This is an optimization exercise on Yosys and OpenROAD, whose aim is small area and few clock cycles, not a production implementation. RTL that was checked went through simulation tests only; none was proved equivalent to the original. Not every run is shown, and edits may drop behaviour that the tests do not exercise. Only the layout flow was run in runs 2, 3 and 14; the RTL was not checked for function there.

--- flow/design.v ---
`timescale 1ns / 1ps
module ad9958_config_register(
							  output 	   vco_gain,
							  output [4:0] clock_multiplier,
							  output [1:0] dac_fscale_ch0,
							  output [1:0] dac_fscale_ch1
);
   assign vco_gain = 1'b1;
   assign clock_multiplier = 5'd10;
   assign dac_fscale_ch0 = 2'b01;
   assign dac_fscale_ch1 = 2'b01;
endmodule
`timescale 1ns / 1ps
module four_bit_spi(
					 input 			  clock,
					 input 			  reset_n,
					 input 			  trigger,
					 input 			  four_bit,
					 output reg 	  busy,
					 input [5:0] 	  bits_to_send,
					 input [63:0] 	  data_input,
					 output 		  cs,
					 output 		  sclk,
					 output reg [3:0] sdio
);
   parameter
	 STATE_IDLE = 0,
	 STATE_SEND = 1;
   reg [1:0] 						  state;
   reg [5:0] 						  bits_cntr;
   assign cs = 1'b0;
   reg 								  sclk_r;
   assign sclk = sclk_r;
   always @(posedge clock) begin
	  if(~reset_n) begin
		 state <= STATE_IDLE;
		 busy <= 0;
		 sclk_r <= 1'b1;
		 sdio <= 4'b0;
	  end else begin
		 case(state)
		   STATE_IDLE : begin
			  sclk_r <= 1'b1;
			  if(trigger & ~busy) begin
				 busy <= 1;
				 state <= STATE_SEND;
				 sclk_r <= 1'b0;
				 if(four_bit) begin
					sdio[0] <= data_input[bits_to_send-4];
					sdio[1] <= data_input[bits_to_send-3];
					sdio[2] <= data_input[bits_to_send-2];
					sdio[3] <= data_input[bits_to_send-1];
					bits_cntr <= bits_to_send - 4;
				 end else begin
					sdio[0] <= data_input[bits_to_send-1];
					sdio[1] <= 0;
					sdio[2] <= 0;
					sdio[3] <= 0;
					bits_cntr <= bits_to_send - 1;
				 end
			  end else begin
				 busy <= 0;
			  end
		   end
		   STATE_SEND : begin
			  busy <= 1;
			  if(~sclk_r) begin
				 sclk_r <= 1'b1;
			  end else if(bits_cntr == 0) begin
				 state <= STATE_IDLE;
			  end else begin
				 sclk_r <= 1'b0;
				 if(four_bit) begin
					sdio[0] <= data_input[bits_cntr-4];
					sdio[1] <= data_input[bits_cntr-3];
					sdio[2] <= data_input[bits_cntr-2];
					sdio[3] <= data_input[bits_cntr-1];
					bits_cntr <= bits_cntr - 4;
				 end else begin
					sdio[0] <= data_input[bits_cntr-1];
					sdio[1] <= 0;
					sdio[2] <= 0;
					sdio[3] <= 0;
					bits_cntr <= bits_cntr - 1;
				 end
			  end
		   end
		   default : begin
			  state <= STATE_IDLE;
		   end
		 endcase  
	  end  
   end  
endmodule  
`timescale 1ns / 1ps
module ad9958_core(
				   input 			 clock,
				   input 			 reset_n,
				   input [32-1:0] 	 ftw_ch0,
				   input [32-1:0] 	 ftw_ch1,
				   input [10-1:0] 	 asf_ch0,
				   input [10-1:0] 	 asf_ch1,
				   input 			 vco_gain,
				   input [4:0] 		 clock_multiplier,
				   input [1:0] 		 dac_fscale_ch0,
				   input [1:0] 		 dac_fscale_ch1,
				   input 			 busy,
				   output reg 		 trigger,
				   output reg 		 four_bit,
				   output reg [5:0]  bits_to_send,
				   output reg [63:0] data_input,
				   output reg 		 master_reset,
				   output reg 		 io_update
				   );
   parameter
	 MSB_FIRST = 0,
	 LSB_FIRST = 1;
   parameter
	 ASF_EN = 13'b1000000000000;
   parameter
	 CH0_ENABLE = 8'b01000000,
	 CH1_ENABLE = 8'b10000000;
   parameter
	 IO_MODE = 3'b110;
   parameter
	 STATE_MASTER_RESET = 0,
	 STATE_IO_UPDATE = 1,
	 STATE_INSTRUCTION_WRITE = 2,
	 STATE_CSR_CONFIG = 3,
	 STATE_FR1_CONFIG = 4,
	 STATE_FR2_CONFIG = 5,
	 STATE_CFR_CONFIG = 6,
	 STATE_FTW_CONFIG = 7,
	 STATE_ASF_CONFIG = 8,
	 STATE_WAIT = 9;
   parameter
	 NONE_SELECTED = 0,
	 CH0_SELECTED = 1,
	 CH1_SELECTED = 2,
	 BOTH_SELECTED = 3;
   parameter
	 TUNE_FREQ = 0,
	 TUNE_AMPL = 1;
   reg 								 init_done;
   reg [1:0] 						 channel_select;
   reg 								 io_mode_set;
   reg [3:0] 						 state;
   reg [3:0] 						 next_state;
   reg [7:0] 						 reg_address;
   reg [1:0] 						 tune_target;
   reg [32-1:0] 					 ftw_ch0_buf;
   reg [32-1:0] 					 ftw_ch1_buf;
   reg [32-1:0] 					 asf_ch0_buf;
   reg [32-1:0] 					 asf_ch1_buf;
   always @(posedge clock) begin
	  if(reset_n && state == STATE_IO_UPDATE) begin
		 ftw_ch0_buf <= ftw_ch0;
		 ftw_ch1_buf <= ftw_ch1;
		 asf_ch0_buf <= asf_ch0;
		 asf_ch1_buf <= asf_ch1;
	  end
   end
   always @(posedge clock) begin
	  if(~reset_n) begin
		 init_done <= 0;
		 master_reset <= 0;
		 io_update <= 0;
		 trigger <= 0;
		 state <= STATE_MASTER_RESET;
		 io_mode_set <= 0;
	  end else begin
		 case(state)
		   STATE_MASTER_RESET : begin
			  four_bit <= 0;
			  master_reset <= 0;
			  state <= STATE_INSTRUCTION_WRITE;
			  next_state <= STATE_CSR_CONFIG;
			  channel_select <= BOTH_SELECTED;
			  reg_address <= 8'h00;
			  tune_target <= TUNE_FREQ;
		   end
		   STATE_IO_UPDATE : begin
			  io_update <= 1;
			  state <= STATE_WAIT;
			  next_state <= STATE_INSTRUCTION_WRITE;
			  channel_select <= CH0_SELECTED;
		   end  
		   STATE_INSTRUCTION_WRITE : begin
			  state <= STATE_WAIT;
			  master_reset <= 0;
			  trigger <= 1;
			  data_input <= reg_address | 8'h00;
			  bits_to_send <= 8;
			  if(io_mode_set) begin
				 four_bit <= 1;
			  end else begin
				 four_bit <= 0;
			  end
			  case(reg_address)
				8'h00 : begin
				   next_state <= STATE_CSR_CONFIG;
				end
				8'h01 : begin
				   next_state <= STATE_FR1_CONFIG;
				end
				8'h02 : begin
				   next_state <= STATE_FR2_CONFIG;
				end
				8'h03 : begin
				   next_state <= STATE_CFR_CONFIG;
				end
				8'h04 : begin
				   next_state <= STATE_FTW_CONFIG;
				end
				8'h06 : begin
				   next_state <= STATE_ASF_CONFIG;
				end
				default : begin
				   next_state <= STATE_INSTRUCTION_WRITE;
				end
			  endcase  
		   end  
		   STATE_CSR_CONFIG : begin
			  state <= STATE_WAIT;
			  trigger <= 1;
			  bits_to_send <= 8;
			  case (channel_select)
				CH0_SELECTED : begin
					next_state <= STATE_INSTRUCTION_WRITE;
				   data_input <= CH0_ENABLE | MSB_FIRST | IO_MODE;
				   case(tune_target)
					 TUNE_FREQ : begin
						reg_address <= 8'h04;
					 end
					 TUNE_AMPL :begin
						reg_address <= 8'h06;
					 end
				   endcase
				end
				CH1_SELECTED : begin
					next_state <= STATE_INSTRUCTION_WRITE;
				   data_input <= CH1_ENABLE | MSB_FIRST | IO_MODE;
				   case(tune_target)
					 TUNE_FREQ : begin
						reg_address <= 8'h04;
					 end
					 TUNE_AMPL :begin
						reg_address <= 8'h06;
					 end
				   endcase
				end
				BOTH_SELECTED : begin
					next_state <= STATE_IO_UPDATE;
				   io_mode_set <= 1;
					data_input <= CH0_ENABLE | CH1_ENABLE | MSB_FIRST | IO_MODE;
				   reg_address <= 8'h01;
				end
				default : begin  
				   data_input <= MSB_FIRST | IO_MODE;
				   reg_address <= 8'h01;
				end
			  endcase  
		   end  
		   STATE_FR1_CONFIG : begin
			  state <= STATE_WAIT;
			  next_state <= STATE_IO_UPDATE;
			  reg_address <= 8'h03;
			  trigger <= 1;
			  bits_to_send <= 24;
			  data_input <= (vco_gain << 23) | (clock_multiplier << 18);
		   end
		   STATE_FR2_CONFIG : begin
			  state <= STATE_WAIT;
			  next_state <= STATE_IO_UPDATE;
			  reg_address <= 8'h00;
		   end
		   STATE_CFR_CONFIG : begin
			  state <= STATE_WAIT;
			  next_state <= STATE_IO_UPDATE;
			  init_done <= 1;
			  trigger <= 1;
			  bits_to_send <= 24;
			  data_input <= (dac_fscale_ch0 << 8);
			  reg_address <= 8'h00;
		   end  
		   STATE_FTW_CONFIG : begin
			  state <= STATE_WAIT;
			  next_state <= STATE_INSTRUCTION_WRITE;
			  trigger <= 1;
			  bits_to_send <= 32;
			  case(channel_select)
				CH0_SELECTED : begin
				   channel_select <= CH1_SELECTED;
				   data_input <= ftw_ch0_buf;
				   next_state <= STATE_INSTRUCTION_WRITE;
				   tune_target <= TUNE_FREQ;
				end
				CH1_SELECTED : begin
				   channel_select <= CH0_SELECTED;
				   data_input <= ftw_ch1_buf;
				   next_state <= STATE_IO_UPDATE;
				   tune_target <= TUNE_AMPL;
				end
				default : begin
				end
			  endcase  
			  reg_address <= 8'h00;
		   end  
		   STATE_ASF_CONFIG : begin
			  state <= STATE_WAIT;
			  trigger <= 1;
			  bits_to_send <= 16;
			  case (channel_select)
				CH0_SELECTED : begin
				   channel_select <= CH1_SELECTED;
				   next_state <= STATE_INSTRUCTION_WRITE;
				   data_input <= ASF_EN | asf_ch0_buf;
				   tune_target <= TUNE_AMPL;
				end
				CH1_SELECTED : begin
				   channel_select <= CH0_SELECTED;
				   next_state <= STATE_IO_UPDATE;
				   data_input <= ASF_EN | asf_ch1_buf;
				   tune_target <= TUNE_FREQ;
				end
				default : begin
				   channel_select <= CH0_SELECTED;
				end
			  endcase  
			  reg_address <= 8'h00;
		   end  
		   STATE_WAIT : begin
			  master_reset <= 0;
			  io_update <= 0;
			  trigger <= 0;
			  if(~ (busy | trigger)) begin
				 state <= next_state;
			  end
		   end
		   default : begin
		   end
		 endcase  
	  end  
   end  
endmodule  
`timescale 1ns / 1ps
module ad9958_master(
					 input 			  clock,
					 input 			  reset_n,
					 output 		  cs,
					 output 		  sclk,
					 output [3:0] 	  sdio,
					 output 		  master_reset,
					 output 		  io_update,
					 input [32-1:0] ftw_ch0,
					 input [32-1:0] ftw_ch1,
					 input [10-1:0] asf_ch0,
					 input [10-1:0] asf_ch1
);
   wire [5:0]			bits_to_send;			 
   wire					busy;					 
   wire [4:0]			clock_multiplier;		 
   wire [1:0]			dac_fscale_ch0;			 
   wire [1:0]			dac_fscale_ch1;			 
   wire [63:0]			data_input;				 
   wire					four_bit;				 
   wire					trigger;				 
   wire					vco_gain;				 
   ad9958_core ad9958_core_inst( 
								.trigger		(trigger),
								.four_bit		(four_bit),
								.bits_to_send	(bits_to_send[5:0]),
								.data_input		(data_input[63:0]),
								.master_reset	(master_reset),
								.io_update		(io_update),
								.clock			(clock),
								.reset_n		(reset_n),
								.ftw_ch0		(ftw_ch0[32-1:0]),
								.ftw_ch1		(ftw_ch1[32-1:0]),
								.asf_ch0		(asf_ch0[10-1:0]),
								.asf_ch1		(asf_ch1[10-1:0]),
								.vco_gain		(vco_gain),
								.clock_multiplier(clock_multiplier[4:0]),
								.dac_fscale_ch0	(dac_fscale_ch0[1:0]),
								.dac_fscale_ch1	(dac_fscale_ch1[1:0]),
								.busy			(busy));
   four_bit_spi spi_master( 
						   .busy				(busy),
						   .cs					(cs),
						   .sclk				(sclk),
						   .sdio				(sdio[3:0]),
						   .clock				(clock),
						   .reset_n				(reset_n),
						   .trigger				(trigger),
						   .four_bit			(four_bit),
						   .bits_to_send		(bits_to_send[5:0]),
						   .data_input			(data_input[63:0]));
   ad9958_config_register config_register( 
										  .vco_gain				(vco_gain),
										  .clock_multiplier		(clock_multiplier[4:0]),
										  .dac_fscale_ch0		(dac_fscale_ch0[1:0]),
										  .dac_fscale_ch1		(dac_fscale_ch1[1:0]));
endmodule
--- flow/run.sh ---
#!/bin/bash
# synth_recipe.tcl (not shown) runs the flow's synth.tcl, then flattens the netlist and writes it again
# the make line also repeats each setting of config.mk as NAME=value (left out here)
make -C /OpenROAD-flow-scripts/flow DESIGN_CONFIG=/design/flow/config.mk WORK_HOME=/design/flow/orfs CLKGATE_MAP_FILE= SYNTH_SCRIPT=/design/flow/synth_recipe.tcl finish
--- flow/config.mk ---
export PLATFORM = sky130hd
export DESIGN_NAME = ad9958_master
export DESIGN_NICKNAME = ad9958_master
export VERILOG_FILES = /design/flow/design.v
export SDC_FILE = /design/flow/constraint.sdc
export NUM_CORES = 4
export LEC_CHECK = 0
export CAP_MARGIN = 20
export CORE_MARGIN = 2
export CORE_UTILIZATION = 40
export SLEW_MARGIN = 20
--- flow/constraint.sdc ---
create_clock -name core_clock -period 5.0 [get_ports {clock}]
set_input_delay 1.0000 -clock core_clock [delete_from_list [all_inputs] [get_ports {clock}]]
set_output_delay 1.0000 -clock core_clock [all_outputs]
set_load 0.01 [all_outputs]
==> run_1/congestion.png <==
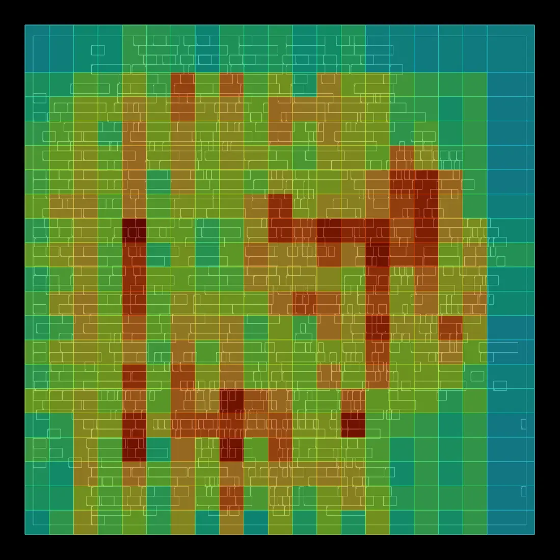
final core utilization: 49.6%
grt met1 use: 26.3%
GR met2 Demand/Resource: 29.0%
Total GRT Usage: 18.9%
GRT busiest layer: met2

==> run_1/power_grid.png <==
(3 px per um) Pins as bars on the die edge.
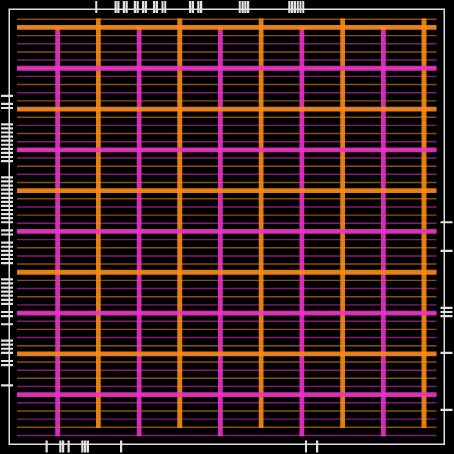
orange -> VDD
magenta -> VSS
signal pins = 94
met5 straps = 10
rows = 51

==> metrics.md, run 1 <==
| Metric | Value |
|---|---|
| Multi-input logic area | 3250 sq um |
| Clock tree root buffer cell | sky130_fd_sc_hd__clkbuf_16 |
| Post-synthesis instance area | 7900 sq um |
| Max-cap violations | 0 |
| Post CTS Setup Buffer Count | 0 |
| Placement row count | 51 |
| Unrepaired setup endpoints after global routing | no |
| Post-cts resize count | 0 |
| Per-cell via count in the routed design | 5.56 |
| Final-layout setup total negative slack | 0 ns |
| Fraction of layout cells with a size suffix above 1 | 11.8% |
| Sort of element at the start of the critical path | flip-flop |
| Fraction of synthesized area in multiplexers | 13.8% |
| CP endpoint kind | flip-flop |
| Seq/Total Area, Yosys | 55.2% |
| Path type of the worst setup path | reg -> reg |
| Iteration-0 DRC Markers | 497 |
| Number of antenna repair diodes | 0 |
| Average wire per cell in the routed design | 18.7 um |
| Number of global-route vias before repair | 5582 |
| CTS Buf Count | 17 |
| Buffers and inverters on the worst path | 1 |
| Cell area reported after detailed placement | 9080 sq um |
| Final instance area | 9620 sq um |
| Vertical die dimension | 145 um |
| CP max stage delay | 0.94 ns |
| Clock edge transition at the registers on the reported setup and hold paths | 0.06 ns |
| Number of warnings issued by yosys | 2 |
| Max stage delay cell, worst path | sky130_fd_sc_hd__edfxtp_1 |
| Placer's final routability congestion estimate | 0.924 |
| Type of the most critical hold path | reg -> reg |
| Std-Cell Core Area | 19400 sq um |
| Worst-case clock skew | 0.0148 ns |
| Count of buffers inserted at the top-level ports | 91 |
| Pin count of the biggest net entering global routing | 47 |
| Die Span X | 145 um |
| Fin crit period | 3.17 ns |
| Share of the synthesized area in compound gates (AO/OA/AOI/OAI) | 12.1% |
| Layout area overhead | 21.8% |
| Final hold vios | 0 |
| Initial antenna violation count | 0 |
| Clock sink count | 150 |
| Final wirelength | 18900 um |
| Outcome | timing/DRC/antenna clean |
| Top Ports | 94 |
| Layout net count | 830 |
| CP top delay family | flip-flops |
| Transition time of the tightest slew-check pin | 0.943 ns |
| Post-synth EDFFs | 136 |
| Async set-reset flop share out of synthesis | 0% |
| Arrival time at the worst endpoint | 3.46 ns |
| Insertion delay of the later-clocked pin in the worst-skew pair | 0.42 ns |
Testbench counts for the RTL of run 1, summed over its fixed seeds: cycles 20,244.
==> run_1/layer_met1.png <==
(3 px per um) Supply wires on this layer in grey.
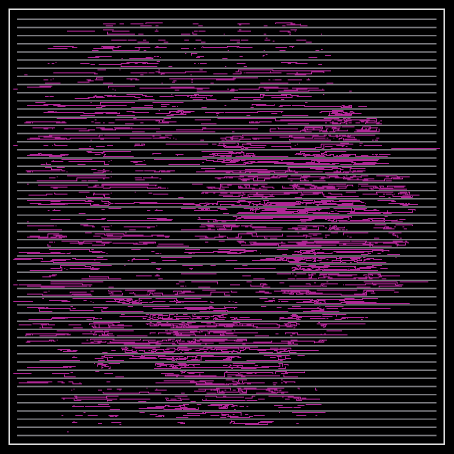
longest straight run = 48.8 um
wire length on this layer = 8420 um
main direction = horizontal

-- run 1: routing by layer --
| layer | track usage, % | wire length, um | up-vias |
|---|---|---|---|
| met1 | 26.3 | 8420 | 2714 |
| met3 | 4.57 | 1330 | 33 |
| li1 | - | - | 2630 |
| met5 | 0 | 0 | - |
| met4 | 6.44 | 336 | 0 |
| met2 | 29.0 | 8770 | 238 |
-- run 1: cell usage after synthesis (4+ instances only) --
cell type | count | share of area [%]
sky130_fd_sc_hd__nand2b_1 | 8 | 0.63
sky130_fd_sc_hd__inv_1 | 19 | 0.90
sky130_fd_sc_hd__clkbuf_1 | 20 | 0.95
sky130_fd_sc_hd__and2_1 | 6 | 0.48
sky130_fd_sc_hd__a22oi_1 | 4 | 0.38
sky130_fd_sc_hd__o21ai_0 | 28 | 1.8
sky130_fd_sc_hd__nor3_1 | 11 | 0.70
sky130_fd_sc_hd__mux4_2 | 18 | 5.1
sky130_fd_sc_hd__nand3_1 | 16 | 1.0
sky130_fd_sc_hd__dfxtp_1 | 14 | 3.5
sky130_fd_sc_hd__buf_4 | 6 | 0.57
sky130_fd_sc_hd__nand2_1 | 54 | 2.6
sky130_fd_sc_hd__mux2_2 | 4 | 0.57
sky130_fd_sc_hd__nor2b_1 | 11 | 0.87
sky130_fd_sc_hd__a31oi_1 | 7 | 0.55
sky130_fd_sc_hd__xnor2_1 | 7 | 0.78
sky130_fd_sc_hd__edfxtp_1 | 136 | 52
sky130_fd_sc_hd__a211oi_1 | 7 | 0.67
sky130_fd_sc_hd__buf_2 | 10 | 0.63
sky130_fd_sc_hd__mux2i_1 | 52 | 6.6
sky130_fd_sc_hd__xor2_1 | 4 | 0.44
sky130_fd_sc_hd__nand3b_1 | 4 | 0.38
sky130_fd_sc_hd__and3_1 | 4 | 0.32
sky130_fd_sc_hd__ha_1 | 13 | 2.1
sky130_fd_sc_hd__a21boi_0 | 7 | 0.67
sky130_fd_sc_hd__nor2_1 | 55 | 2.6
sky130_fd_sc_hd__o211ai_1 | 4 | 0.38
sky130_fd_sc_hd__mux4_1 | 4 | 1.3
sky130_fd_sc_hd__a21oi_1 | 27 | 1.7
sky130_fd_sc_hd__a221oi_1 | 11 | 1.2
sky130_fd_sc_hd__o22ai_1 | 12 | 0.95
sky130_fd_sc_hd__buf_1 | 6 | 0.29
-- run 1: area by class of cell --
class | count | share of cell area, %
Clock inverter | 15 | 1.21
Inverter | 23 | 0.898
Sequential cell | 150 | 45.4
Timing Repair Buffer | 107 | 10.8
Multi-Input combinational cell | 432 | 33.8
Clock buffer | 17 | 4.42
Tap cell | 265 | 3.45
-- run 1: kinds of logic after synthesis --
group	count (synthesis)
xor+xnor	13
mux	79
buf+inv	67
simple gates	185
other cells	1
fa+ha+maj	13
compound gates	140
flops	150
-- run 1: path summary, 6_finish.rpt --
| kind | cells past startpoint | slack (ns) | to | from |
|---|---|---|---|---|
| worst max-delay path | 8 | 1.83 | spi_master.sdio[3] | spi_master.bits_cntr[2] |
| worst min register to register | 2 | 0.47 | spi_master.sdio[1] | spi_master.sdio[1] |
| worst max register to register | 8 | 1.83 | spi_master.sdio[3] | spi_master.bits_cntr[2] |
| worst min-delay path | 2 | 0.47 | spi_master.sdio[1] | spi_master.sdio[1] |
-- run 1: flip-flops by register name (all words and copies together) (netlist names), 2 cells and up --
signal / count
ad9958_core_inst.data_input: 32
ad9958_core_inst.ftw_ch0_buf: 32
ad9958_core_inst.ftw_ch1_buf: 32
ad9958_core_inst.asf_ch0_buf: 10
ad9958_core_inst.asf_ch1_buf: 10
spi_master.bits_cntr: 6
ad9958_core_inst.next_state: 4
ad9958_core_inst.state: 4
spi_master.sdio: 4
ad9958_core_inst.bits_to_send: 3
ad9958_core_inst.reg_address: 3
ad9958_core_inst.channel_select: 2
-- run 1: through the flow --
step,hold slack [ns],cells
after floorplan,0.450,649
after global placement,0.460,977
after detailed placement,0.444,977
after CTS,0.466,1009
after global routing,0.482,1009
final,0.465,1009
## Run 2: what changed since run 1
==> flow/design.v (replaced) <==
`timescale 1ns / 1ps
module ad9958_master(
    input         clock,
    input         reset_n,
    output        cs,
    output        sclk,
    output [3:0]  sdio,
    output        master_reset,
    output        io_update,
    input  [31:0] ftw_ch0,
    input  [31:0] ftw_ch1,
    input  [9:0]  asf_ch0,
    input  [9:0]  asf_ch1
);
   assign cs = 1'b0;
   assign master_reset = 1'b0;
   reg        sclk_r;
   reg        iou_r;
   reg [3:0]  n;
   reg [1:0]  st;
   reg        ch;
   reg        amp;
   reg [63:0] buf_r;
   wire last     = &n;
   wire need_iou = (st != 2'd0) ? ~(st == 2'd1 & ch) : ch;
   wire to_iou   = sclk_r & ~iou_r & last & need_iou;
   wire load_amp = (st == 2'd0) & ~amp;
   always @(posedge clock) begin
      if (~reset_n) begin
         sclk_r <= 1'b1;
         iou_r  <= 1'b0;
         n      <= 4'd15;
         st     <= 2'd1;
         ch     <= 1'b1;
      end else begin
         iou_r <= to_iou;
         if (~sclk_r) begin
            sclk_r <= 1'b1;
         end else if (~to_iou) begin
            sclk_r <= 1'b0;
            if (last & (st != 2'd1 | ~ch)) begin
               case (st)
                 2'd1: begin st <= 2'd2; n <= 4'd8; end
                 2'd2: begin st <= 2'd3; n <= 4'd8; end
                 2'd3: begin st <= 2'd0; n <= 4'd2; ch <= 1'b0; amp <= 1'b0; end
                 default: begin
                    n  <= 4'd2;
                    ch <= ~ch;
                    if (ch) amp <= ~amp;
                 end
               endcase
            end else begin
               if (st == 2'd1) ch <= 1'b0;
               n <= (st == 2'd0 & amp & n == 4'd7) ? 4'd12 : n + 4'd1;
            end
         end
      end
   end
   always @(posedge clock) begin
      if (to_iou) begin
         buf_r[63:48] <= ftw_ch0[31:16];
         buf_r[31:16] <= ftw_ch1[31:16];
         if (load_amp) begin
            buf_r[47:32] <= {4'h1, 2'b00, asf_ch0};
            buf_r[15:0]  <= {4'h1, 2'b00, asf_ch1};
         end else begin
            buf_r[47:32] <= ftw_ch0[15:0];
            buf_r[15:0]  <= ftw_ch1[15:0];
         end
      end
   end
   reg [3:0] data_nib;
   always @(*) begin
      case ({ch, n[2:0]})
        4'd0:  data_nib = buf_r[63:60];
        4'd1:  data_nib = buf_r[59:56];
        4'd2:  data_nib = buf_r[55:52];
        4'd3:  data_nib = buf_r[51:48];
        4'd4:  data_nib = buf_r[47:44];
        4'd5:  data_nib = buf_r[43:40];
        4'd6:  data_nib = buf_r[39:36];
        4'd7:  data_nib = buf_r[35:32];
        4'd8:  data_nib = buf_r[31:28];
        4'd9:  data_nib = buf_r[27:24];
        4'd10: data_nib = buf_r[23:20];
        4'd11: data_nib = buf_r[19:16];
        4'd12: data_nib = buf_r[15:12];
        4'd13: data_nib = buf_r[11:8];
        4'd14: data_nib = buf_r[7:4];
        default: data_nib = buf_r[3:0];
      endcase
   end
   reg [3:0] hdr_nib;
   always @(*) begin
      case (n[2:0])
        3'd4:    hdr_nib = ch ? 4'h8 : 4'h4;
        3'd5:    hdr_nib = 4'h6;
        3'd7:    hdr_nib = amp ? 4'h6 : 4'h4;
        default: hdr_nib = 4'h0;
      endcase
   end
   reg [3:0] sdio_c;
   always @(*) begin
      case (st)
        2'd1: sdio_c = {3'b000, (n == 4'd8) | (n == 4'd9) | (n == 4'd13) | (n == 4'd14)};
        2'd2: sdio_c = (n[2:0] == 3'd1) ? 4'h1 : (n[2:0] == 3'd2) ? 4'hA :
                       (n[2:0] == 3'd3) ? 4'h8 : 4'h0;
        2'd3: sdio_c = (n[2:0] == 3'd1) ? 4'h3 : (n[2:0] == 3'd5) ? 4'h1 : 4'h0;
        default: sdio_c = n[3] ? data_nib : hdr_nib;
      endcase
   end
   assign sclk = sclk_r;
   assign sdio = sdio_c;
   assign io_update = iou_r;
endmodule
==> flow/flow/run.sh (new file) <==
#!/bin/bash
# Standard layout, with plain buf_1 cells as the port buffers.
set -euo pipefail
bash standard.sh "BUFFER_PORTS_ARGS=-buffer_cell sky130_fd_sc_hd__buf_1" finish > flow_make.log 2>&1
==> flow/standard.sh (new file) <==
#!/bin/bash
# synth_recipe.tcl (not shown) runs the flow's synth.tcl, then flattens the netlist and writes it again
# the make line also repeats each setting of config.mk as NAME=value (left out here)
make -C /OpenROAD-flow-scripts/flow DESIGN_CONFIG=/design/flow/config.mk WORK_HOME=/design/flow/orfs CLKGATE_MAP_FILE= SYNTH_SCRIPT=/design/flow/synth_recipe.tcl "${@:-finish}"
removed: flow/run.sh
==> run_2/metal_density.png <==
(4 px per um) The die is cut into 20 by 20 equal tiles; dark purple is low, yellow is high, scaled to the fullest tile. Values are wire area over tile area, all layers added.
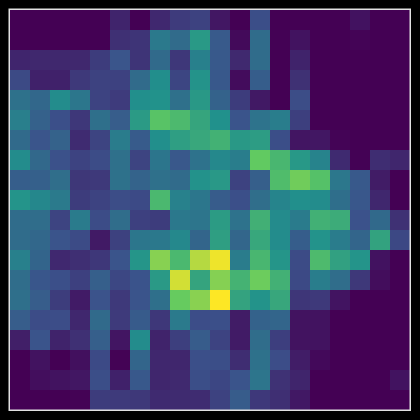
fullest tile = 0.50
tiles over half the peak = 14%
mean over tiles = 0.12

==> run_2/layer_met1.png <==
(4 px per um) Supply wires on this layer in grey.
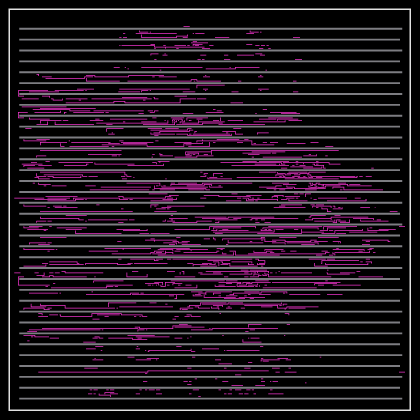
nets with wire on the layer = 398
main direction = horizontal

==> run_2/power_grid.png <==
(4 px per um) Pins as bars on the die edge.
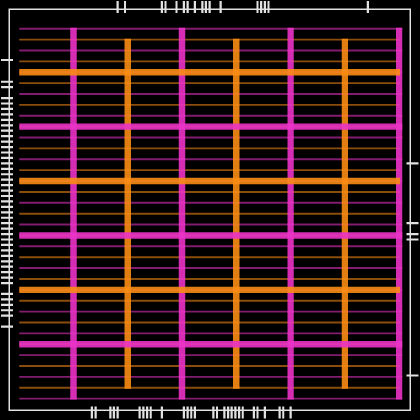
magenta -> VSS
orange -> VDD
signal pins = 94
met5 straps = 6
rows = 34
met1 rails = 35

==> run 2 against run 1 <==
Final cell count decreased by 53%. Global-route usage decreased by 2.7 points. Via count decreased by 55%. Hold slack improved by 0.090 ns. Area after synthesis decreased by 53%. First-iteration DRC count decreased by 63%. Critical path type is now reg -> out. Largest cell class unchanged. Highest routed layer unchanged.
==> metrics.md, run 2 <==
| Metric | Value |
|---|---|
| Met3 global-route usage | 3.90% (-0.67 points) |
| Arrival time at the worst endpoint | 2.81 ns (-0.65 ns) |
| Total GRT Usage | 16.1% (-2.7 points) |
| Register with the most flip-flops | buf_r |
| Final wirelength | 7670 um (-59%) |
| Pin count of the biggest net entering global routing | 43 (-8.5%) |
| Number of warnings issued by yosys | 1 (-1) |
| Post-cts resize count | 0 (unchanged) |
| Fraction of layout cells with a size suffix above 1 | 15.8% (+3.9 points) |
| Max FFs per register | 64 |
| Die Span X | 99.9 um (-31%) |
| Sort of element at the start of the critical path | flip-flop |
| Area leader, netlist | sky130_fd_sc_hd__edfxtp_1 |
| Number of global-route vias before repair | 2544 (-54%) |
| Post-synth EDFFs | 65 (-52%) |
| CP endpoint kind | output pin |
| Layout net count | 461 (-44%) |
| Clock edge transition at the registers on the reported setup and hold paths | 0.08 ns (+0.02 ns) |
| Iteration-0 DRC Markers | 183 (-63%) |
| CTS Buf Count | 9 (-8) |
| Average wire per cell in the routed design | 16.1 um (-14%) |
| Initial antenna violation count | 0 (unchanged) |
| Async set-reset flop share out of synthesis | 0% (unchanged) |
| Grt met1 use | 22.6% (-3.7 points) |
| Final hold vios | 0 (unchanged) |
| Fraction of synthesized area in multiplexers | 8.88% (-4.9 points) |
| Seq/Total Area, Yosys | 58.0% (+2.7 points) |
| Per-cell via count in the routed design | 5.29 (-4.9%) |
| Insertion delay of the later-clocked pin in the worst-skew pair | 0.35 ns (-0.07 ns) |
| Largest registers | buf_r (64), n (4), st (2) |
| Path type of the worst setup path | reg -> out |
| Max-cap violations | 0 (unchanged) |
| Layout area overhead | 15.3% |
| Count of buffers inserted at the top-level ports | 91 (unchanged) |
| Synth top cells by count | 65 x sky130_fd_sc_hd__edfxtp_1, 23 x sky130_fd_sc_hd__mux2_2, 20 x sky130_fd_sc_hd__nand2_1, 13 x sky130_fd_sc_hd__nor2b_1, 12 x sky130_fd_sc_hd__ha_1 |
| GR met2 Demand/Resource | 24.5% (-4.5 points) |
| Final-layout setup total negative slack | 0 ns (unchanged) |
| Post-synthesis instance area | 3680 sq um (-53%) |
| Vertical die dimension | 99.9 um (-31%) |
| Number of antenna repair diodes | 0 (unchanged) |
| Unrepaired setup endpoints after global routing | no |
| Clock sink count | 74 (-51%) |
| Worst-case clock skew | 0.00887 ns (-0.00589 ns) |
| Top cells by area in the synthesized netlist | sky130_fd_sc_hd__edfxtp_1 53%, sky130_fd_sc_hd__mux2_2 7.0%, sky130_fd_sc_hd__dfxtp_1 4.9%, sky130_fd_sc_hd__ha_1 4.1%, sky130_fd_sc_hd__nor2b_1 2.2% |
| Std-Cell Core Area | 8810 sq um (-55%) |
| Portion of synthesized cell area occupied by the leading cell type | 53.1% (+1.4 points) |
| GRT busiest layer | met2 |
| Share of the synthesized area in compound gates (AO/OA/AOI/OAI) | 15.1% (+3.1 points) |
| Post CTS Setup Buffer Count | 0 (unchanged) |
| Transition time of the tightest slew-check pin | 0.870 ns (-0.0733 ns) |
| Outcome | timing/DRC/antenna clean |
run 2: worst paths after layout:
check	start	to	slack (ns)	depth (start not counted)
setup / recovery	n[0]	sdio[2]	1.19	6
hold / removal	sclk_r	iou_r	0.56	1
setup reg to reg	n[0]	buf_r[58]	1.84	5
hold reg to reg	sclk_r	iou_r	0.56	1
run 2: layout make-up:
class | count | area, sq um
fill | 798 | 4570
sequential | 74 | 2130
multi-input combinational | 177 | 1400
timing repair buffer | 94 | 364
tap | 108 | 135
clock buffer | 9 | 124
clock inverter | 7 | 58.8
inverter | 7 | 26.3
run 2: cell families after synthesis:
family | count (synthesis)
compound gates | 69
fa+ha+maj | 12
buf+inv | 25
flops | 74
mux | 28
other cells | 1
simple gates | 66
run 2: routing by layer:
metal	vias up	share of wire, %
li1	1233	-
met1	1178	45
met2	96	47
met3	11	6.6
met4	0	1.4
met5	-	0
run 2: through the flow:
stage | utilization, % | instance area (sq um) | hold WS [ns]
3_5_place_dp | 46.1 | 4060 | 0.546
3_3_place_gp | 46.1 | 4060 | 0.534
5_1_grt | 48.2 | 4240 | 0.571
6_report | 48.2 | 4240 | 0.556
2_1_floorplan | - | 3680 | 0.520
4_1_cts | 48.2 | 4240 | 0.559
run 2: critical path: stages (launching register included):
cell and delay, ns:
sky130_fd_sc_hd__dfxtp_1 0.48, sky130_fd_sc_hd__ha_1 0.78, sky130_fd_sc_hd__a22o_1 0.25, sky130_fd_sc_hd__a221oi_2 0.04
sky130_fd_sc_hd__mux4_2 0.51, sky130_fd_sc_hd__o2bb2ai_1 0.20, sky130_fd_sc_hd__buf_1 0.18
## Run 3: what changed since run 2
==> flow/flow/run.sh (replaced) <==
#!/bin/bash
# Standard layout, with plain buf_1 cells as the port buffers and no dummy clock loads.
set -euo pipefail
bash standard.sh "BUFFER_PORTS_ARGS=-buffer_cell sky130_fd_sc_hd__buf_1" \
  "CTS_ARGS=-sink_clustering_enable -repair_clock_nets -dont_use_dummy_load" \
  finish > flow_make.log 2>&1
==> run_3/metal_density.png <==
(4 px per um) The die is cut into 20 by 20 equal tiles; dark purple is low, yellow is high, scaled to the fullest tile. Values are wire area over tile area, all layers added.
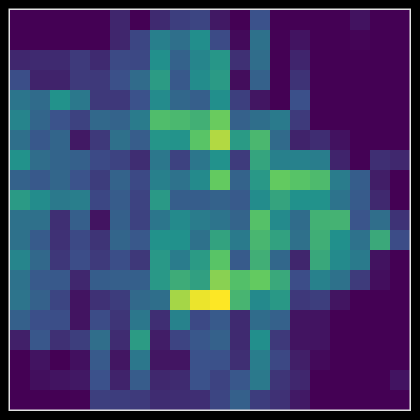
densest ninth of the die = centre
tiles over half the peak = 14%
mean over tiles = 0.12
nearly empty tiles = 22%
fullest tile = 0.48
emptiest ninth of the die = north-east

==> run_3/layer_met1.png <==
(4 px per um) Supply wires on this layer in grey.
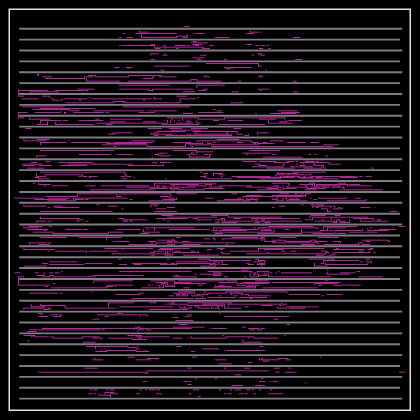
nets with wire on the layer = 399
longest straight run = 30.1 um
wire length on this layer = 3590 um
share of all routed wire = 47%

==> run_3/flops_by_reg.png <==
(4 px per um) Other sequential cells in the stronger grey, the rest of the logic in the fainter grey.
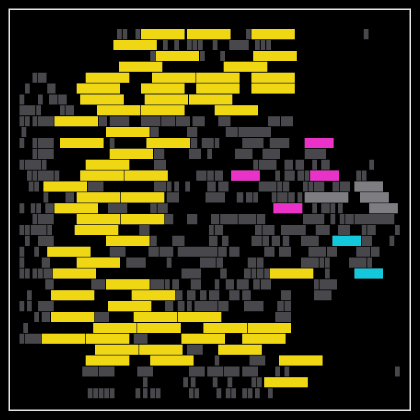
cyan -> st  # sequential cells 2
magenta -> n  # sequential cells 4, where east
yellow -> buf_r  # sequential cells 64
not coloured = 4

==> run 3 against run 2 <==
Still clean. Setup slack better by 0.041 ns. Hold slack got worse by 0.0032 ns. Synthesized cell count did not move. Sequential share of layout area up 0.71 points. Register-to-register slack improved by 0.02 ns. Sequential cell count did not move. Area after synthesis stayed put.
==> metrics.md, run 3 <==
| Metric | Value |
|---|---|
| Outcome | timing/DRC/antenna clean |
| Multi-input logic area | 1400 sq um (unchanged) |
| Initial antenna violation count | 0 (unchanged) |
| Number of antenna repair diodes | 0 (unchanged) |
| Cell area reported after detailed placement | 4060 sq um (unchanged) |
| Final core utilization | 47.5% (-0.67 points) |
| Worst-case clock skew | 0.0240 ns (+0.0151 ns) |
| Clock edge transition at the registers on the reported setup and hold paths | 0.06 ns (-0.02 ns) |
| Max FFs per register | 64 (unchanged) |
| Insertion delay of the later-clocked pin in the worst-skew pair | 0.35 ns (about the same) |
| Post CTS Setup Buffer Count | 0 (unchanged) |
| Vertical die dimension | 99.9 um (unchanged) |
| Top cells by area in the synthesized netlist | sky130_fd_sc_hd__edfxtp_1 53%, sky130_fd_sc_hd__mux2_2 7.0%, sky130_fd_sc_hd__dfxtp_1 4.9%, sky130_fd_sc_hd__ha_1 4.1%, sky130_fd_sc_hd__nor2b_1 2.2% |
| Register with the most flip-flops | buf_r |
| Sequential standard cell area | 2130 sq um (unchanged) |
| Worst Hold Margin | 0.552 ns (-0.00319 ns) |
| Layout area overhead | 13.7% |
| Area leader, netlist | sky130_fd_sc_hd__edfxtp_1 |
| Die Span X | 99.9 um (unchanged) |
| Std-Cell Core Area | 8810 sq um (unchanged) |
| Portion of synthesized cell area occupied by the leading cell type | 53.1% (unchanged) |
| Number of global-route vias before repair | 2533 (-0.43%) |
| Transition time of the tightest slew-check pin | 0.867 ns (-0.00251 ns) |
| Iteration-0 DRC Markers | 160 (-13%) |
| Final wirelength | 7590 um (-1.0%) |
| Fraction of layout cells with a size suffix above 1 | 14.1% (-1.6 points) |
| Post-synth EDFFs | 65 (unchanged) |
| Cells on Worst Hold Path | 1 (unchanged) |
| Largest registers | buf_r (64), n (4), st (2) |
| Average wire per cell in the routed design | 16.2 um (+0.43%) |
| Filler Cell Count | 802 (+0.50%) |
| Unrepaired setup endpoints after global routing | no |
| Post-cts resize count | 0 (unchanged) |
| CTS Buf Count | 9 (unchanged) |
| CP endpoint kind | output pin |
| Post-synthesis instance area | 3680 sq um (unchanged) |
| Synth top cells by count | 65 x sky130_fd_sc_hd__edfxtp_1, 23 x sky130_fd_sc_hd__mux2_2, 20 x sky130_fd_sc_hd__nand2_1, 13 x sky130_fd_sc_hd__nor2b_1, 12 x sky130_fd_sc_hd__ha_1 |
| Arrival time at the worst endpoint | 2.76 ns (-0.05 ns) |
| Final hold vios | 0 (unchanged) |
| Total GRT Usage | 16.0% (-0.16 points) |
| Path type of the worst setup path | reg -> out |
| Sort of element at the start of the critical path | flip-flop |
| Count of buffers inserted at the top-level ports | 91 (unchanged) |
| Depth of the worst register-to-register path | 5 (unchanged) |
-- run 3: cell types whose count changed in the layout (fill, tap and decap cells not counted) --
cell                         delta
sky130_fd_sc_hd__clkinv_2       -1
sky130_fd_sc_hd__inv_8          -1
sky130_fd_sc_hd__clkinvlp_4     -1
sky130_fd_sc_hd__inv_6          -4
-- run 3: area by class of cell --
type | instances | share of cell area, %
well taps | 108 | 3.23
inverters | 7 | 0.628
flip-flops and latches | 74 | 51.0
multi-input cells | 177 | 33.5
clock buffers | 9 | 2.96
repair buffers | 94 | 8.71
-- run 3: cell families (layout without fill, tap and decap cells) --
family,after synthesis,after routing,share of synthesized area [%]
simple gates,66,66,9.66
other cells,1,2,0.102
mux,28,28,8.88
compound gates,69,69,15.1
buf+inv,25,110,4.15
fa+ha+maj,12,12,4.08
flops,74,74,58.0
-- run 3: path summary, 6_finish.rpt --
check               from        end  slack [ns]
hold reg to reg   sclk_r      iou_r        0.55
hold / removal    sclk_r      iou_r        0.55
setup reg to reg    n[0]  buf_r[58]        1.86
setup / recovery    n[0]    sdio[2]        1.24
-- run 3: metal layers --
layer	track usage (%)	wire [um]
met5	0	0
met4	5.58	78
met3	4.32	356
met2	24.1	3560
met1	22.4	3590
-- run 3: worst max-delay path: stages (launching register included) --
cell                        delay (ns)
sky130_fd_sc_hd__dfxtp_1          0.47
sky130_fd_sc_hd__ha_1             0.78
sky130_fd_sc_hd__a22o_1           0.25
sky130_fd_sc_hd__a221oi_2         0.04
sky130_fd_sc_hd__mux4_2           0.51
sky130_fd_sc_hd__o2bb2ai_1        0.20
sky130_fd_sc_hd__buf_1            0.18
## Run 4: what changed since run 3
--- a/flow/design.v
+++ b/flow/design.v
@@ -71,23 +71,4 @@
    end
-   reg [3:0] data_nib;
-   always @(*) begin
-      case ({ch, n[2:0]})
-        4'd0:  data_nib = buf_r[63:60];
-        4'd1:  data_nib = buf_r[59:56];
-        4'd2:  data_nib = buf_r[55:52];
-        4'd3:  data_nib = buf_r[51:48];
-        4'd4:  data_nib = buf_r[47:44];
-        4'd5:  data_nib = buf_r[43:40];
-        4'd6:  data_nib = buf_r[39:36];
-        4'd7:  data_nib = buf_r[35:32];
-        4'd8:  data_nib = buf_r[31:28];
-        4'd9:  data_nib = buf_r[27:24];
-        4'd10: data_nib = buf_r[23:20];
-        4'd11: data_nib = buf_r[19:16];
-        4'd12: data_nib = buf_r[15:12];
-        4'd13: data_nib = buf_r[11:8];
-        4'd14: data_nib = buf_r[7:4];
-        default: data_nib = buf_r[3:0];
-      endcase
-   end
+   wire [3:0] slot = {ch, n[2:0]};
+   wire [3:0] data_nib = buf_r[{~slot, 2'b00} +: 4];
    reg [3:0] hdr_nib;
==> flow/run.sh (new file) <==
#!/bin/bash
# synth_recipe.tcl (not shown) runs the flow's synth.tcl, then flattens the netlist and writes it again
# the make line also repeats each setting of config.mk as NAME=value (left out here)
make -C /OpenROAD-flow-scripts/flow DESIGN_CONFIG=/design/flow/config.mk WORK_HOME=/design/flow/orfs CLKGATE_MAP_FILE= SYNTH_SCRIPT=/design/flow/synth_recipe.tcl finish
removed: flow/flow/run.sh
removed: flow/standard.sh
==> run_4/flops_by_reg.png <==
(4 px per um) Other sequential cells in the stronger grey, the rest of the logic in the fainter grey.
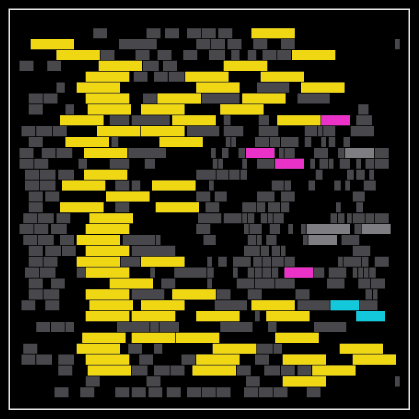
yellow -> buf_r  # sequential cells 64
magenta -> n  # sequential cells 4
cyan -> st  # sequential cells 2
not coloured = 4

==> run_4/congestion.png <==
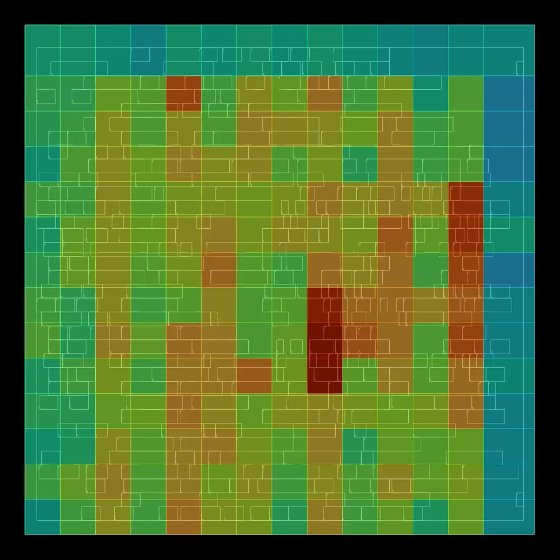
GR met2 Demand/Resource: 26.6%
final core utilization: 55.1%
grt met1 use: 21.6%

==> run_4/metal_density.png <==
(4 px per um) The die is cut into 20 by 20 equal tiles; dark purple is low, yellow is high, scaled to the fullest tile. Values are wire area over tile area, all layers added.
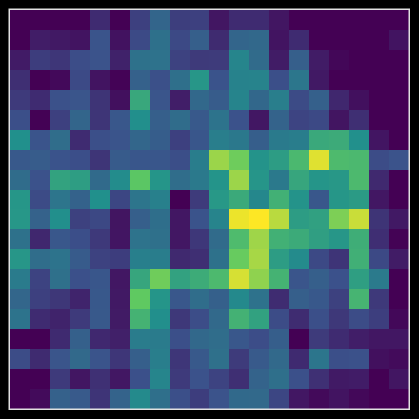
emptiest ninth of the die = north-east
mean over tiles = 0.12
tiles over half the peak = 16%
fullest tile = 0.42
densest ninth of the die = centre
nearly empty tiles = 12%

==> run 4 against run 3 <==
Still clean. Highest routed layer unchanged. Non-clock buffer count up 2. Global-route usage up 0.51 points. Count of clock-buffer cells in the layout up 1. Die area down 0.46%. Critical path type unchanged. Critical path depth up 2.
==> metrics.md, run 4 <==
| Metric | Value |
|---|---|
| CP endpoint kind | output pin |
| Final wirelength | 7390 um (-2.5%) |
| Vertical die dimension | 99.7 um (-0.23%) |
| Post-synthesis instance area | 3660 sq um (-0.48%) |
| Final hold vios | 0 (unchanged) |
| Largest registers | buf_r (64), n (4), st (2) |
| Sequence of cells on the critical path | buf_4 > clkinv_1 > ha_1 > mux2_1 > o21ai_0 > a21oi_1 > or3_1 > clkdlybuf4s50_1 |
| Number of global-route vias before repair | 2511 (-0.87%) |
| Top cells by area in the synthesized netlist | sky130_fd_sc_hd__edfxtp_1 53%, sky130_fd_sc_hd__mux4_2 6.8%, sky130_fd_sc_hd__mux2_2 6.2%, sky130_fd_sc_hd__dfxtp_1 4.9%, sky130_fd_sc_hd__ha_1 4.1% |
| CP top delay family | buffers and inverters |
| Worst-case clock skew | 0.0107 ns (-0.0133 ns) |
| Arrival time at the worst endpoint | 2.87 ns (+0.11 ns) |
| Total GRT Usage | 16.5% (+0.51 points) |
| Initial antenna violation count | 0 (unchanged) |
| Clock edge transition at the registers on the reported setup and hold paths | 0.07 ns (about the same) |
| Post CTS Setup Buffer Count | 0 (unchanged) |
| Post-synth EDFFs | 65 (unchanged) |
| Layout area overhead | 32.6% |
| Unrepaired setup endpoints after global routing | no |
| Path type of the worst setup path | reg -> out |
| CP max stage delay | 0.50 ns (-0.28 ns) |
| Average wire per cell in the routed design | 16.1 um (-0.42%) |
| Area leader, netlist | sky130_fd_sc_hd__edfxtp_1 |
| Max stage delay cell, worst path | sky130_fd_sc_hd__clkdlybuf4s50_1 |
| Cell area reported after detailed placement | 4670 sq um (+15%) |
| Max FFs per register | 64 (unchanged) |
| Buffers and inverters on the worst path | 3 (+2) |
| Fraction of layout cells with a size suffix above 1 | 16.2% (+2.1 points) |
| Post-cts resize count | 0 (unchanged) |
| Insertion delay of the later-clocked pin in the worst-skew pair | 0.34 ns (about the same) |
| Std-Cell Core Area | 8810 sq um (unchanged) |
| Outcome | timing/DRC/antenna clean |
| Sort of element at the start of the critical path | flip-flop |
| Transition time of the tightest slew-check pin | 0.788 ns (-0.0794 ns) |
| Register with the most flip-flops | buf_r |
Testbench counts for the RTL of run 4, summed over its fixed seeds: cycles 12,162.
[run 4: layout make-up]
type                            count  area (sq um)
Inverter                           14          52.6
Clock inverter                      5          56.3
Clock buffer                       10           128
Sequential cell                    74          2130
Multi-Input combinational cell    152          1400
Timing Repair Buffer               96           948
Fill cell                         741          3950
Tap cell                          108           135
[run 4: final timing paths]
kind,start,to,depth (start not counted)
worst max register to register,st[1],buf_r[46],6
worst min register to register,amp,amp,1
worst min-delay path,amp,amp,1
worst max-delay path,n[0],sdio[0],8
[run 4: per-stage QoR]
step                      instances  utilization (%)  hold slack (ns)  setup slack [ns]
after floorplan                 253                -            0.558             0.560
after global placement          444             53.0            0.603              1.50
after detailed placement        444             53.0            0.626              1.47
after CTS                       459             55.1            0.652              1.09
after global routing            459             55.1            0.687             0.914
final                           459             55.1            0.651              1.13
[run 4: cell families after synthesis]
family / after synthesis / share of synthesized area (%)
fa+ha+maj: 12 / 4.10
mux: 41 / 17.5
flops: 74 / 58.3
other cells: 1 / 0.102
compound gates: 37 / 7.35
simple gates: 59 / 8.65
xor+xnor: 1 / 0.239
buf+inv: 27 / 3.83
[run 4: layer usage]
layer / wire (um) / vias to the layer above / GRT usage [%]
li1: - / 1153 / -
met1: 3340 / 1157 / 21.6
met2: 3590 / 65 / 26.6
met3: 359 / 7 / 4.08
met4: 106 / 0 / 6.43
met5: 0 / - / 0
## Run 5: what changed since run 4
--- a/flow/design.v
+++ b/flow/design.v
@@ -1 +1,24 @@
+`timescale 1ns / 1ps
+module ad9958_buffer(
+    input         clock,
+    input         load,
+    input         load_amp,
+    input  [31:0] ftw_ch0,
+    input  [31:0] ftw_ch1,
+    input  [9:0]  asf_ch0,
+    input  [9:0]  asf_ch1,
+    input  [3:0]  slot,
+    output [3:0]  nibble
+);
+   reg [63:0] buf_r;
+   always @(posedge clock) begin
+      if (load) begin
+         buf_r[63:42] <= ftw_ch0[31:10];
+         buf_r[31:10] <= ftw_ch1[31:10];
+         buf_r[41:32] <= load_amp ? asf_ch0 : ftw_ch0[9:0];
+         buf_r[9:0]   <= load_amp ? asf_ch1 : ftw_ch1[9:0];
+      end
+   end
+   assign nibble = buf_r[{~slot, 2'b00} +: 4];
+endmodule
 `timescale 1ns / 1ps
@@ -22,3 +45,2 @@
    reg        amp;
-   reg [63:0] buf_r;
    wire last     = &n;
@@ -26,3 +48,2 @@
    wire to_iou   = sclk_r & ~iou_r & last & need_iou;
-   wire load_amp = (st == 2'd0) & ~amp;
    always @(posedge clock) begin
@@ -58,26 +79,7 @@
    end
-   always @(posedge clock) begin
-      if (to_iou) begin
-         buf_r[63:48] <= ftw_ch0[31:16];
-         buf_r[31:16] <= ftw_ch1[31:16];
-         if (load_amp) begin
-            buf_r[47:32] <= {4'h1, 2'b00, asf_ch0};
-            buf_r[15:0]  <= {4'h1, 2'b00, asf_ch1};
-         end else begin
-            buf_r[47:32] <= ftw_ch0[15:0];
-            buf_r[15:0]  <= ftw_ch1[15:0];
-         end
-      end
-   end
-   wire [3:0] slot = {ch, n[2:0]};
-   wire [3:0] data_nib = buf_r[{~slot, 2'b00} +: 4];
-   reg [3:0] hdr_nib;
-   always @(*) begin
-      case (n[2:0])
-        3'd4:    hdr_nib = ch ? 4'h8 : 4'h4;
-        3'd5:    hdr_nib = 4'h6;
-        3'd7:    hdr_nib = amp ? 4'h6 : 4'h4;
-        default: hdr_nib = 4'h0;
-      endcase
-   end
+   wire [3:0] data_nib;
+   ad9958_buffer data_buf(
+      .clock(clock), .load(to_iou), .load_amp((st == 2'd0) & ~amp),
+      .ftw_ch0(ftw_ch0), .ftw_ch1(ftw_ch1), .asf_ch0(asf_ch0), .asf_ch1(asf_ch1),
+      .slot({ch, n[2:0]}), .nibble(data_nib));
    reg [3:0] sdio_c;
@@ -89,3 +91,11 @@
         2'd3: sdio_c = (n[2:0] == 3'd1) ? 4'h3 : (n[2:0] == 3'd5) ? 4'h1 : 4'h0;
-        default: sdio_c = n[3] ? data_nib : hdr_nib;
+        default:
+          case (n)
+            4'd4:  sdio_c = ch ? 4'h8 : 4'h4;
+            4'd5:  sdio_c = 4'h6;
+            4'd7:  sdio_c = amp ? 4'h6 : 4'h4;
+            4'd12: sdio_c = amp ? 4'h1 : data_nib;
+            4'd13: sdio_c = amp ? {2'b00, data_nib[1:0]} : data_nib;
+            default: sdio_c = n[3] ? data_nib : 4'h0;
+          endcase
       endcase
==> flow/flow/run.sh (new file) <==
#!/bin/bash
# Standard layout with three changes: synthesis maps logic with an
# area-oriented ABC script and without the adder step (flow/synth.tcl,
# flow/area.abc), the port
# buffers are plain buf_1 cells, and clock tree
# synthesis adds no dummy loads.
set -euo pipefail
here=$(pwd)
bash standard.sh "SYNTH_SCRIPT=$here/flow/synth.tcl" \
  "ADDER_MAP_FILE=" \
  "CTS_ARGS=-sink_clustering_enable -repair_clock_nets -dont_use_dummy_load" \
  "BUFFER_PORTS_ARGS=-buffer_cell sky130_fd_sc_hd__buf_1" \
  finish > flow_make.log 2>&1
==> flow/flow/area.abc (new file) <==
strash
dc2
dch -f
amap
==> flow/flow/synth.tcl (new file) <==
set ::area_abc_script [file join [file dirname [file normalize [info script]]] area.abc]
proc synth {args} { yosys synth -nofsm -noshare {*}$args }
proc abc {args} {
  set i [lsearch -exact $args -script]
  if { $i >= 0 } { lset args [expr { $i + 1 }] $::area_abc_script }
  puts "abc script: $::area_abc_script"
  yosys abc {*}$args
}
source $::env(SCRIPTS_DIR)/synth.tcl
# left out here: clear keep_hierarchy, flatten, clean up, hide names made inside functions, write 1_2_yosys.v
==> flow/standard.sh (new file) <==
#!/bin/bash
# synth_recipe.tcl (not shown) runs the flow's synth.tcl, then flattens the netlist and writes it again
# the make line also repeats each setting of config.mk as NAME=value (left out here)
make -C /OpenROAD-flow-scripts/flow DESIGN_CONFIG=/design/flow/config.mk WORK_HOME=/design/flow/orfs CLKGATE_MAP_FILE= SYNTH_SCRIPT=/design/flow/synth_recipe.tcl "${@:-finish}"
removed: flow/run.sh
==> run_5/power_grid.png <==
(4 px per um) Pins as bars on the die edge.
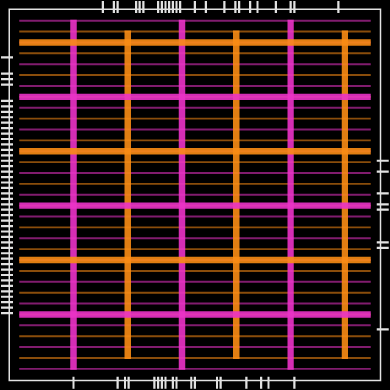
orange -> VDD
magenta -> VSS
met4 straps = 6
rows = 32
met1 rails = 33
met5 straps = 6

==> run_5/congestion.png <==
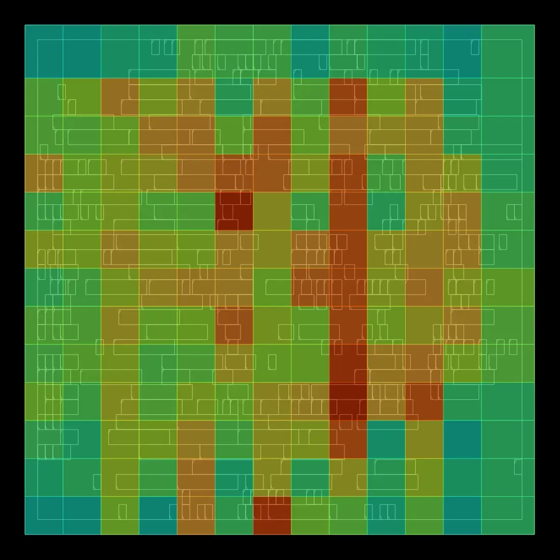
GR met2 Demand/Resource: 29.3%
met3 global-route usage: 3.91%
Total GRT Usage: 18.3%
final core utilization: 49.4%

==> run_5/layer_met1.png <==
(4 px per um) Supply wires on this layer in grey.
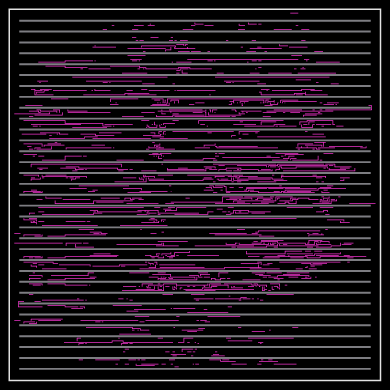
main direction = horizontal
share of all routed wire = 43%
nets with wire on the layer = 371
longest straight run = 28.5 um
wire length on this layer = 3230 um

==> run 5 against run 4 <==
Still clean. Count of clock-buffer cells in the layout down 1. Hold slack worse by 0.12 ns. Final cell count down 2.0%. Non-clock buffer count up 2. Register-to-register slack worse by 0.29 ns.
==> metrics.md, run 5 <==
| Metric | Value |
|---|---|
| CP endpoint kind | output pin |
| Post CTS Setup Buffer Count | 0 (unchanged) |
| Vertical die dimension | 92.4 um (-7.2%) |
| Depth of the worst register-to-register path | 14 (+8) |
| Path type of the worst setup path | reg -> out |
| Insertion delay of the later-clocked pin in the worst-skew pair | 0.34 ns (about the same) |
| Sequence of cells on the critical path | clkinv_1 > nor2_1 > buf_4 > a222oi_1 > a32oi_1 > o22ai_1 > o2111a_1 > nor3_1 > buf_1 |
| Number of placed cells counting well taps | 441 (-0.68%) |
| Hold path startpoint | st[0] |
| Post-route insts no fill | 450 (-2.0%) |
| Fraction of layout cells with a size suffix above 1 | 4.89% (-11 points) |
| Largest registers | data_buf.buf_r (64), n (4), st (2) |
| Overall overflow remaining after global route | 0 |
| Post-synth EDFFs | 65 (unchanged) |
| Area leader, netlist | sky130_fd_sc_hd__edfxtp_1 |
| Buffers and inverters on the worst path | 3 (unchanged) |
| Unrepaired setup endpoints after global routing | no |
| Post-synthesis instance area | 3130 sq um (-15%) |
| Average wire per cell in the routed design | 16.6 um (+3.2%) |
| CP top delay family | compound AO/OA/AOI/OAI gates |
| Max stage delay cell, worst path | sky130_fd_sc_hd__nor2_1 |
| Initial antenna violation count | 0 (unchanged) |
| Cells on Worst Hold Path | 2 (+1) |
| Outcome | timing/DRC/antenna clean |
| Number of global-route vias before repair | 2399 (-4.5%) |
| Top cells by area in the synthesized netlist | sky130_fd_sc_hd__edfxtp_1 62%, sky130_fd_sc_hd__a22o_1 5.9%, sky130_fd_sc_hd__dfxtp_1 5.8%, sky130_fd_sc_hd__a222oi_1 4.5%, sky130_fd_sc_hd__nor2_1 2.9% |
| Final hold vios | 0 (unchanged) |
| CP max stage delay | 0.45 ns (-0.05 ns) |
| Clock edge transition at the registers on the reported setup and hold paths | 0.07 ns (about the same) |
| Worst r2r src | n[0] |
| Final-layout setup total negative slack | 0 ns |
| Std-Cell Core Area | 7650 sq um (-13%) |
| Register with the most flip-flops | data_buf.buf_r |
| Post-cts resize count | 0 (unchanged) |
| Max FFs per register | 64 (unchanged) |
Testbench counts for the RTL of run 5, summed over its fixed seeds: cycles 12,162.
run 5: cell count changes after synthesis, moves of 5 or more:
cell	previous run	this run
sky130_fd_sc_hd__nor2_1	2	24
sky130_fd_sc_hd__a22o_1	0	21
sky130_fd_sc_hd__clkinv_1	1	22
sky130_fd_sc_hd__mux2_2	20	0
sky130_fd_sc_hd__nor2b_1	17	2
sky130_fd_sc_hd__a222oi_1	0	14
sky130_fd_sc_hd__ha_1	12	0
sky130_fd_sc_hd__inv_1	12	0
sky130_fd_sc_hd__mux4_2	11	0
sky130_fd_sc_hd__a31oi_1	0	5
sky130_fd_sc_hd__mux2i_1	5	0
sky130_fd_sc_hd__nor3_1	2	7
run 5: final cells by class:
class | count | area, sq um
fillers | 703 | 3870
flip-flops and latches | 74 | 2130
multi-input cells | 145 | 917
repair buffers | 98 | 394
well taps | 102 | 128
clock buffers | 9 | 124
inverters | 22 | 82.6
run 5: worst reg2reg max path, stage by stage (launching register included):
cell	delay, ns
sky130_fd_sc_hd__dfxtp_1	0.40
sky130_fd_sc_hd__clkinv_1	0.17
sky130_fd_sc_hd__nor2_1	0.22
sky130_fd_sc_hd__buf_4	0.27
sky130_fd_sc_hd__nand2_1	0.11
sky130_fd_sc_hd__nor2_1	0.17
sky130_fd_sc_hd__clkinv_1	0.18
sky130_fd_sc_hd__nor4_4	0.20
sky130_fd_sc_hd__buf_4	0.43
sky130_fd_sc_hd__nor2_1	0.19
sky130_fd_sc_hd__clkinv_1	0.09
sky130_fd_sc_hd__nor2_1	0.06
sky130_fd_sc_hd__clkinv_1	0.07
sky130_fd_sc_hd__a21oi_1	0.04
sky130_fd_sc_hd__o221ai_1	0.22
run 5: worst max-delay path by stage:
stage,endpoint,cells after the start,from,slack [ns]
2_1_floorplan,ch,12,n[0],0.53
3_3_place_gp,sdio[2],9,n[1],1.49
3_5_place_dp,sdio[2],9,n[0],1.45
4_1_cts,sdio[2],9,n[0],1.07
5_1_grt,sdio[2],9,n[0],0.86
6_report,sdio[2],9,n[0],1.05
run 5: per-stage QoR:
step | utilization (%) | area [sq um] | hold WS [ns] | worst slack [ns]
global route | 49.4 | 3780 | 0.563 | 0.861
floorplan | - | 3150 | 0.491 | 0.528
finish | 49.4 | 3780 | 0.527 | 1.05
global placement | 47.8 | 3650 | 0.531 | 1.49
CTS | 49.4 | 3780 | 0.535 | 1.07
detailed placement | 47.8 | 3650 | 0.533 | 1.45
run 5: cell families (layout without fill, tap and decap cells):
group	Yosys count	count (layout)	share of synthesized area [%]
compound gates	79	79	19.8
flops	74	74	68.2
simple gates	64	64	8.80
buf+inv	24	129	3.12
other cells	1	2	0.120
run 5: routing by layer:
metal	up-vias	GRT usage (%)	routed length [um]	share of wire, %
met5	-	0	0	0
met4	0	7.84	97	1.3
met3	7	3.91	569	7.6
met2	116	29.3	3580	48
met1	1145	24.1	3230	43
li1	1192	-	-	-
## Run 6: what changed since run 5
--- a/flow/design.v
+++ b/flow/design.v
@@ -40,3 +40,2 @@
    reg        sclk_r;
-   reg        iou_r;
    reg [3:0]  n;
@@ -46,4 +45,6 @@
    wire last     = &n;
-   wire need_iou = (st != 2'd0) ? ~(st == 2'd1 & ch) : ch;
-   wire to_iou   = sclk_r & ~iou_r & last & need_iou;
+   wire need_iou = ch | st[1];
+   wire to_iou   = sclk_r & last & need_iou;
+   wire restart  = (n[3:1] == 3'd0) | (last & ~need_iou);
+   wire [3:0] start = (st == 2'd0) ? 4'd2 : 4'd8;
    always @(posedge clock) begin
@@ -51,27 +52,23 @@
          sclk_r <= 1'b1;
-         iou_r  <= 1'b0;
-         n      <= 4'd15;
+         n      <= 4'd1;
          st     <= 2'd1;
-         ch     <= 1'b1;
+         ch     <= 1'b0;
+      end else if (~sclk_r) begin
+         sclk_r <= 1'b1;
       end else begin
-         iou_r <= to_iou;
-         if (~sclk_r) begin
-            sclk_r <= 1'b1;
-         end else if (~to_iou) begin
-            sclk_r <= 1'b0;
-            if (last & (st != 2'd1 | ~ch)) begin
-               case (st)
-                 2'd1: begin st <= 2'd2; n <= 4'd8; end
-                 2'd2: begin st <= 2'd3; n <= 4'd8; end
-                 2'd3: begin st <= 2'd0; n <= 4'd2; ch <= 1'b0; amp <= 1'b0; end
-                 default: begin
-                    n  <= 4'd2;
-                    ch <= ~ch;
-                    if (ch) amp <= ~amp;
-                 end
-               endcase
-            end else begin
-               if (st == 2'd1) ch <= 1'b0;
-               n <= (st == 2'd0 & amp & n == 4'd7) ? 4'd12 : n + 4'd1;
-            end
+         sclk_r <= to_iou;
+         if (restart)
+            n <= start;
+         else if (st == 2'd0 & amp & n == 4'd7)
+            n <= 4'd12;
+         else
+            n <= n + 4'd1;
+         if (last) begin
+            ch <= ~ch;
+            if (st != 2'd0 & (st != 2'd1 | ch))
+               st <= st + 2'd1;
+            if (st == 2'd3)
+               amp <= 1'b0;
+            else if (ch)
+               amp <= ~amp;
          end
@@ -87,3 +84,3 @@
       case (st)
-        2'd1: sdio_c = {3'b000, (n == 4'd8) | (n == 4'd9) | (n == 4'd13) | (n == 4'd14)};
+        2'd1: sdio_c = {3'b000, ch & ((n == 4'd8) | (n == 4'd9) | (n == 4'd13) | (n == 4'd14))};
         2'd2: sdio_c = (n[2:0] == 3'd1) ? 4'h1 : (n[2:0] == 3'd2) ? 4'hA :
@@ -104,3 +101,3 @@
    assign sdio = sdio_c;
-   assign io_update = iou_r;
+   assign io_update = sclk_r & (n == 4'd0);
 endmodule
==> flow/flow/area.abc (replaced) <==
strash
dc2
dc2
dch -f
amap
==> run_6/power_grid.png <==
(4 px per um) Pins as bars on the die edge.
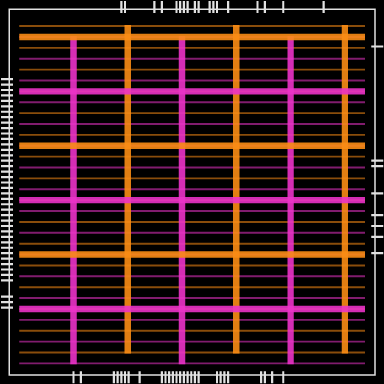
magenta -> VSS
orange -> VDD
signal pins = 94
met5 straps = 6
met4 straps = 6

==> run_6/congestion.png <==
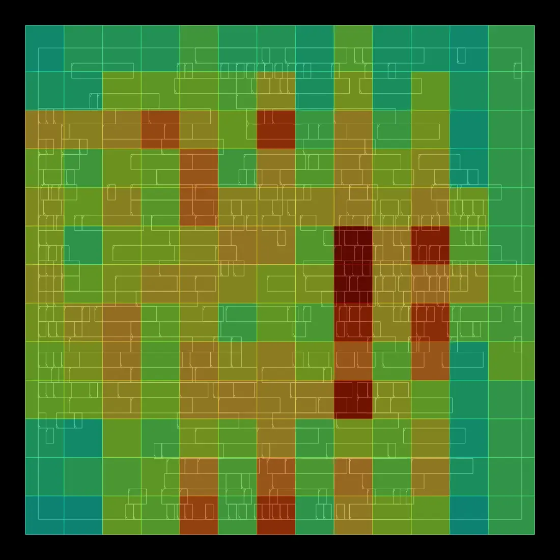
grt met1 use: 25.8%
final core utilization: 50.4%

==> run_6/layer_met1.png <==
(4 px per um) Supply wires on this layer in grey.
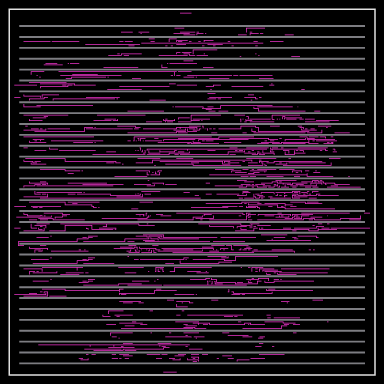
nets with wire on the layer = 364
main direction = horizontal
share of all routed wire = 45%

==> run 6 against run 5 <==
Still clean. Global-route usage up 0.44 points. Clock skew down 0.0025 ns. Critical path type unchanged. Highest routed layer unchanged.
==> metrics.md, run 6 <==
| Metric | Value |
|---|---|
| Max FFs per register | 64 (unchanged) |
| CP max stage delay | 0.48 ns (+0.03 ns) |
| CP top delay family | compound AO/OA/AOI/OAI gates |
| Filler Cell Count | 675 (-4.0%) |
| CP endpoint kind | output pin |
| Setup crit start | n[1] |
| Max stage delay cell, worst path | sky130_fd_sc_hd__nor2_1 |
| Final hold vios | 0 (unchanged) |
| Sequence of cells on the critical path | clkinv_1 > nor2_1 > buf_4 > a222oi_1 > a221oi_1 > a31o_1 > a31oi_1 > o22ai_1 > buf_1 |
| Initial antenna violation count | 0 (unchanged) |
| Top cells by area in the synthesized netlist | sky130_fd_sc_hd__edfxtp_1 64%, sky130_fd_sc_hd__o22a_1 5.8%, sky130_fd_sc_hd__dfxtp_1 5.3%, sky130_fd_sc_hd__a222oi_1 3.6%, sky130_fd_sc_hd__a21oi_1 2.6% |
| Overall overflow remaining after global route | 0 (unchanged) |
| Library cell with the highest instance count after synthesis | sky130_fd_sc_hd__edfxtp_1 |
| Number of global-route vias before repair | 2372 (-1.1%) |
| Std-Cell Core Area | 7290 sq um (-4.6%) |
| Number of placed cells counting well taps | 419 (-5.0%) |
| Register with the most flip-flops | data_buf.buf_r |
| Placement row count | 31 |
| Number of vias after detailed routing | 2377 |
| Buffers and inverters on the worst path | 3 (unchanged) |
| Insertion delay of the later-clocked pin in the worst-skew pair | 0.34 ns (about the same) |
| Clock edge transition at the registers on the reported setup and hold paths | 0.06 ns (about the same) |
| Clock tree from TritonCTS | yes |
| Vertical die dimension | 91.1 um (-1.5%) |
| Largest registers | data_buf.buf_r (64), n (4), st (2) |
| Outcome | timing/DRC/antenna clean |
| Seq/Total Area, Yosys | 69.7% |
| Layout net count | 417 |
| Number of warnings issued by yosys | 2 |
| Area leader, netlist | sky130_fd_sc_hd__edfxtp_1 |
| Cells on Worst Hold Path | 1 (-1) |
| Clock tree root buffer cell | sky130_fd_sc_hd__clkbuf_8 |
| Post CTS Setup Buffer Count | 0 (unchanged) |
| Fraction of layout cells with a size suffix above 1 | 4.86% (-0.022 points) |
| Average wire per cell in the routed design | 17.0 um (+2.5%) |
| Layout area overhead | 21.3% |
| Multi-input logic area | 867 sq um (-5.5%) |
| Post-synthesis average cell area | 13.5 sq um |
| Sequential standard cell area | 2110 sq um (-0.94%) |
| Hold path startpoint | sclk_r |
| Post-synthesis instance area | 3030 sq um (-3.1%) |
| Post-synth EDFFs | 65 (unchanged) |
| Total GRT Usage | 18.7% (+0.44 points) |
| Unrepaired setup endpoints after global routing | no |
| Count of distinct cell types in the synthesized netlist | 28 |
| Final-layout setup total negative slack | 0 ns (unchanged) |
| Depth of the worst register-to-register path | 7 (-7) |
| Terminus of the critical flop-to-flop path | data_buf.buf_r[7] |
| Post-cts resize count | 0 (unchanged) |
| Post-route insts no fill | 428 (-4.9%) |
| Top Ports | 94 |
| Worst r2r src | n[1] |
Testbench counts for the RTL of run 6, summed over its fixed seeds: cycles 12,162.
run 6: cell types whose count changed in the layout (fill, tap and decap cells not counted), sizes merged, moves of 4 or more:
cell,delta
a22o,-21
o22a,+20
clkinv,-8
nand2,-6
a21oi,+5
a221oi,+5
nand3,+5
o21ai,-5
nor2,-4
run 6: worst max-delay path by stage:
stage	to	depth (start not counted)
global placement	sdio[3]	10
floorplan	data_buf.buf_r[0]	6
CTS	sdio[1]	9
global route	sdio[1]	9
detailed placement	sdio[3]	10
finish	sdio[1]	9
run 6: final cells by class:
class                   instances  share of cell area [%]
inverters                      14                    1.43
multi-input cells             136                    23.6
repair buffers                 97                    10.9
flip-flops and latches         73                    57.4
clock buffers                   9                    3.37
well taps                      99                    3.37
run 6: routing by layer:
layer	track usage (%)	part of all wire, %	routed length [um]
met5	0	0	0
met4	5.81	0.78	57
met3	5.64	7.5	547
met2	28.6	47	3400
met1	25.8	45	3280
run 6: cell families (layout without fill, tap and decap cells):
| group | count (synthesis) | in the layout | share of synthesized area (%) |
|---|---|---|---|
| AOI/OAI and AO/OA | 80 | 80 | 20.3 |
| buffers and inverters | 16 | 120 | 2.23 |
| DFF | 73 | 73 | 69.7 |
| other | 1 | 2 | 0.124 |
| and+or+nand+nor | 54 | 54 | 7.72 |
run 6: metrics by stage:
stage | cell area, sq um | setup WS (ns) | hold WS, ns | util, %
after floorplan | 3040 | 0.954 | 0.510 | -
after global placement | 3550 | 1.65 | 0.547 | 48.7
after detailed placement | 3550 | 1.57 | 0.583 | 48.7
after CTS | 3680 | 1.18 | 0.591 | 50.4
after global routing | 3680 | 0.825 | 0.618 | 50.4
final | 3680 | 1.16 | 0.595 | 50.4
## Run 7: what changed since run 6
--- a/flow/config.mk
+++ b/flow/config.mk
@@ -10,2 +10,3 @@
 export CORE_UTILIZATION = 40
+export CTS_BUF_LIST = sky130_fd_sc_hd__clkbuf_16
 export SLEW_MARGIN = 20
==> run_7/metal_density.png <==
(4 px per um) The die is cut into 18 by 18 equal tiles; dark purple is low, yellow is high, scaled to the fullest tile. Values are wire area over tile area, all layers added.
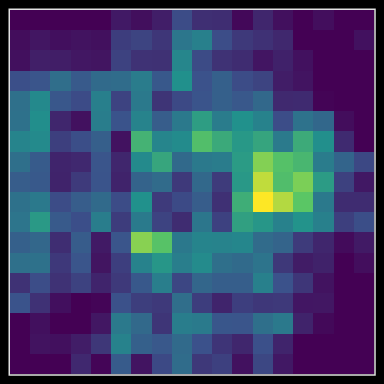
nearly empty tiles = 14%
mean over tiles = 0.14
tiles over half the peak = 9.0%

==> run_7/flops_by_reg.png <==
(4 px per um) Other sequential cells in the stronger grey, the rest of the logic in the fainter grey.
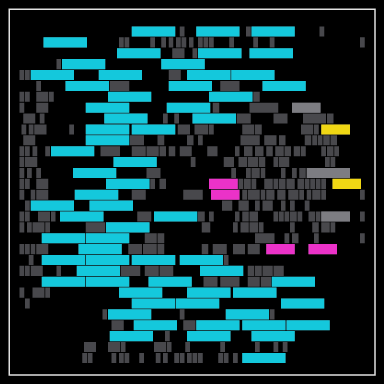
magenta -> n  # sequential cells 4
cyan -> data_buf.buf_r  # sequential cells 64
yellow -> st  # sequential cells 2
not coloured = 3

==> run_7/ir_drop.png <==
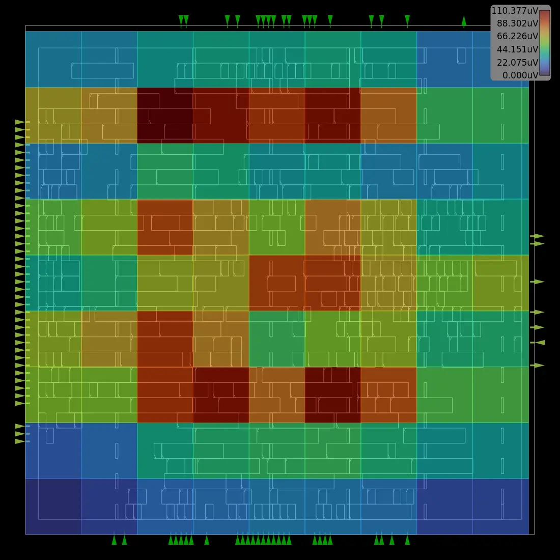

==> run 7 against run 6 <==
Final cell count stayed put. Hold slack stayed put. Clock skew stayed put. Final area stayed put. Still clean on timing, DRC and antenna. Critical path type unchanged.
==> metrics.md, run 7 <==
| Metric | Value |
|---|---|
| Top Ports | 94 (unchanged) |
| Final-layout setup total negative slack | 0 ns (unchanged) |
| Final worst slack | 1.16 ns (unchanged) |
| Seq/Total Area, Yosys | 69.7% (unchanged) |
| Post CTS Setup Buffer Count | 0 (unchanged) |
| Post-route insts no fill | 428 (unchanged) |
| Clock edge transition at the registers on the reported setup and hold paths | 0.06 ns (about the same) |
| Layout area overhead | 21.3% (unchanged) |
| Placement row count | 31 (unchanged) |
| Number of global-route vias before repair | 2372 (unchanged) |
| Clock tree root buffer cell | sky130_fd_sc_hd__clkbuf_8 |
| Overall overflow remaining after global route | 0 (unchanged) |
| Detailed route wirelength on metal3 | 547 um (unchanged) |
| Std-Cell Core Area | 7290 sq um (unchanged) |
| Met1 routed wirelength after detailed routing | 3280 um (unchanged) |
| Max FFs per register | 64 (unchanged) |
| Worst setup slack after placement | 1.57 ns (unchanged) |
| Top layer in use | met4 |
| Final core utilization | 50.4% (unchanged) |
| Multi-input logic area | 867 sq um (unchanged) |
| Post-cts resize count | 0 (unchanged) |
| Area leader, netlist | sky130_fd_sc_hd__edfxtp_1 |
| Number of vias after detailed routing | 2377 (unchanged) |
| Register with the most flip-flops | data_buf.buf_r |
| Required time at the worst-slack endpoint | 4.00 ns |
| Unrepaired setup endpoints after global routing | no |
| Count of distinct cell types in the synthesized netlist | 28 (unchanged) |
| Hold path startpoint | sclk_r |
| Worst r2r src | n[1] |
| Sequential standard cell area | 2110 sq um (unchanged) |
| Post-synthesis instance area | 3030 sq um (unchanged) |
| Final hold vios | 0 (unchanged) |
| Filler Cell Count | 675 (unchanged) |
| Post-synth EDFFs | 65 (unchanged) |
| Number of placed cells counting well taps | 419 (unchanged) |
| Fraction of layout cells with a size suffix above 1 | 4.86% (unchanged) |
| Average wire per cell in the routed design | 17.0 um (unchanged) |
| Insertion delay of the later-clocked pin in the worst-skew pair | 0.34 ns (about the same) |
| Top cells by area in the synthesized netlist | sky130_fd_sc_hd__edfxtp_1 64%, sky130_fd_sc_hd__o22a_1 5.8%, sky130_fd_sc_hd__dfxtp_1 5.3%, sky130_fd_sc_hd__a222oi_1 3.6%, sky130_fd_sc_hd__a21oi_1 2.6% |
| Initial antenna violation count | 0 (unchanged) |
| Terminus of the critical flop-to-flop path | data_buf.buf_r[7] |
| Vertical die dimension | 91.1 um (unchanged) |
| Outcome | timing/DRC/antenna clean |
==> run 7: cell counts after synthesis <==
Identical to the previous run, type by type.
==> run 7: final cells by class <==
type / count / area share (%)
Sequential cell: 73 / 57.4
Multi-Input combinational cell: 136 / 23.6
Timing Repair Buffer: 97 / 10.9
Clock buffer: 9 / 3.37
Tap cell: 99 / 3.37
Inverter: 14 / 1.43
==> run 7: logic make-up (layout without fill, tap and decap cells) <==
family	after synthesis	after routing	synth area share [%]
AO/OA/AOI/OAI	80	80	20.3
flip-flops	73	73	69.7
AND/OR/NAND/NOR	54	54	7.72
buffers and inverters	16	120	2.23
other	1	2	0.124
==> run 7: worst max-delay path: stages (launching register included) <==
cell	delay, ns
sky130_fd_sc_hd__dfxtp_1	0.45
sky130_fd_sc_hd__clkinv_1	0.22
sky130_fd_sc_hd__nor2_1	0.48
sky130_fd_sc_hd__buf_4	0.30
sky130_fd_sc_hd__a222oi_1	0.11
sky130_fd_sc_hd__a221oi_1	0.33
sky130_fd_sc_hd__a31o_1	0.16
sky130_fd_sc_hd__a31oi_1	0.08
sky130_fd_sc_hd__o22ai_1	0.20
sky130_fd_sc_hd__buf_1	0.18
==> run 7: worst max path at each step <==
stage | endpoint | start | slack [ns]
final | sdio[1] | n[1] | 1.16
after global routing | sdio[1] | n[1] | 0.82
after CTS | sdio[1] | n[1] | 1.18
after detailed placement | sdio[3] | n[1] | 1.57
after global placement | sdio[3] | n[1] | 1.65
after floorplan | data_buf.buf_r[0] | n[1] | 0.95
==> run 7: layer usage <==
| layer | up-vias | global-route usage, % |
|---|---|---|
| met5 | - | 0 |
| met4 | 0 | 5.81 |
| met3 | 6 | 5.64 |
| met2 | 118 | 28.6 |
| met1 | 1118 | 25.8 |
| li1 | 1135 | - |
==> run 7: per-stage QoR <==
stage | instance area [sq um] | hold slack, ns
final | 3680 | 0.595
after detailed placement | 3550 | 0.583
after CTS | 3680 | 0.591
after global placement | 3550 | 0.547
after floorplan | 3040 | 0.510
after global routing | 3680 | 0.618
## Run 8: what changed since run 7
--- a/flow/config.mk
+++ b/flow/config.mk
@@ -10,3 +10,3 @@
 export CORE_UTILIZATION = 40
-export CTS_BUF_LIST = sky130_fd_sc_hd__clkbuf_16
+export GPL_TIMING_DRIVEN = 0
 export SLEW_MARGIN = 20
==> run_8/metal_density.png <==
(4 px per um) The die is cut into 18 by 18 equal tiles; dark purple is low, yellow is high, scaled to the fullest tile. Values are wire area over tile area, all layers added.
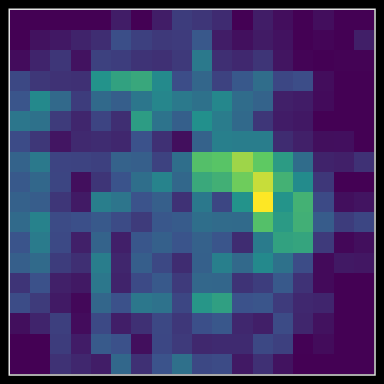
nearly empty tiles = 14%
emptiest ninth of the die = north-east
tiles over half the peak = 7.7%
mean over tiles = 0.14
densest ninth of the die = centre
fullest tile = 0.66

==> run_8/congestion.png <==
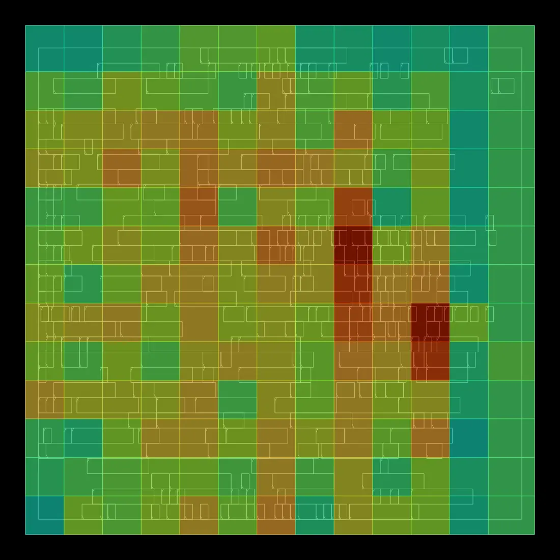
met3 global-route usage: 4.98%
GR met2 Demand/Resource: 27.7%
final core utilization: 51.4%
Total GRT Usage: 18.4%
grt met1 use: 25.4%

==> run_8/ir_drop.png <==
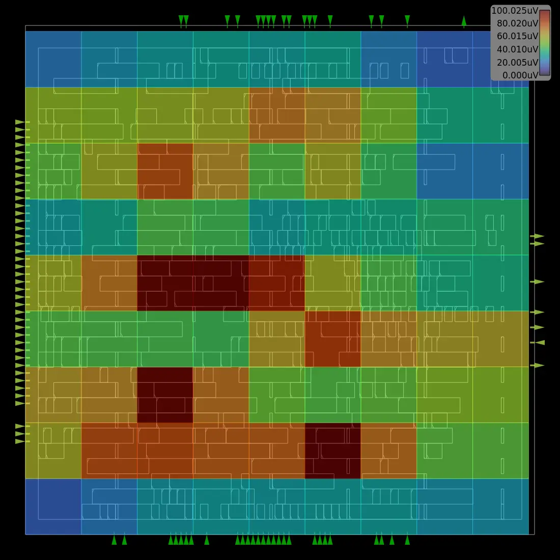

==> run 8 against run 7 <==
Synthesized cell count did not move. Sequential share of layout area fell by 1.0 points. Non-clock buffer count rose by 1. Register-to-register slack got worse by 0.09 ns. Hold slack got worse by 0.022 ns. Setup slack got worse by 0.10 ns. Largest cell class unchanged.
==> metrics.md, run 8 <==
| Metric | Value |
|---|---|
| Outcome | timing/DRC/antenna clean |
| Count of distinct cell types in the synthesized netlist | 28 (unchanged) |
| Hold path startpoint | st[0] |
| Final instance area | 3740 sq um (+1.8%) |
| Top cells by area in the synthesized netlist | sky130_fd_sc_hd__edfxtp_1 64%, sky130_fd_sc_hd__o22a_1 5.8%, sky130_fd_sc_hd__dfxtp_1 5.3%, sky130_fd_sc_hd__a222oi_1 3.6%, sky130_fd_sc_hd__a21oi_1 2.6% |
| Filler Cell Count | 698 (+3.4%) |
| Setup crit start | n[1] |
| Post-synth EDFFs | 65 (unchanged) |
| Top Ports | 94 (unchanged) |
| Synth Area in Simple Gates | 7.72% (unchanged) |
| Terminus of the critical flop-to-flop path | data_buf.buf_r[44] |
| Share of the synthesized area in compound gates (AO/OA/AOI/OAI) | 20.3% (unchanged) |
| Worst r2r src | n[1] |
| Average wire per cell in the routed design | 17.0 um (about the same) |
| Post-synthesis share of cell area spent on full adders, half adders and majority gates | 0% (unchanged) |
| CP top delay family | compound AO/OA/AOI/OAI gates |
| Post CTS Setup Buffer Count | 0 (unchanged) |
| Layout area overhead | 23.5% |
| Initial antenna violation count | 0 (unchanged) |
| Overall overflow remaining after global route | 0 (unchanged) |
| XOR/XNOR Fraction of Synth Area | 0% (unchanged) |
| Number of vias after detailed routing | 2390 (+0.55%) |
| Unrepaired setup endpoints after global routing | no |
| Clock tree root buffer cell | sky130_fd_sc_hd__clkbuf_8 |
| Critical path's most frequent cell | sky130_fd_sc_hd__a31oi_1 |
| Fraction of synthesized area in multiplexers | 0% (unchanged) |
| Final-layout setup total negative slack | 0 ns (unchanged) |
| Max stage delay cell, worst path | sky130_fd_sc_hd__dfxtp_1 |
| Placement row count | 31 (unchanged) |
## run 8: cell counts after synthesis
Identical to the previous run, type by type.
## run 8: worst max path at each step
stage / to / slack [ns] / depth (start not counted)
5_1_grt: sdio[3] / 0.91 / 10
3_5_place_dp: sdio[3] / 1.45 / 10
4_1_cts: sdio[3] / 1.09 / 10
6_report: sdio[3] / 1.06 / 10
3_3_place_gp: data_buf.buf_r[26] / -0.71 / 6
2_1_floorplan: data_buf.buf_r[0] / 0.95 / 6
## run 8: metrics by stage
step | hold slack [ns] | setup slack [ns]
2_1_floorplan | 0.510 | 0.954
3_3_place_gp | 0.544 | -0.707
3_5_place_dp | 0.554 | 1.45
4_1_cts | 0.568 | 1.09
5_1_grt | 0.612 | 0.913
6_report | 0.572 | 1.06
## run 8: tightest hold or removal path, delay by kind of cell, from the launching register on
| kind | cells | cell delay (ns) |
|---|---|---|
| buffers and inverters | 1 | 0.10 |
| AO/OA/AOI/OAI | 1 | 0.09 |
| flip-flops | 1 | 0.32 |
## run 8: final cells by class
class,instances,area [sq um],share of cell area [%]
inverters,14,52.6,1.40
clock buffers,9,124,3.31
flip-flops and latches,73,2110,56.4
plain buffers,2,15.0,0.401
repair buffers,96,438,11.7
multi-input cells,136,880,23.5
well taps,99,124,3.31
## run 8: logic make-up (layout without fill, tap and decap cells)
logic type | after synthesis | count (layout)
AO/OA/AOI/OAI | 80 | 80
flip-flops | 73 | 73
AND/OR/NAND/NOR | 54 | 54
buffers and inverters | 16 | 121
other | 1 | 2
## run 8: per-layer routing
metal	wire length, um	vias to the layer above	track usage, %	share of wire (%)
li1	-	1139	-	-
met1	3270	1124	25.4	45
met2	3390	112	27.7	46
met3	525	15	4.98	7.2
met4	131	0	7.07	1.8
met5	0	-	0	0
## Run 9: what changed since run 8
--- a/flow/flow/run.sh
+++ b/flow/flow/run.sh
@@ -10,3 +10,3 @@
   "ADDER_MAP_FILE=" \
-  "CTS_ARGS=-sink_clustering_enable -repair_clock_nets -dont_use_dummy_load" \
+  "CTS_ARGS=-repair_clock_nets -dont_use_dummy_load" \
   "BUFFER_PORTS_ARGS=-buffer_cell sky130_fd_sc_hd__buf_1" \
--- a/flow/config.mk
+++ b/flow/config.mk
@@ -10,3 +10,2 @@
 export CORE_UTILIZATION = 40
-export GPL_TIMING_DRIVEN = 0
 export SLEW_MARGIN = 20
==> run 9 against run 8 <==
Register-to-register slack improved by 0.09 ns. Setup slack gained 0.10 ns. Sequential share of layout area is 1.0 points higher.
==> metrics.md, run 9 <==
| Metric | Value |
|---|---|
| Pin count of the biggest net entering global routing | 43 |
| Setup crit start | n[1] |
| Layout area overhead | 21.3% |
| Post-synthesis instance area | 3030 sq um |
| Placer's final routability congestion estimate | 0.960 |
| Library cell with the highest instance count after synthesis | sky130_fd_sc_hd__edfxtp_1 |
| XOR/XNOR Fraction of Synth Area | 0% (unchanged) |
| Largest family of logic cells by synthesized area | compound AO/OA/AOI/OAI gates |
| Portion of synthesized cell area occupied by the leading cell type | 64.4% |
| Placement row count | 31 (unchanged) |
| Bufs on Longest Clock Path | 2 |
| Max FFs per register | 64 |
| Worst r2r src | n[1] |
| Filler Cell Count | 675 (-3.3%) |
| Count of distinct cell types in the synthesized netlist | 28 (unchanged) |
| Outcome | timing/DRC/antenna clean |
| Overall overflow remaining after global route | 0 (unchanged) |
| Pins Over Slew Limit | 0 |
| Synth Area in Simple Gates | 7.72% (unchanged) |
| Iteration-0 DRC Markers | 169 |
| Initial antenna violation count | 0 (unchanged) |
| End of the critical path | sdio[1] |
| Post CTS Setup Buffer Count | 0 (unchanged) |
| Number of vias after detailed routing | 2377 (-0.54%) |
| Post-synth EDFFs | 65 (unchanged) |
| Std-Cell Core Area | 7290 sq um |
| Clock tree from TritonCTS | yes |
| Final core utilization | 50.4% (-0.91 points) |
| Total GRT Usage | 18.7% (+0.38 points) |
| Terminus of the critical flop-to-flop path | data_buf.buf_r[7] |
| Async set-reset flop share out of synthesis | 0% |
| Share of the synthesized area in compound gates (AO/OA/AOI/OAI) | 20.3% (unchanged) |
| Unrepaired setup endpoints after global routing | no |
| Count of buffers inserted at the top-level ports | 91 |
| Area leader, netlist | sky130_fd_sc_hd__edfxtp_1 |
| Top cells by area in the synthesized netlist | sky130_fd_sc_hd__edfxtp_1 64%, sky130_fd_sc_hd__o22a_1 5.8%, sky130_fd_sc_hd__dfxtp_1 5.3%, sky130_fd_sc_hd__a222oi_1 3.6%, sky130_fd_sc_hd__a21oi_1 2.6% |
| Final-layout setup total negative slack | 0 ns (unchanged) |
| Multi-input logic area | 867 sq um (-1.4%) |
| Post-synthesis share of cell area spent on full adders, half adders and majority gates | 0% (unchanged) |
| Average wire per cell in the routed design | 17.0 um (about the same) |
| Wire length of the first global-routing pass | 12000 um |
| Top Ports | 94 (unchanged) |
| Die Span X | 91.1 um |
| Depth of the worst register-to-register path | 7 |
| Clock tree root buffer cell | sky130_fd_sc_hd__clkbuf_8 |
| Sequential standard cell area | 2110 sq um (unchanged) |
| Post-cts resize count | 0 |
| Fraction of synthesized area in multiplexers | 0% (unchanged) |
[run 9: cell counts after synthesis]
Identical to the previous run, type by type.
[run 9: worst min path at each step]
stage | slack, ns | end | cells after the start | startpoint
after detailed placement | 0.58 | st[0] | 2 | st[0]
after CTS | 0.59 | st[0] | 2 | st[0]
after global routing | 0.62 | n[0] | 1 | sclk_r
after floorplan | 0.51 | st[0] | 2 | st[0]
final | 0.59 | n[0] | 1 | sclk_r
after global placement | 0.55 | st[0] | 2 | st[0]
[run 9: logic make-up after synthesis]
family / count (synthesis)
DFF: 73
AOI/OAI and AO/OA: 80
and+or+nand+nor: 54
buffers and inverters: 16
other: 1
[run 9: layout make-up]
type,instances,area share [%]
inverter,14,1.43
clock buffer,9,3.37
timing repair buffer,97,10.9
multi-input combinational,136,23.6
sequential,73,57.4
tap,99,3.37
[run 9: through the flow]
step | instance area, sq um | worst slack, ns | hold slack [ns]
after floorplan | 3040 | 0.954 | 0.510
after global placement | 3550 | 1.65 | 0.547
after detailed placement | 3550 | 1.57 | 0.583
after CTS | 3680 | 1.18 | 0.591
after global routing | 3680 | 0.825 | 0.618
final | 3680 | 1.16 | 0.595
[run 9: critical path, cell delays in order (launching register included)]
cell and delay, ns:
sky130_fd_sc_hd__dfxtp_1 0.45, sky130_fd_sc_hd__clkinv_1 0.22, sky130_fd_sc_hd__nor2_1 0.48, sky130_fd_sc_hd__buf_4 0.30, sky130_fd_sc_hd__a222oi_1 0.11, sky130_fd_sc_hd__a221oi_1 0.33, sky130_fd_sc_hd__a31o_1 0.16, sky130_fd_sc_hd__a31oi_1 0.08
sky130_fd_sc_hd__o22ai_1 0.20, sky130_fd_sc_hd__buf_1 0.18
[run 9: layer usage]
metal / track usage, % / share of wire (%) / vias to the layer above / wire, um
met1: 25.8 / 45 / 1118 / 3280
li1: - / - / 1135 / -
met2: 28.6 / 47 / 118 / 3400
met4: 5.81 / 0.78 / 0 / 57
met3: 5.64 / 7.5 / 6 / 547
met5: 0 / 0 / - / 0
## Run 10: what changed since run 9
--- a/flow/flow/run.sh
+++ b/flow/flow/run.sh
@@ -10,3 +10,3 @@
   "ADDER_MAP_FILE=" \
-  "CTS_ARGS=-repair_clock_nets -dont_use_dummy_load" \
+  "CTS_ARGS=-sink_clustering_enable -repair_clock_nets -dont_use_dummy_load -buf_list sky130_fd_sc_hd__clkbuf_16" \
   "BUFFER_PORTS_ARGS=-buffer_cell sky130_fd_sc_hd__buf_1" \
==> run_10/layer_met1.png <==
(4 px per um) Supply wires on this layer in grey.
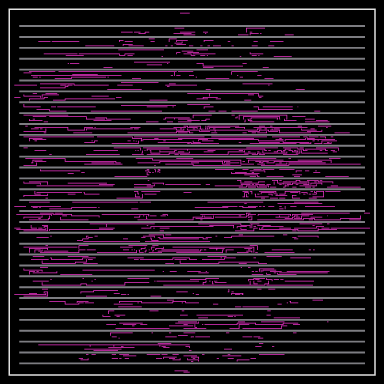
main direction = horizontal
wire length on this layer = 3310 um

==> run_10/congestion.png <==
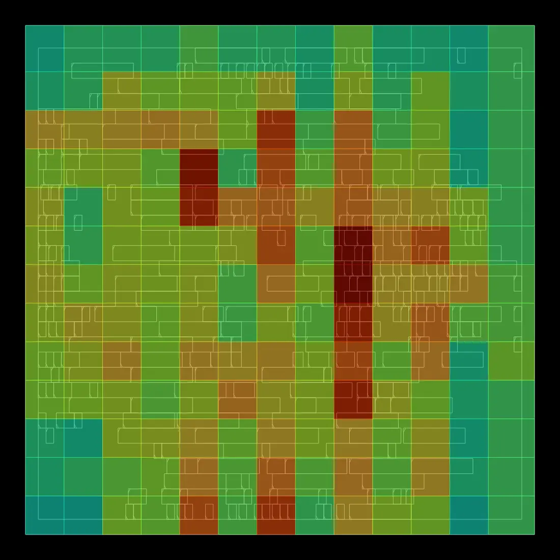
final core utilization: 51.8%
average wire per cell in the routed design: 17.3 um
Total GRT Usage: 19.0%
grt met1 use: 26.3%

==> run_10/flops_by_reg.png <==
(4 px per um) Other sequential cells in the stronger grey, the rest of the logic in the fainter grey.
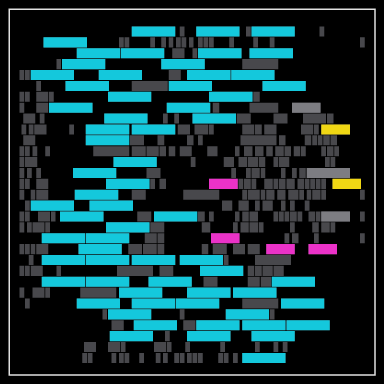
cyan -> data_buf.buf_r  # sequential cells 64
magenta -> n  # sequential cells 4
yellow -> st  # sequential cells 2
not coloured = 3

==> run 10 against run 9 <==
Hold slack worse by 0.0043 ns. Via count up 0.76%. Non-clock buffer count unchanged. Final area up 2.8%. Maximum frequency down 1.8%. Area after synthesis unchanged. Die area unchanged.
==> metrics.md, run 10 <==
| Metric | Value |
|---|---|
| Outcome | timing/DRC/antenna clean |
| Count of buffers inserted at the top-level ports | 91 (unchanged) |
| Post-synthesis instance area | 3030 sq um (unchanged) |
| Worst setup slack after placement | 1.57 ns (unchanged) |
| Top Ports | 94 (unchanged) |
| Overall overflow remaining after global route | 0 (unchanged) |
| Top cells by area in the synthesized netlist | sky130_fd_sc_hd__edfxtp_1 64%, sky130_fd_sc_hd__o22a_1 5.8%, sky130_fd_sc_hd__dfxtp_1 5.3%, sky130_fd_sc_hd__a222oi_1 3.6%, sky130_fd_sc_hd__a21oi_1 2.6% |
| Pins Over Slew Limit | 0 (unchanged) |
| Max stage delay cell, worst path | sky130_fd_sc_hd__nor2_1 |
| Buffers and inverters on the worst path | 3 (unchanged) |
| Post CTS Setup Buffer Count | 0 (unchanged) |
| Wire length of the first global-routing pass | 12100 um (+1.1%) |
| Final worst slack | 1.09 ns (-0.0709 ns) |
| Filler Cell Count | 666 (-1.3%) |
| Iteration-0 DRC Markers | 201 (+19%) |
| Die Span X | 91.1 um (unchanged) |
| Clock tree from TritonCTS | yes |
| Layout area overhead | 24.7% |
| Post-cts resize count | 0 (unchanged) |
| Count of distinct cell types in the synthesized netlist | 28 (unchanged) |
| Library cell with the highest instance count after synthesis | sky130_fd_sc_hd__edfxtp_1 |
| Bufs on Longest Clock Path | 2 (unchanged) |
| Placer's final routability congestion estimate | 0.960 (unchanged) |
| Placement row count | 31 (unchanged) |
| Max FFs per register | 64 (unchanged) |
| Portion of synthesized cell area occupied by the leading cell type | 64.4% (unchanged) |
| Std-Cell Core Area | 7290 sq um (unchanged) |
| Sequence of cells on the critical path | clkinv_1 > nor2_1 > buf_4 > a222oi_1 > a221oi_1 > a31o_1 > a31oi_1 > o22ai_1 > buf_1 |
| Unrepaired setup endpoints after global routing | no |
| CP max stage delay | 0.52 ns (+0.04 ns) |
| Final-layout setup total negative slack | 0 ns (unchanged) |
-- run 10: cell counts after synthesis --
Identical to the previous run, type by type.
-- run 10: metrics by stage --
step                      hold slack (ns)  cell area (sq um)
after floorplan                     0.510               3040
after global routing                0.616               3780
after global placement              0.547               3550
after detailed placement            0.583               3550
final                               0.590               3780
after CTS                           0.593               3780
-- run 10: layout make-up --
class	count	area, sq um	area share (%)
Inverter	14	52.6	1.39
Clock buffer	9	225	5.96
Sequential cell	73	2110	55.9
Timing Repair Buffer	97	399	10.6
Multi-Input combinational cell	136	867	22.9
Tap cell	99	124	3.28
-- run 10: path summary, 6_finish.rpt --
kind	start	end	slack, ns	depth (start not counted)
worst max-delay path	n[1]	sdio[1]	1.09	9
worst min-delay path	sclk_r	n[0]	0.59	1
worst max register to register	n[1]	data_buf.buf_r[7]	1.78	7
worst min register to register	sclk_r	n[0]	0.59	1
-- run 10: kinds of logic (layout without fill, tap and decap cells) --
kind of cell / after synthesis / in the layout / share of synthesized area (%)
flops: 73 / 73 / 69.7
buf+inv: 16 / 120 / 2.23
compound gates: 80 / 80 / 20.3
other cells: 1 / 2 / 0.124
simple gates: 54 / 54 / 7.72
-- run 10: per-layer routing --
metal | GRT usage (%) | vias up | part of all wire, %
li1 | - | 1138 | -
met1 | 26.3 | 1136 | 45
met2 | 29.4 | 113 | 48
met3 | 4.98 | 8 | 6.3
met4 | 6.31 | 0 | 1.2
met5 | 0 | - | 0
## Run 11: what changed since run 10
--- a/flow/flow/run.sh
+++ b/flow/flow/run.sh
@@ -10,3 +10,3 @@
   "ADDER_MAP_FILE=" \
-  "CTS_ARGS=-sink_clustering_enable -repair_clock_nets -dont_use_dummy_load -buf_list sky130_fd_sc_hd__clkbuf_16" \
+  "CTS_ARGS=-sink_clustering_enable -repair_clock_nets -dont_use_dummy_load -buf_list sky130_fd_sc_hd__clkbuf_8 -sink_clustering_size 40 -sink_clustering_max_diameter 200" \
   "BUFFER_PORTS_ARGS=-buffer_cell sky130_fd_sc_hd__buf_1" \
==> run 11 against run 10 <==
Register-to-register slack better by 0.06 ns. Count of clock-buffer cells in the layout is the same. Area after synthesis is the same. Sequential share of layout area up 1.5 points. Routed wire length down 1.7%. Hold slack improved by 0.0043 ns. Final cell count unchanged. Sequential cell count stayed put. Critical endpoint unchanged. Highest routed layer unchanged.
==> metrics.md, run 11 <==
| Metric | Value |
|---|---|
| Outcome | timing/DRC/antenna clean |
| CP max stage delay | 0.48 ns (-0.04 ns) |
| Final hold vios | 0 |
| Max FFs per register | 64 (unchanged) |
| Max stage delay cell, worst path | sky130_fd_sc_hd__nor2_1 |
| Top cells by area in the synthesized netlist | sky130_fd_sc_hd__edfxtp_1 64%, sky130_fd_sc_hd__o22a_1 5.8%, sky130_fd_sc_hd__dfxtp_1 5.3%, sky130_fd_sc_hd__a222oi_1 3.6%, sky130_fd_sc_hd__a21oi_1 2.6% |
| Register with the most flip-flops | data_buf.buf_r |
| Placer's final routability congestion estimate | 0.960 (unchanged) |
| Top Ports | 94 (unchanged) |
| Total GRT Usage | 18.7% (-0.30 points) |
| Layout area overhead | 21.3% |
| Wire length of the first global-routing pass | 12000 um (-1.1%) |
| CP top delay family | compound AO/OA/AOI/OAI gates |
| Portion of synthesized cell area occupied by the leading cell type | 64.4% (unchanged) |
| Setup crit start | n[1] |
| Post-synthesis instance area | 3030 sq um (unchanged) |
| Sequence of cells on the critical path | clkinv_1 > nor2_1 > buf_4 > a222oi_1 > a221oi_1 > a31o_1 > a31oi_1 > o22ai_1 > buf_1 |
| Count of buffers inserted at the top-level ports | 91 (unchanged) |
| Iteration-0 DRC Markers | 169 (-16%) |
| Buffers and inverters on the worst path | 3 (unchanged) |
| Bufs on Longest Clock Path | 2 (unchanged) |
| Count of distinct cell types in the synthesized netlist | 28 (unchanged) |
| Overall overflow remaining after global route | 0 (unchanged) |
| Die Span X | 91.1 um (unchanged) |
| Post CTS Setup Buffer Count | 0 (unchanged) |
| Library cell with the highest instance count after synthesis | sky130_fd_sc_hd__edfxtp_1 |
| Pins Over Slew Limit | 0 (unchanged) |
| Die Area | 8290 sq um |
| Post-cts resize count | 0 (unchanged) |
| Placement row count | 31 (unchanged) |
| Std-Cell Core Area | 7290 sq um (unchanged) |
| Worst r2r src | n[1] |
| Average wire per cell in the routed design | 17.0 um (-1.7%) |
| Filler Cell Count | 675 (+1.4%) |
| Post-synthesis average cell area | 13.5 sq um |
| Hold path startpoint | sclk_r |
| Number of iterations in the first detailed-routing pass | 5 |
==> run 11: layout make-up <==
| cell class | count | area (sq um) | area share [%] |
|---|---|---|---|
| tap | 99 | 124 | 3.37 |
| timing repair buffer | 97 | 399 | 10.9 |
| clock buffer | 9 | 124 | 3.37 |
| inverter | 14 | 52.6 | 1.43 |
| multi-input combinational | 136 | 867 | 23.6 |
| sequential | 73 | 2110 | 57.4 |
==> run 11: stage by stage <==
step / hold slack (ns) / instances / cell area [sq um] / worst slack (ns)
2_1_floorplan: 0.510 / 225 / 3040 / 0.954
3_3_place_gp: 0.547 / 419 / 3550 / 1.65
3_5_place_dp: 0.583 / 419 / 3550 / 1.57
4_1_cts: 0.591 / 428 / 3680 / 1.18
5_1_grt: 0.618 / 428 / 3680 / 0.825
6_report: 0.595 / 428 / 3680 / 1.16
==> run 11: kinds of logic after synthesis <==
logic type	count (synthesis)	synth area share, %
buffers and inverters	16	2.23
flip-flops	73	69.7
AND/OR/NAND/NOR	54	7.72
other	1	0.124
AO/OA/AOI/OAI	80	20.3
==> run 11: worst paths after layout <==
check | endpoint | slack, ns | depth (start not counted)
min | n[0] | 0.59 | 1
max | sdio[1] | 1.16 | 9
min reg2reg | n[0] | 0.59 | 1
max reg2reg | data_buf.buf_r[7] | 1.84 | 7
==> run 11: metal layers <==
metal / up-vias / wire (um) / global-route usage (%)
li1: 1135 / - / -
met1: 1118 / 3280 / 25.8
met2: 118 / 3400 / 28.6
met3: 6 / 547 / 5.64
met4: 0 / 57 / 5.81
met5: - / 0 / 0
## Run 12: what changed since run 11
--- a/flow/flow/run.sh
+++ b/flow/flow/run.sh
@@ -10,3 +10,3 @@
   "ADDER_MAP_FILE=" \
-  "CTS_ARGS=-sink_clustering_enable -repair_clock_nets -dont_use_dummy_load -buf_list sky130_fd_sc_hd__clkbuf_8 -sink_clustering_size 40 -sink_clustering_max_diameter 200" \
+  "CTS_ARGS=-sink_clustering_enable -repair_clock_nets -dont_use_dummy_load" \
   "BUFFER_PORTS_ARGS=-buffer_cell sky130_fd_sc_hd__buf_1" \
--- a/flow/config.mk
+++ b/flow/config.mk
@@ -7,5 +7,6 @@
 export LEC_CHECK = 0
-export CAP_MARGIN = 20
+export CAP_MARGIN = 0
 export CORE_MARGIN = 2
 export CORE_UTILIZATION = 40
-export SLEW_MARGIN = 20
+export GPL_TIMING_DRIVEN = 0
+export SLEW_MARGIN = 0
==> run_12/congestion.png <==
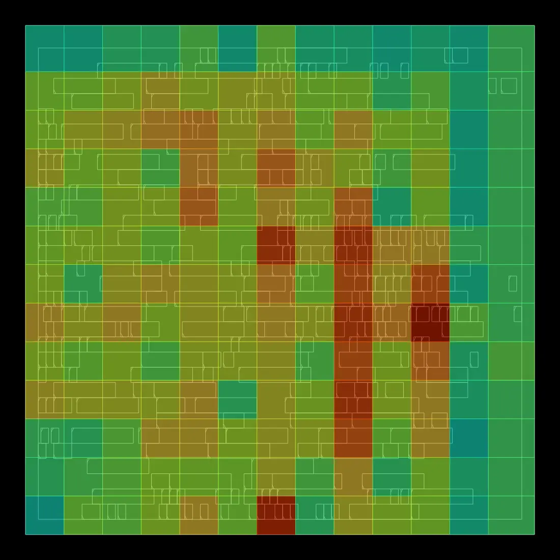
final core utilization: 51.4%
GR met2 Demand/Resource: 27.6%
Total GRT Usage: 18.5%

==> run_12/flops_by_reg.png <==
(4 px per um) Other sequential cells in the stronger grey, the rest of the logic in the fainter grey.
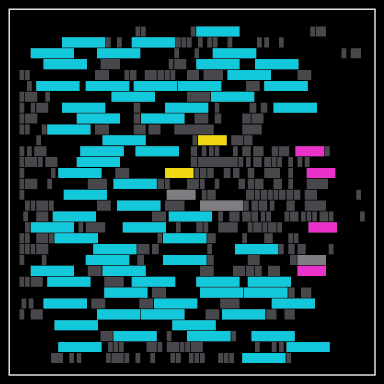
magenta -> n  # sequential cells 4, where east
cyan -> data_buf.buf_r  # sequential cells 64
yellow -> st  # sequential cells 2

==> run_12/ir_drop.png <==
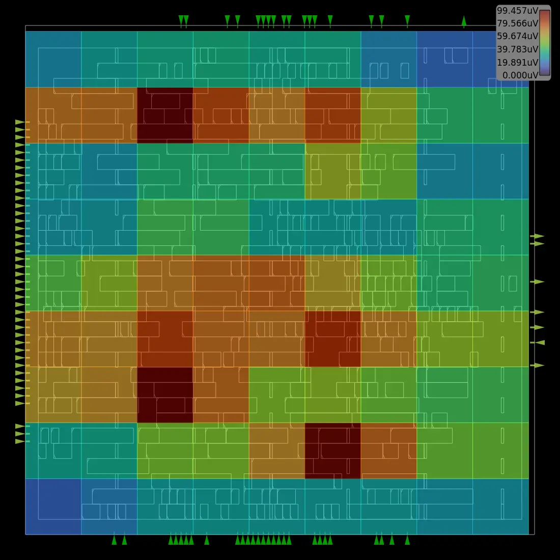

==> run 12 against run 11 <==
Still clean. Hold slack worse by 0.0056 ns. Count of clock-buffer cells in the layout unchanged. Maximum frequency down 2.4%. Sequential share of layout area down 1.1 points. Final area up 1.9%. Area after synthesis unchanged. Setup slack worse by 0.096 ns. Highest routed layer unchanged.
==> metrics.md, run 12 <==
| Metric | Value |
|---|---|
| Outcome | timing/DRC/antenna clean |
| Final hold vios | 0 (unchanged) |
| Die Span X | 91.1 um (unchanged) |
| Number of placed cells counting well taps | 421 (+0.48%) |
| Max stage delay cell, worst path | sky130_fd_sc_hd__dfxtp_1 |
| Synth top cells by count | 65 x sky130_fd_sc_hd__edfxtp_1, 20 x sky130_fd_sc_hd__nor2_1, 20 x sky130_fd_sc_hd__o22a_1, 16 x sky130_fd_sc_hd__a21oi_1 |
| Fmax | 0.254 GHz |
| Post-route insts no fill | 430 (+0.47%) |
| Fin crit period | 3.93 ns |
| Iteration-0 DRC Markers | 192 (+14%) |
| Number of iterations in the first detailed-routing pass | 5 (unchanged) |
| Bufs on Longest Clock Path | 2 (unchanged) |
| H-Tree Level Count | 3 |
| Placer's final routability congestion estimate | 0.910 (-5.2%) |
| Average wire per cell in the routed design | 17.0 um (-0.37%) |
| CP max stage delay | 0.49 ns (about the same) |
| Die Area | 8290 sq um (unchanged) |
| Register with the most flip-flops | data_buf.buf_r |
| Post-cts resize count | 0 (unchanged) |
| Count of distinct cell types in the synthesized netlist | 28 (unchanged) |
| Top cells by area in the synthesized netlist | sky130_fd_sc_hd__edfxtp_1 64%, sky130_fd_sc_hd__o22a_1 5.8%, sky130_fd_sc_hd__dfxtp_1 5.3%, sky130_fd_sc_hd__a222oi_1 3.6%, sky130_fd_sc_hd__a21oi_1 2.6% |
| CTS Buf Count | 9 |
| Pins Over Slew Limit | 0 (unchanged) |
| Post-synthesis average cell area | 13.5 sq um (unchanged) |
| Wire length of the first global-routing pass | 11900 um (-1.1%) |
| Per-cell via count in the routed design | 5.63 |
| Sort of element at the start of the critical path | flip-flop |
| Std-Cell Core Area | 7290 sq um (unchanged) |
| Count of buffers inserted at the top-level ports | 91 (unchanged) |
| Portion of the clock cycle consumed by the worst path in the final layout | 78.7% |
| Portion of synthesized cell area occupied by the leading cell type | 64.4% (unchanged) |
| Placement row count | 31 (unchanged) |
| Library cell with the highest instance count after synthesis | sky130_fd_sc_hd__edfxtp_1 |
| Area leader, netlist | sky130_fd_sc_hd__edfxtp_1 |
| Overall overflow remaining after global route | 0 (unchanged) |
| Clock tree from TritonCTS | yes |
| Post CTS Setup Buffer Count | 0 (unchanged) |
| Max FFs per register | 64 (unchanged) |
| Worst Hold Margin | 0.589 ns (-0.00560 ns) |
| Seq/Total Area, Yosys | 69.7% |
| Post-route DRC | 0 |
| Vertical die dimension | 91.1 um |
| Number of warnings issued by yosys | 2 |
| Unrepaired setup endpoints after global routing | no |
| Sequence of cells on the critical path | clkinv_1 > nor2_2 > buf_8 > a222oi_1 > a221oi_1 > a31oi_1 > nor2_1 > a31oi_1 > o22ai_1 > buf_1 |
| Top Ports | 94 (unchanged) |
| Post-synthesis instance area | 3030 sq um (unchanged) |
| Layout area overhead | 23.7% |
| Arrival time at the worst endpoint | 2.93 ns |
-- run 12: logic make-up after synthesis --
logic type             count (synthesis)  share of synthesized area (%)
AO/OA/AOI/OAI                         80                           20.3
flip-flops                            73                           69.7
AND/OR/NAND/NOR                       54                           7.72
buffers and inverters                 16                           2.23
other                                  1                          0.124
-- run 12: layout make-up --
class | instances | area [sq um]
plain buffers | 2 | 15.0
flip-flops and latches | 73 | 2110
repair buffers | 97 | 445
inverters | 14 | 52.6
fillers | 705 | 3540
multi-input cells | 136 | 877
clock buffers | 9 | 124
well taps | 99 | 124
-- run 12: routing by layer --
layer | routed length (um) | track usage (%) | up-vias
li1 | - | - | 1140
met1 | 3220 | 25.1 | 1159
met2 | 3360 | 27.6 | 107
met3 | 527 | 5.15 | 14
met4 | 190 | 8.96 | 0
met5 | 0 | 0 | -
-- run 12: critical path, delay by kind of cell (launching register included) --
family,cells,cell delay [ns]
AOI/OAI and AO/OA,5,0.88
buffers and inverters,3,0.67
and+or+nand+nor,2,0.55
DFF,1,0.49
-- run 12: final timing paths --
check / start / end / slack, ns / cells after the start
worst max-delay path: n[1] / sdio[3] / 1.07 / 10
worst min-delay path: st[0] / st[0] / 0.59 / 2
worst max register to register: n[1] / data_buf.buf_r[37] / 1.79 / 8
worst min register to register: st[0] / st[0] / 0.59 / 2
-- run 12: per-stage QoR --
step	setup TNS [ns]	setup WS, ns	util (%)	cell area (sq um)
2_1_floorplan	0	0.954	-	3040
3_3_place_gp	-46.43	-0.707	48.1	3500
6_report	0	1.07	51.4	3750
4_1_cts	0	0.879	51.4	3750
5_1_grt	0	0.880	51.4	3750
3_5_place_dp	0	1.25	49.7	3620
## Run 13: what changed since run 12
--- a/flow/config.mk
+++ b/flow/config.mk
@@ -7,6 +7,5 @@
 export LEC_CHECK = 0
-export CAP_MARGIN = 0
+export CAP_MARGIN = 20
 export CORE_MARGIN = 2
-export CORE_UTILIZATION = 40
-export GPL_TIMING_DRIVEN = 0
-export SLEW_MARGIN = 0
+export CORE_UTILIZATION = 60
+export SLEW_MARGIN = 20
==> run_13/congestion.png <==
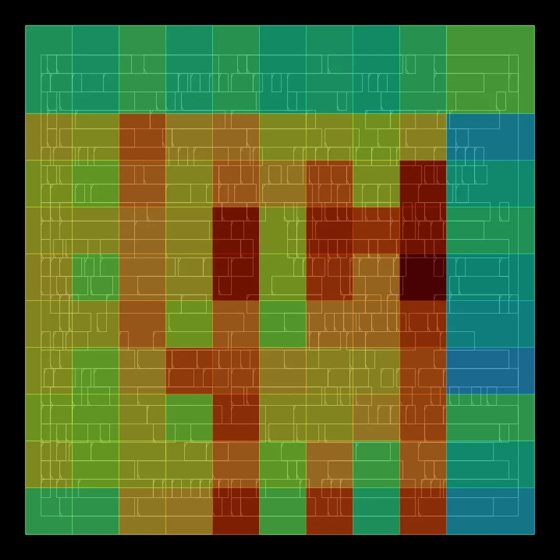
Total GRT Usage: 27.6%
met3 global-route usage: 8.30%

==> run_13/layer_met1.png <==
(6 px per um) Supply wires on this layer in grey.
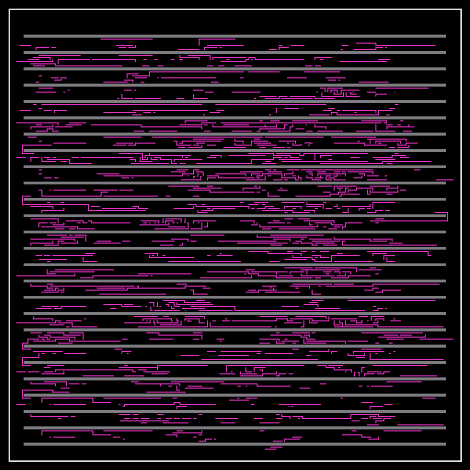
share of all routed wire = 40%
main direction = horizontal
longest straight run = 26.7 um

==> run_13/power_grid.png <==
(6 px per um) Pins as bars on the die edge.
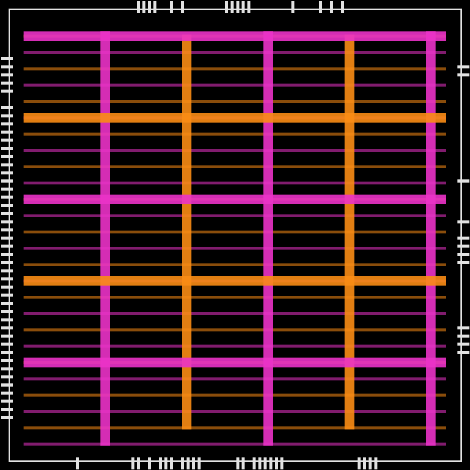
orange -> VDD
magenta -> VSS
met1 rails = 26
met4 straps = 5
met5 straps = 5

==> run 13 against run 12 <==
Die area down 32%. Routed wire length down 3.2%. Count of clock-buffer cells in the layout did not move. Final area fell by 3.0%. Non-clock buffer count fell by 2. Sequential cell count unchanged. Core utilization is 25 points higher. Global-route usage grew 9.1 points.
==> metrics.md, run 13 <==
| Metric | Value |
|---|---|
| Outcome | timing/DRC/antenna clean |
| Portion of the clock cycle consumed by the worst path in the final layout | 74.5% (-4.2 points) |
| Top cells by area in the synthesized netlist | sky130_fd_sc_hd__edfxtp_1 64%, sky130_fd_sc_hd__o22a_1 5.8%, sky130_fd_sc_hd__dfxtp_1 5.3%, sky130_fd_sc_hd__a222oi_1 3.6%, sky130_fd_sc_hd__a21oi_1 2.6% |
| Wire length of the first global-routing pass | 11200 um (-6.1%) |
| Depth of the critical timing path with buffers and inverters included | 10 (unchanged) |
| CTS Buf Count | 9 (unchanged) |
| Placement row count | 25 (-19%) |
| Std-Cell Core Area | 4790 sq um (-34%) |
| Cells on Worst Hold Path | 2 (unchanged) |
| Depth of the worst register-to-register path | 7 (-1) |
| Post-route DRC | 0 (unchanged) |
| Post-cts resize count | 0 (unchanged) |
| Arrival time at the worst endpoint | 2.73 ns (-0.20 ns) |
| Top Ports | 94 (unchanged) |
| Post-route insts no fill | 396 (-7.9%) |
| CP top delay family | compound AO/OA/AOI/OAI gates |
| Iteration-0 DRC Markers | 469 (+140%) |
| Buffers and inverters on the worst path | 3 (unchanged) |
| Terminus of the critical flop-to-flop path | data_buf.buf_r[2] |
| Worst r2r src | n[1] |
| Setup slack, reg-to-reg | 1.98 ns (+0.19 ns) |
| Per-cell via count in the routed design | 6.25 (+11%) |
| Sort of element at the start of the critical path | flip-flop |
| Area leader, netlist | sky130_fd_sc_hd__edfxtp_1 |
| Fin crit period | 3.73 ns (-0.209 ns) |
| Unrepaired setup endpoints after global routing | no |
| Max stage delay cell, worst path | sky130_fd_sc_hd__dfxtp_1 |
| Bufs on Longest Clock Path | 2 (unchanged) |
==> run 13: changes by cell type in the layout (fill, tap and decap cells not counted) <==
cell / previous run / this run
sky130_fd_sc_hd__nor2_2: 4 / 0
sky130_fd_sc_hd__buf_16: 2 / 0
sky130_fd_sc_hd__buf_12: 0 / 1
sky130_fd_sc_hd__buf_4: 3 / 5
sky130_fd_sc_hd__nor2_1: 16 / 20
sky130_fd_sc_hd__buf_8: 2 / 0
sky130_fd_sc_hd__buf_6: 1 / 0
==> run 13: tightest hold or removal path: stages (launching register included) <==
cell and delay (ns):
sky130_fd_sc_hd__dfxtp_1 0.33, sky130_fd_sc_hd__clkinv_1 0.11, sky130_fd_sc_hd__o21ai_0 0.09
==> run 13: final cells by class <==
class / instances / area (sq um)
clock buffer: 9 / 124
fill: 323 / 1150
inverter: 14 / 52.6
multi-input combinational: 136 / 867
sequential: 73 / 2110
tap: 67 / 83.8
timing repair buffer: 97 / 399
==> run 13: worst max path at each step <==
| stage | from | to | slack (ns) |
|---|---|---|---|
| after detailed placement | n[1] | sdio[3] | 1.70 |
| after CTS | n[1] | sdio[3] | 1.32 |
| final | n[1] | sdio[3] | 1.27 |
| after global routing | n[1] | sdio[3] | 1.04 |
| after floorplan | n[1] | data_buf.buf_r[0] | 0.95 |
| after global placement | n[0] | sdio[3] | 1.76 |
==> run 13: kinds of logic after synthesis <==
family,count (synthesis),synth area share (%)
AO/OA/AOI/OAI,80,20.3
AND/OR/NAND/NOR,54,7.72
buffers and inverters,16,2.23
other,1,0.124
flip-flops,73,69.7
==> run 13: routing by layer <==
metal	global-route usage, %	share of wire, %	vias up
met4	14.9	2.4	0
met5	0	0	-
met2	41.8	48	170
met1	36.0	40	1143
li1	-	-	1140
met3	8.30	9.6	22
==> run 13: through the flow <==
stage	cell area, sq um	utilization [%]	hold slack [ns]	setup WS [ns]
finish	3640	76.0	0.582	1.27
global route	3640	76.0	0.613	1.04
CTS	3640	76.0	0.584	1.32
detailed placement	3510	73.4	0.570	1.70
global placement	3510	73.4	0.555	1.76
floorplan	3040	-	0.510	0.954
## Run 14: what changed since run 13
--- a/flow/design.v
+++ b/flow/design.v
@@ -81,20 +81,22 @@
       .slot({ch, n[2:0]}), .nibble(data_nib));
-   reg [3:0] sdio_c;
-   always @(*) begin
-      case (st)
-        2'd1: sdio_c = {3'b000, ch & ((n == 4'd8) | (n == 4'd9) | (n == 4'd13) | (n == 4'd14))};
-        2'd2: sdio_c = (n[2:0] == 3'd1) ? 4'h1 : (n[2:0] == 3'd2) ? 4'hA :
-                       (n[2:0] == 3'd3) ? 4'h8 : 4'h0;
-        2'd3: sdio_c = (n[2:0] == 3'd1) ? 4'h3 : (n[2:0] == 3'd5) ? 4'h1 : 4'h0;
-        default:
-          case (n)
-            4'd4:  sdio_c = ch ? 4'h8 : 4'h4;
-            4'd5:  sdio_c = 4'h6;
-            4'd7:  sdio_c = amp ? 4'h6 : 4'h4;
-            4'd12: sdio_c = amp ? 4'h1 : data_nib;
-            4'd13: sdio_c = amp ? {2'b00, data_nib[1:0]} : data_nib;
-            default: sdio_c = n[3] ? data_nib : 4'h0;
-          endcase
-      endcase
-   end
+   wire       loop = (st == 2'd0);
+   wire [2:0] k    = n[2:0];
+   wire       hdr  = loop & ~n[3];
+   wire       dat  = loop & n[3];
+   wire       mark = amp & (k == 3'd4);
+   wire       top0 = amp & (k[2:1] == 2'b10);
+   wire [3:0] sdio_c;
+   assign sdio_c[3] = (dat & ~top0 & data_nib[3])
+                    | (hdr & ch & (k == 3'd4))
+                    | ((st == 2'd2) & (k[2:1] == 2'b01));
+   assign sdio_c[2] = (dat & ~top0 & data_nib[2])
+                    | (hdr & (((k == 3'd4) & ~ch) | (k == 3'd5) | (k == 3'd7)));
+   assign sdio_c[1] = (dat & ~mark & data_nib[1])
+                    | (hdr & ((k == 3'd5) | ((k == 3'd7) & amp)))
+                    | ((st == 2'd2) & (k == 3'd2))
+                    | ((st == 2'd3) & (k == 3'd1));
+   assign sdio_c[0] = (dat & (mark | data_nib[0]))
+                    | ((st == 2'd1) & ch & ((k[1:0] == 2'b00) ? ~k[2] : (k[1:0] == 2'b01) ? 1'b1 : (k[1:0] == 2'b10) ? k[2] : 1'b0) & ~(k == 3'd4))
+                    | ((st == 2'd2) & (k == 3'd1))
+                    | ((st == 2'd3) & ((k == 3'd1) | (k == 3'd5)));
    assign sclk = sclk_r;
--- a/flow/config.mk
+++ b/flow/config.mk
@@ -9,3 +9,3 @@
 export CORE_MARGIN = 2
-export CORE_UTILIZATION = 60
+export CORE_UTILIZATION = 40
 export SLEW_MARGIN = 20
==> run_14/flops_by_reg.png <==
(4 px per um) Other sequential cells in the stronger grey, the rest of the logic in the fainter grey.
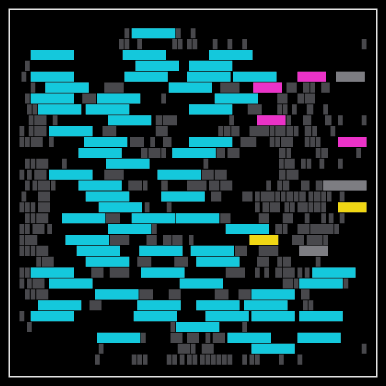
magenta -> n  # sequential cells 4, where north-east
cyan -> data_buf.buf_r  # sequential cells 64
yellow -> st  # sequential cells 2
not coloured = 3

==> run_14/power_grid.png <==
(4 px per um) Pins as bars on the die edge.
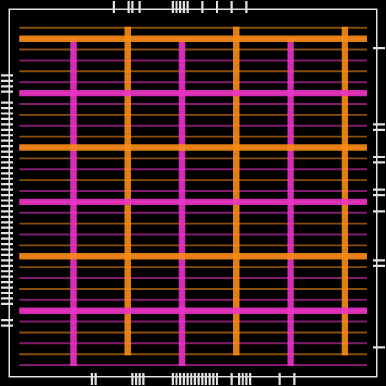
magenta -> VSS
orange -> VDD
rows = 31
signal pins = 94
met5 straps = 6
met4 straps = 6
met1 rails = 32

==> run_14/metal_density.png <==
(4 px per um) The die is cut into 18 by 18 equal tiles; dark purple is low, yellow is high, scaled to the fullest tile. Values are wire area over tile area, all layers added.
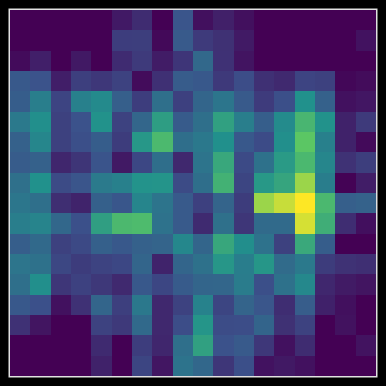
tiles over half the peak = 11%
fullest tile = 0.56
nearly empty tiles = 17%
densest ninth of the die = east

==> run 14 against run 13 <==
Hold slack got worse by 0.020 ns. Synthesized cell count increased by 1.8%. Clock skew decreased by 0.0080 ns. First-iteration DRC count decreased by 60%. Highest routed layer unchanged. Critical path depth decreased by 3. Routed wire length decreased by 0.68%. Core utilization decreased by 26 points. Final cell count increased by 9.1%. Final area increased by 1.7%.
==> metrics.md, run 14 <==
| Metric | Value |
|---|---|
| Outcome | timing/DRC/antenna clean |
| Top Ports | 94 (unchanged) |
| Filler Cell Count | 668 (+110%) |
| Worst r2r src | n[2] |
| Number of antenna repair diodes | 0 |
| Arrival time at the worst endpoint | 2.77 ns (+0.04 ns) |
| Wire length of the first global-routing pass | 11200 um (+0.68%) |
| Setup crit start | n[2] |
| Unrepaired setup endpoints after global routing | no |
| Grt met1 use | 23.3% (-13 points) |
| Worst setup slack after placement | 1.34 ns (-0.360 ns) |
| Final instance area | 3700 sq um (+1.7%) |
| CTS Buf Count | 9 (unchanged) |
| Post-route DRC | 0 (unchanged) |
| Portion of the clock cycle consumed by the worst path in the final layout | 75.5% (+0.98 points) |
| Std-Cell Core Area | 7330 sq um (+53%) |
| Final worst slack | 1.23 ns (-0.0492 ns) |
| Total GRT Usage | 17.6% (-10 points) |
| Number of iterations in the first detailed-routing pass | 4 |
| Buffers and inverters on the worst path | 2 (-1) |
| GRT busiest layer | met2 |
| Post-cts resize count | 0 (unchanged) |
| Bufs on Longest Clock Path | 2 (unchanged) |
| Top cells by area in the synthesized netlist | sky130_fd_sc_hd__edfxtp_1 64%, sky130_fd_sc_hd__o22a_1 5.7%, sky130_fd_sc_hd__dfxtp_1 5.2%, sky130_fd_sc_hd__nor2_1 2.9%, sky130_fd_sc_hd__a222oi_1 2.3% |
| GR met2 Demand/Resource | 27.4% (-14 points) |
| Sort of element at the start of the critical path | flip-flop |
| Placement row count | 31 (+24%) |
| Insertion delay of the later-clocked pin in the worst-skew pair | 0.33 ns |
| Per-cell via count in the routed design | 5.39 (-14%) |
| Worst-case clock skew | 0.0143 ns |
| Final core utilization | 50.5% (-26 points) |
==> run 14: cell families after synthesis <==
group / synth area share (%)
AO/OA/AOI/OAI: 20.6
buffers and inverters: 2.70
flip-flops: 69.0
AND/OR/NAND/NOR: 7.56
other: 0.122
==> run 14: through the flow <==
step	cells	hold WS, ns
4_1_cts	432	0.564
3_5_place_dp	423	0.549
5_1_grt	432	0.613
6_report	432	0.562
3_3_place_gp	422	0.515
2_1_floorplan	229	0.490
==> run 14: tightest hold or removal path: cells and delay by family (launching register included) <==
| kind | cells | cell delay, ns |
|---|---|---|
| compound gates | 1 | 0.08 |
| simple gates | 1 | 0.07 |
| flops | 1 | 0.37 |
==> run 14: worst paths after layout <==
path,slack [ns],endpoint,cells past startpoint
max,1.23,sdio[0],7
min,0.56,n[3],2
max reg2reg,1.34,data_buf.buf_r[27],9
min reg2reg,0.56,n[3],2
==> run 14: layer usage <==
metal	vias up	wire, um
li1	1138	-
met1	1074	3120
met2	99	3280
met3	18	457
met4	0	155
met5	-	0
==> run 14: final cells by class <==
| type | count | area [sq um] | share of cell area, % |
|---|---|---|---|
| flip-flops and latches | 73 | 2110 | 57.1 |
| multi-input cells | 136 | 882 | 23.8 |
| repair buffers | 97 | 390 | 10.6 |
| clock buffers | 9 | 124 | 3.35 |
| well taps | 99 | 124 | 3.35 |
| inverters | 18 | 67.6 | 1.83 |

==> re-timing with driven ports <==
In the flow no input, the clock included, has a driving cell. The finished layouts below were timed again as built, in two steps.
Step 1, drivers: a clkbuf_16 drives clock and a buf_2 each remaining input, both assumed.
Step 2, shift: input delay + t, output delay - t, t = (earliest + latest rising clock arrival at the registers) / 2. This alone moves slack from input paths to output paths.
Slacks: ideal ports / drivers / drivers and shift; pairs: ideal ports / drivers.
run	shift t [ns]	slack for setup (ns)	latest minus earliest clock arrival (ns)
run 1	0.454	1.831 / 1.831 / 1.406	0.015 / 0.015
run 2	0.384	1.195 / 1.163 / 1.547	0.015 / 0.014
run 3	0.368	1.235 / 1.203 / 1.572	0.031 / 0.031
run 4	0.364	1.128 / 1.097 / 1.461	0.011 / 0.011
run 5	0.366	1.055 / 1.024 / 1.390	0.020 / 0.020
run 6	0.362	1.161 / 1.132 / 1.494	0.017 / 0.018
run 7	0.362	1.161 / 1.132 / 1.494	0.017 / 0.018
run 8	0.362	1.058 / 1.029 / 1.391	0.021 / 0.022
run 9	0.362	1.161 / 1.132 / 1.494	0.017 / 0.018
run 10	0.358	1.091 / 1.055 / 1.413	0.015 / 0.016
run 11	0.362	1.161 / 1.132 / 1.494	0.017 / 0.018
run 12	0.360	1.066 / 1.037 / 1.397	0.020 / 0.020
run 13	0.372	1.275 / 1.244 / 1.616	0.024 / 0.024
run 14	0.357	1.226 / 1.195 / 1.340	0.014 / 0.014
After both steps every run listed still meets setup and hold. For run 1, which loses most, drivers alone change the setup slack by 0.000 ns; drivers and shift together by -0.425 ns.
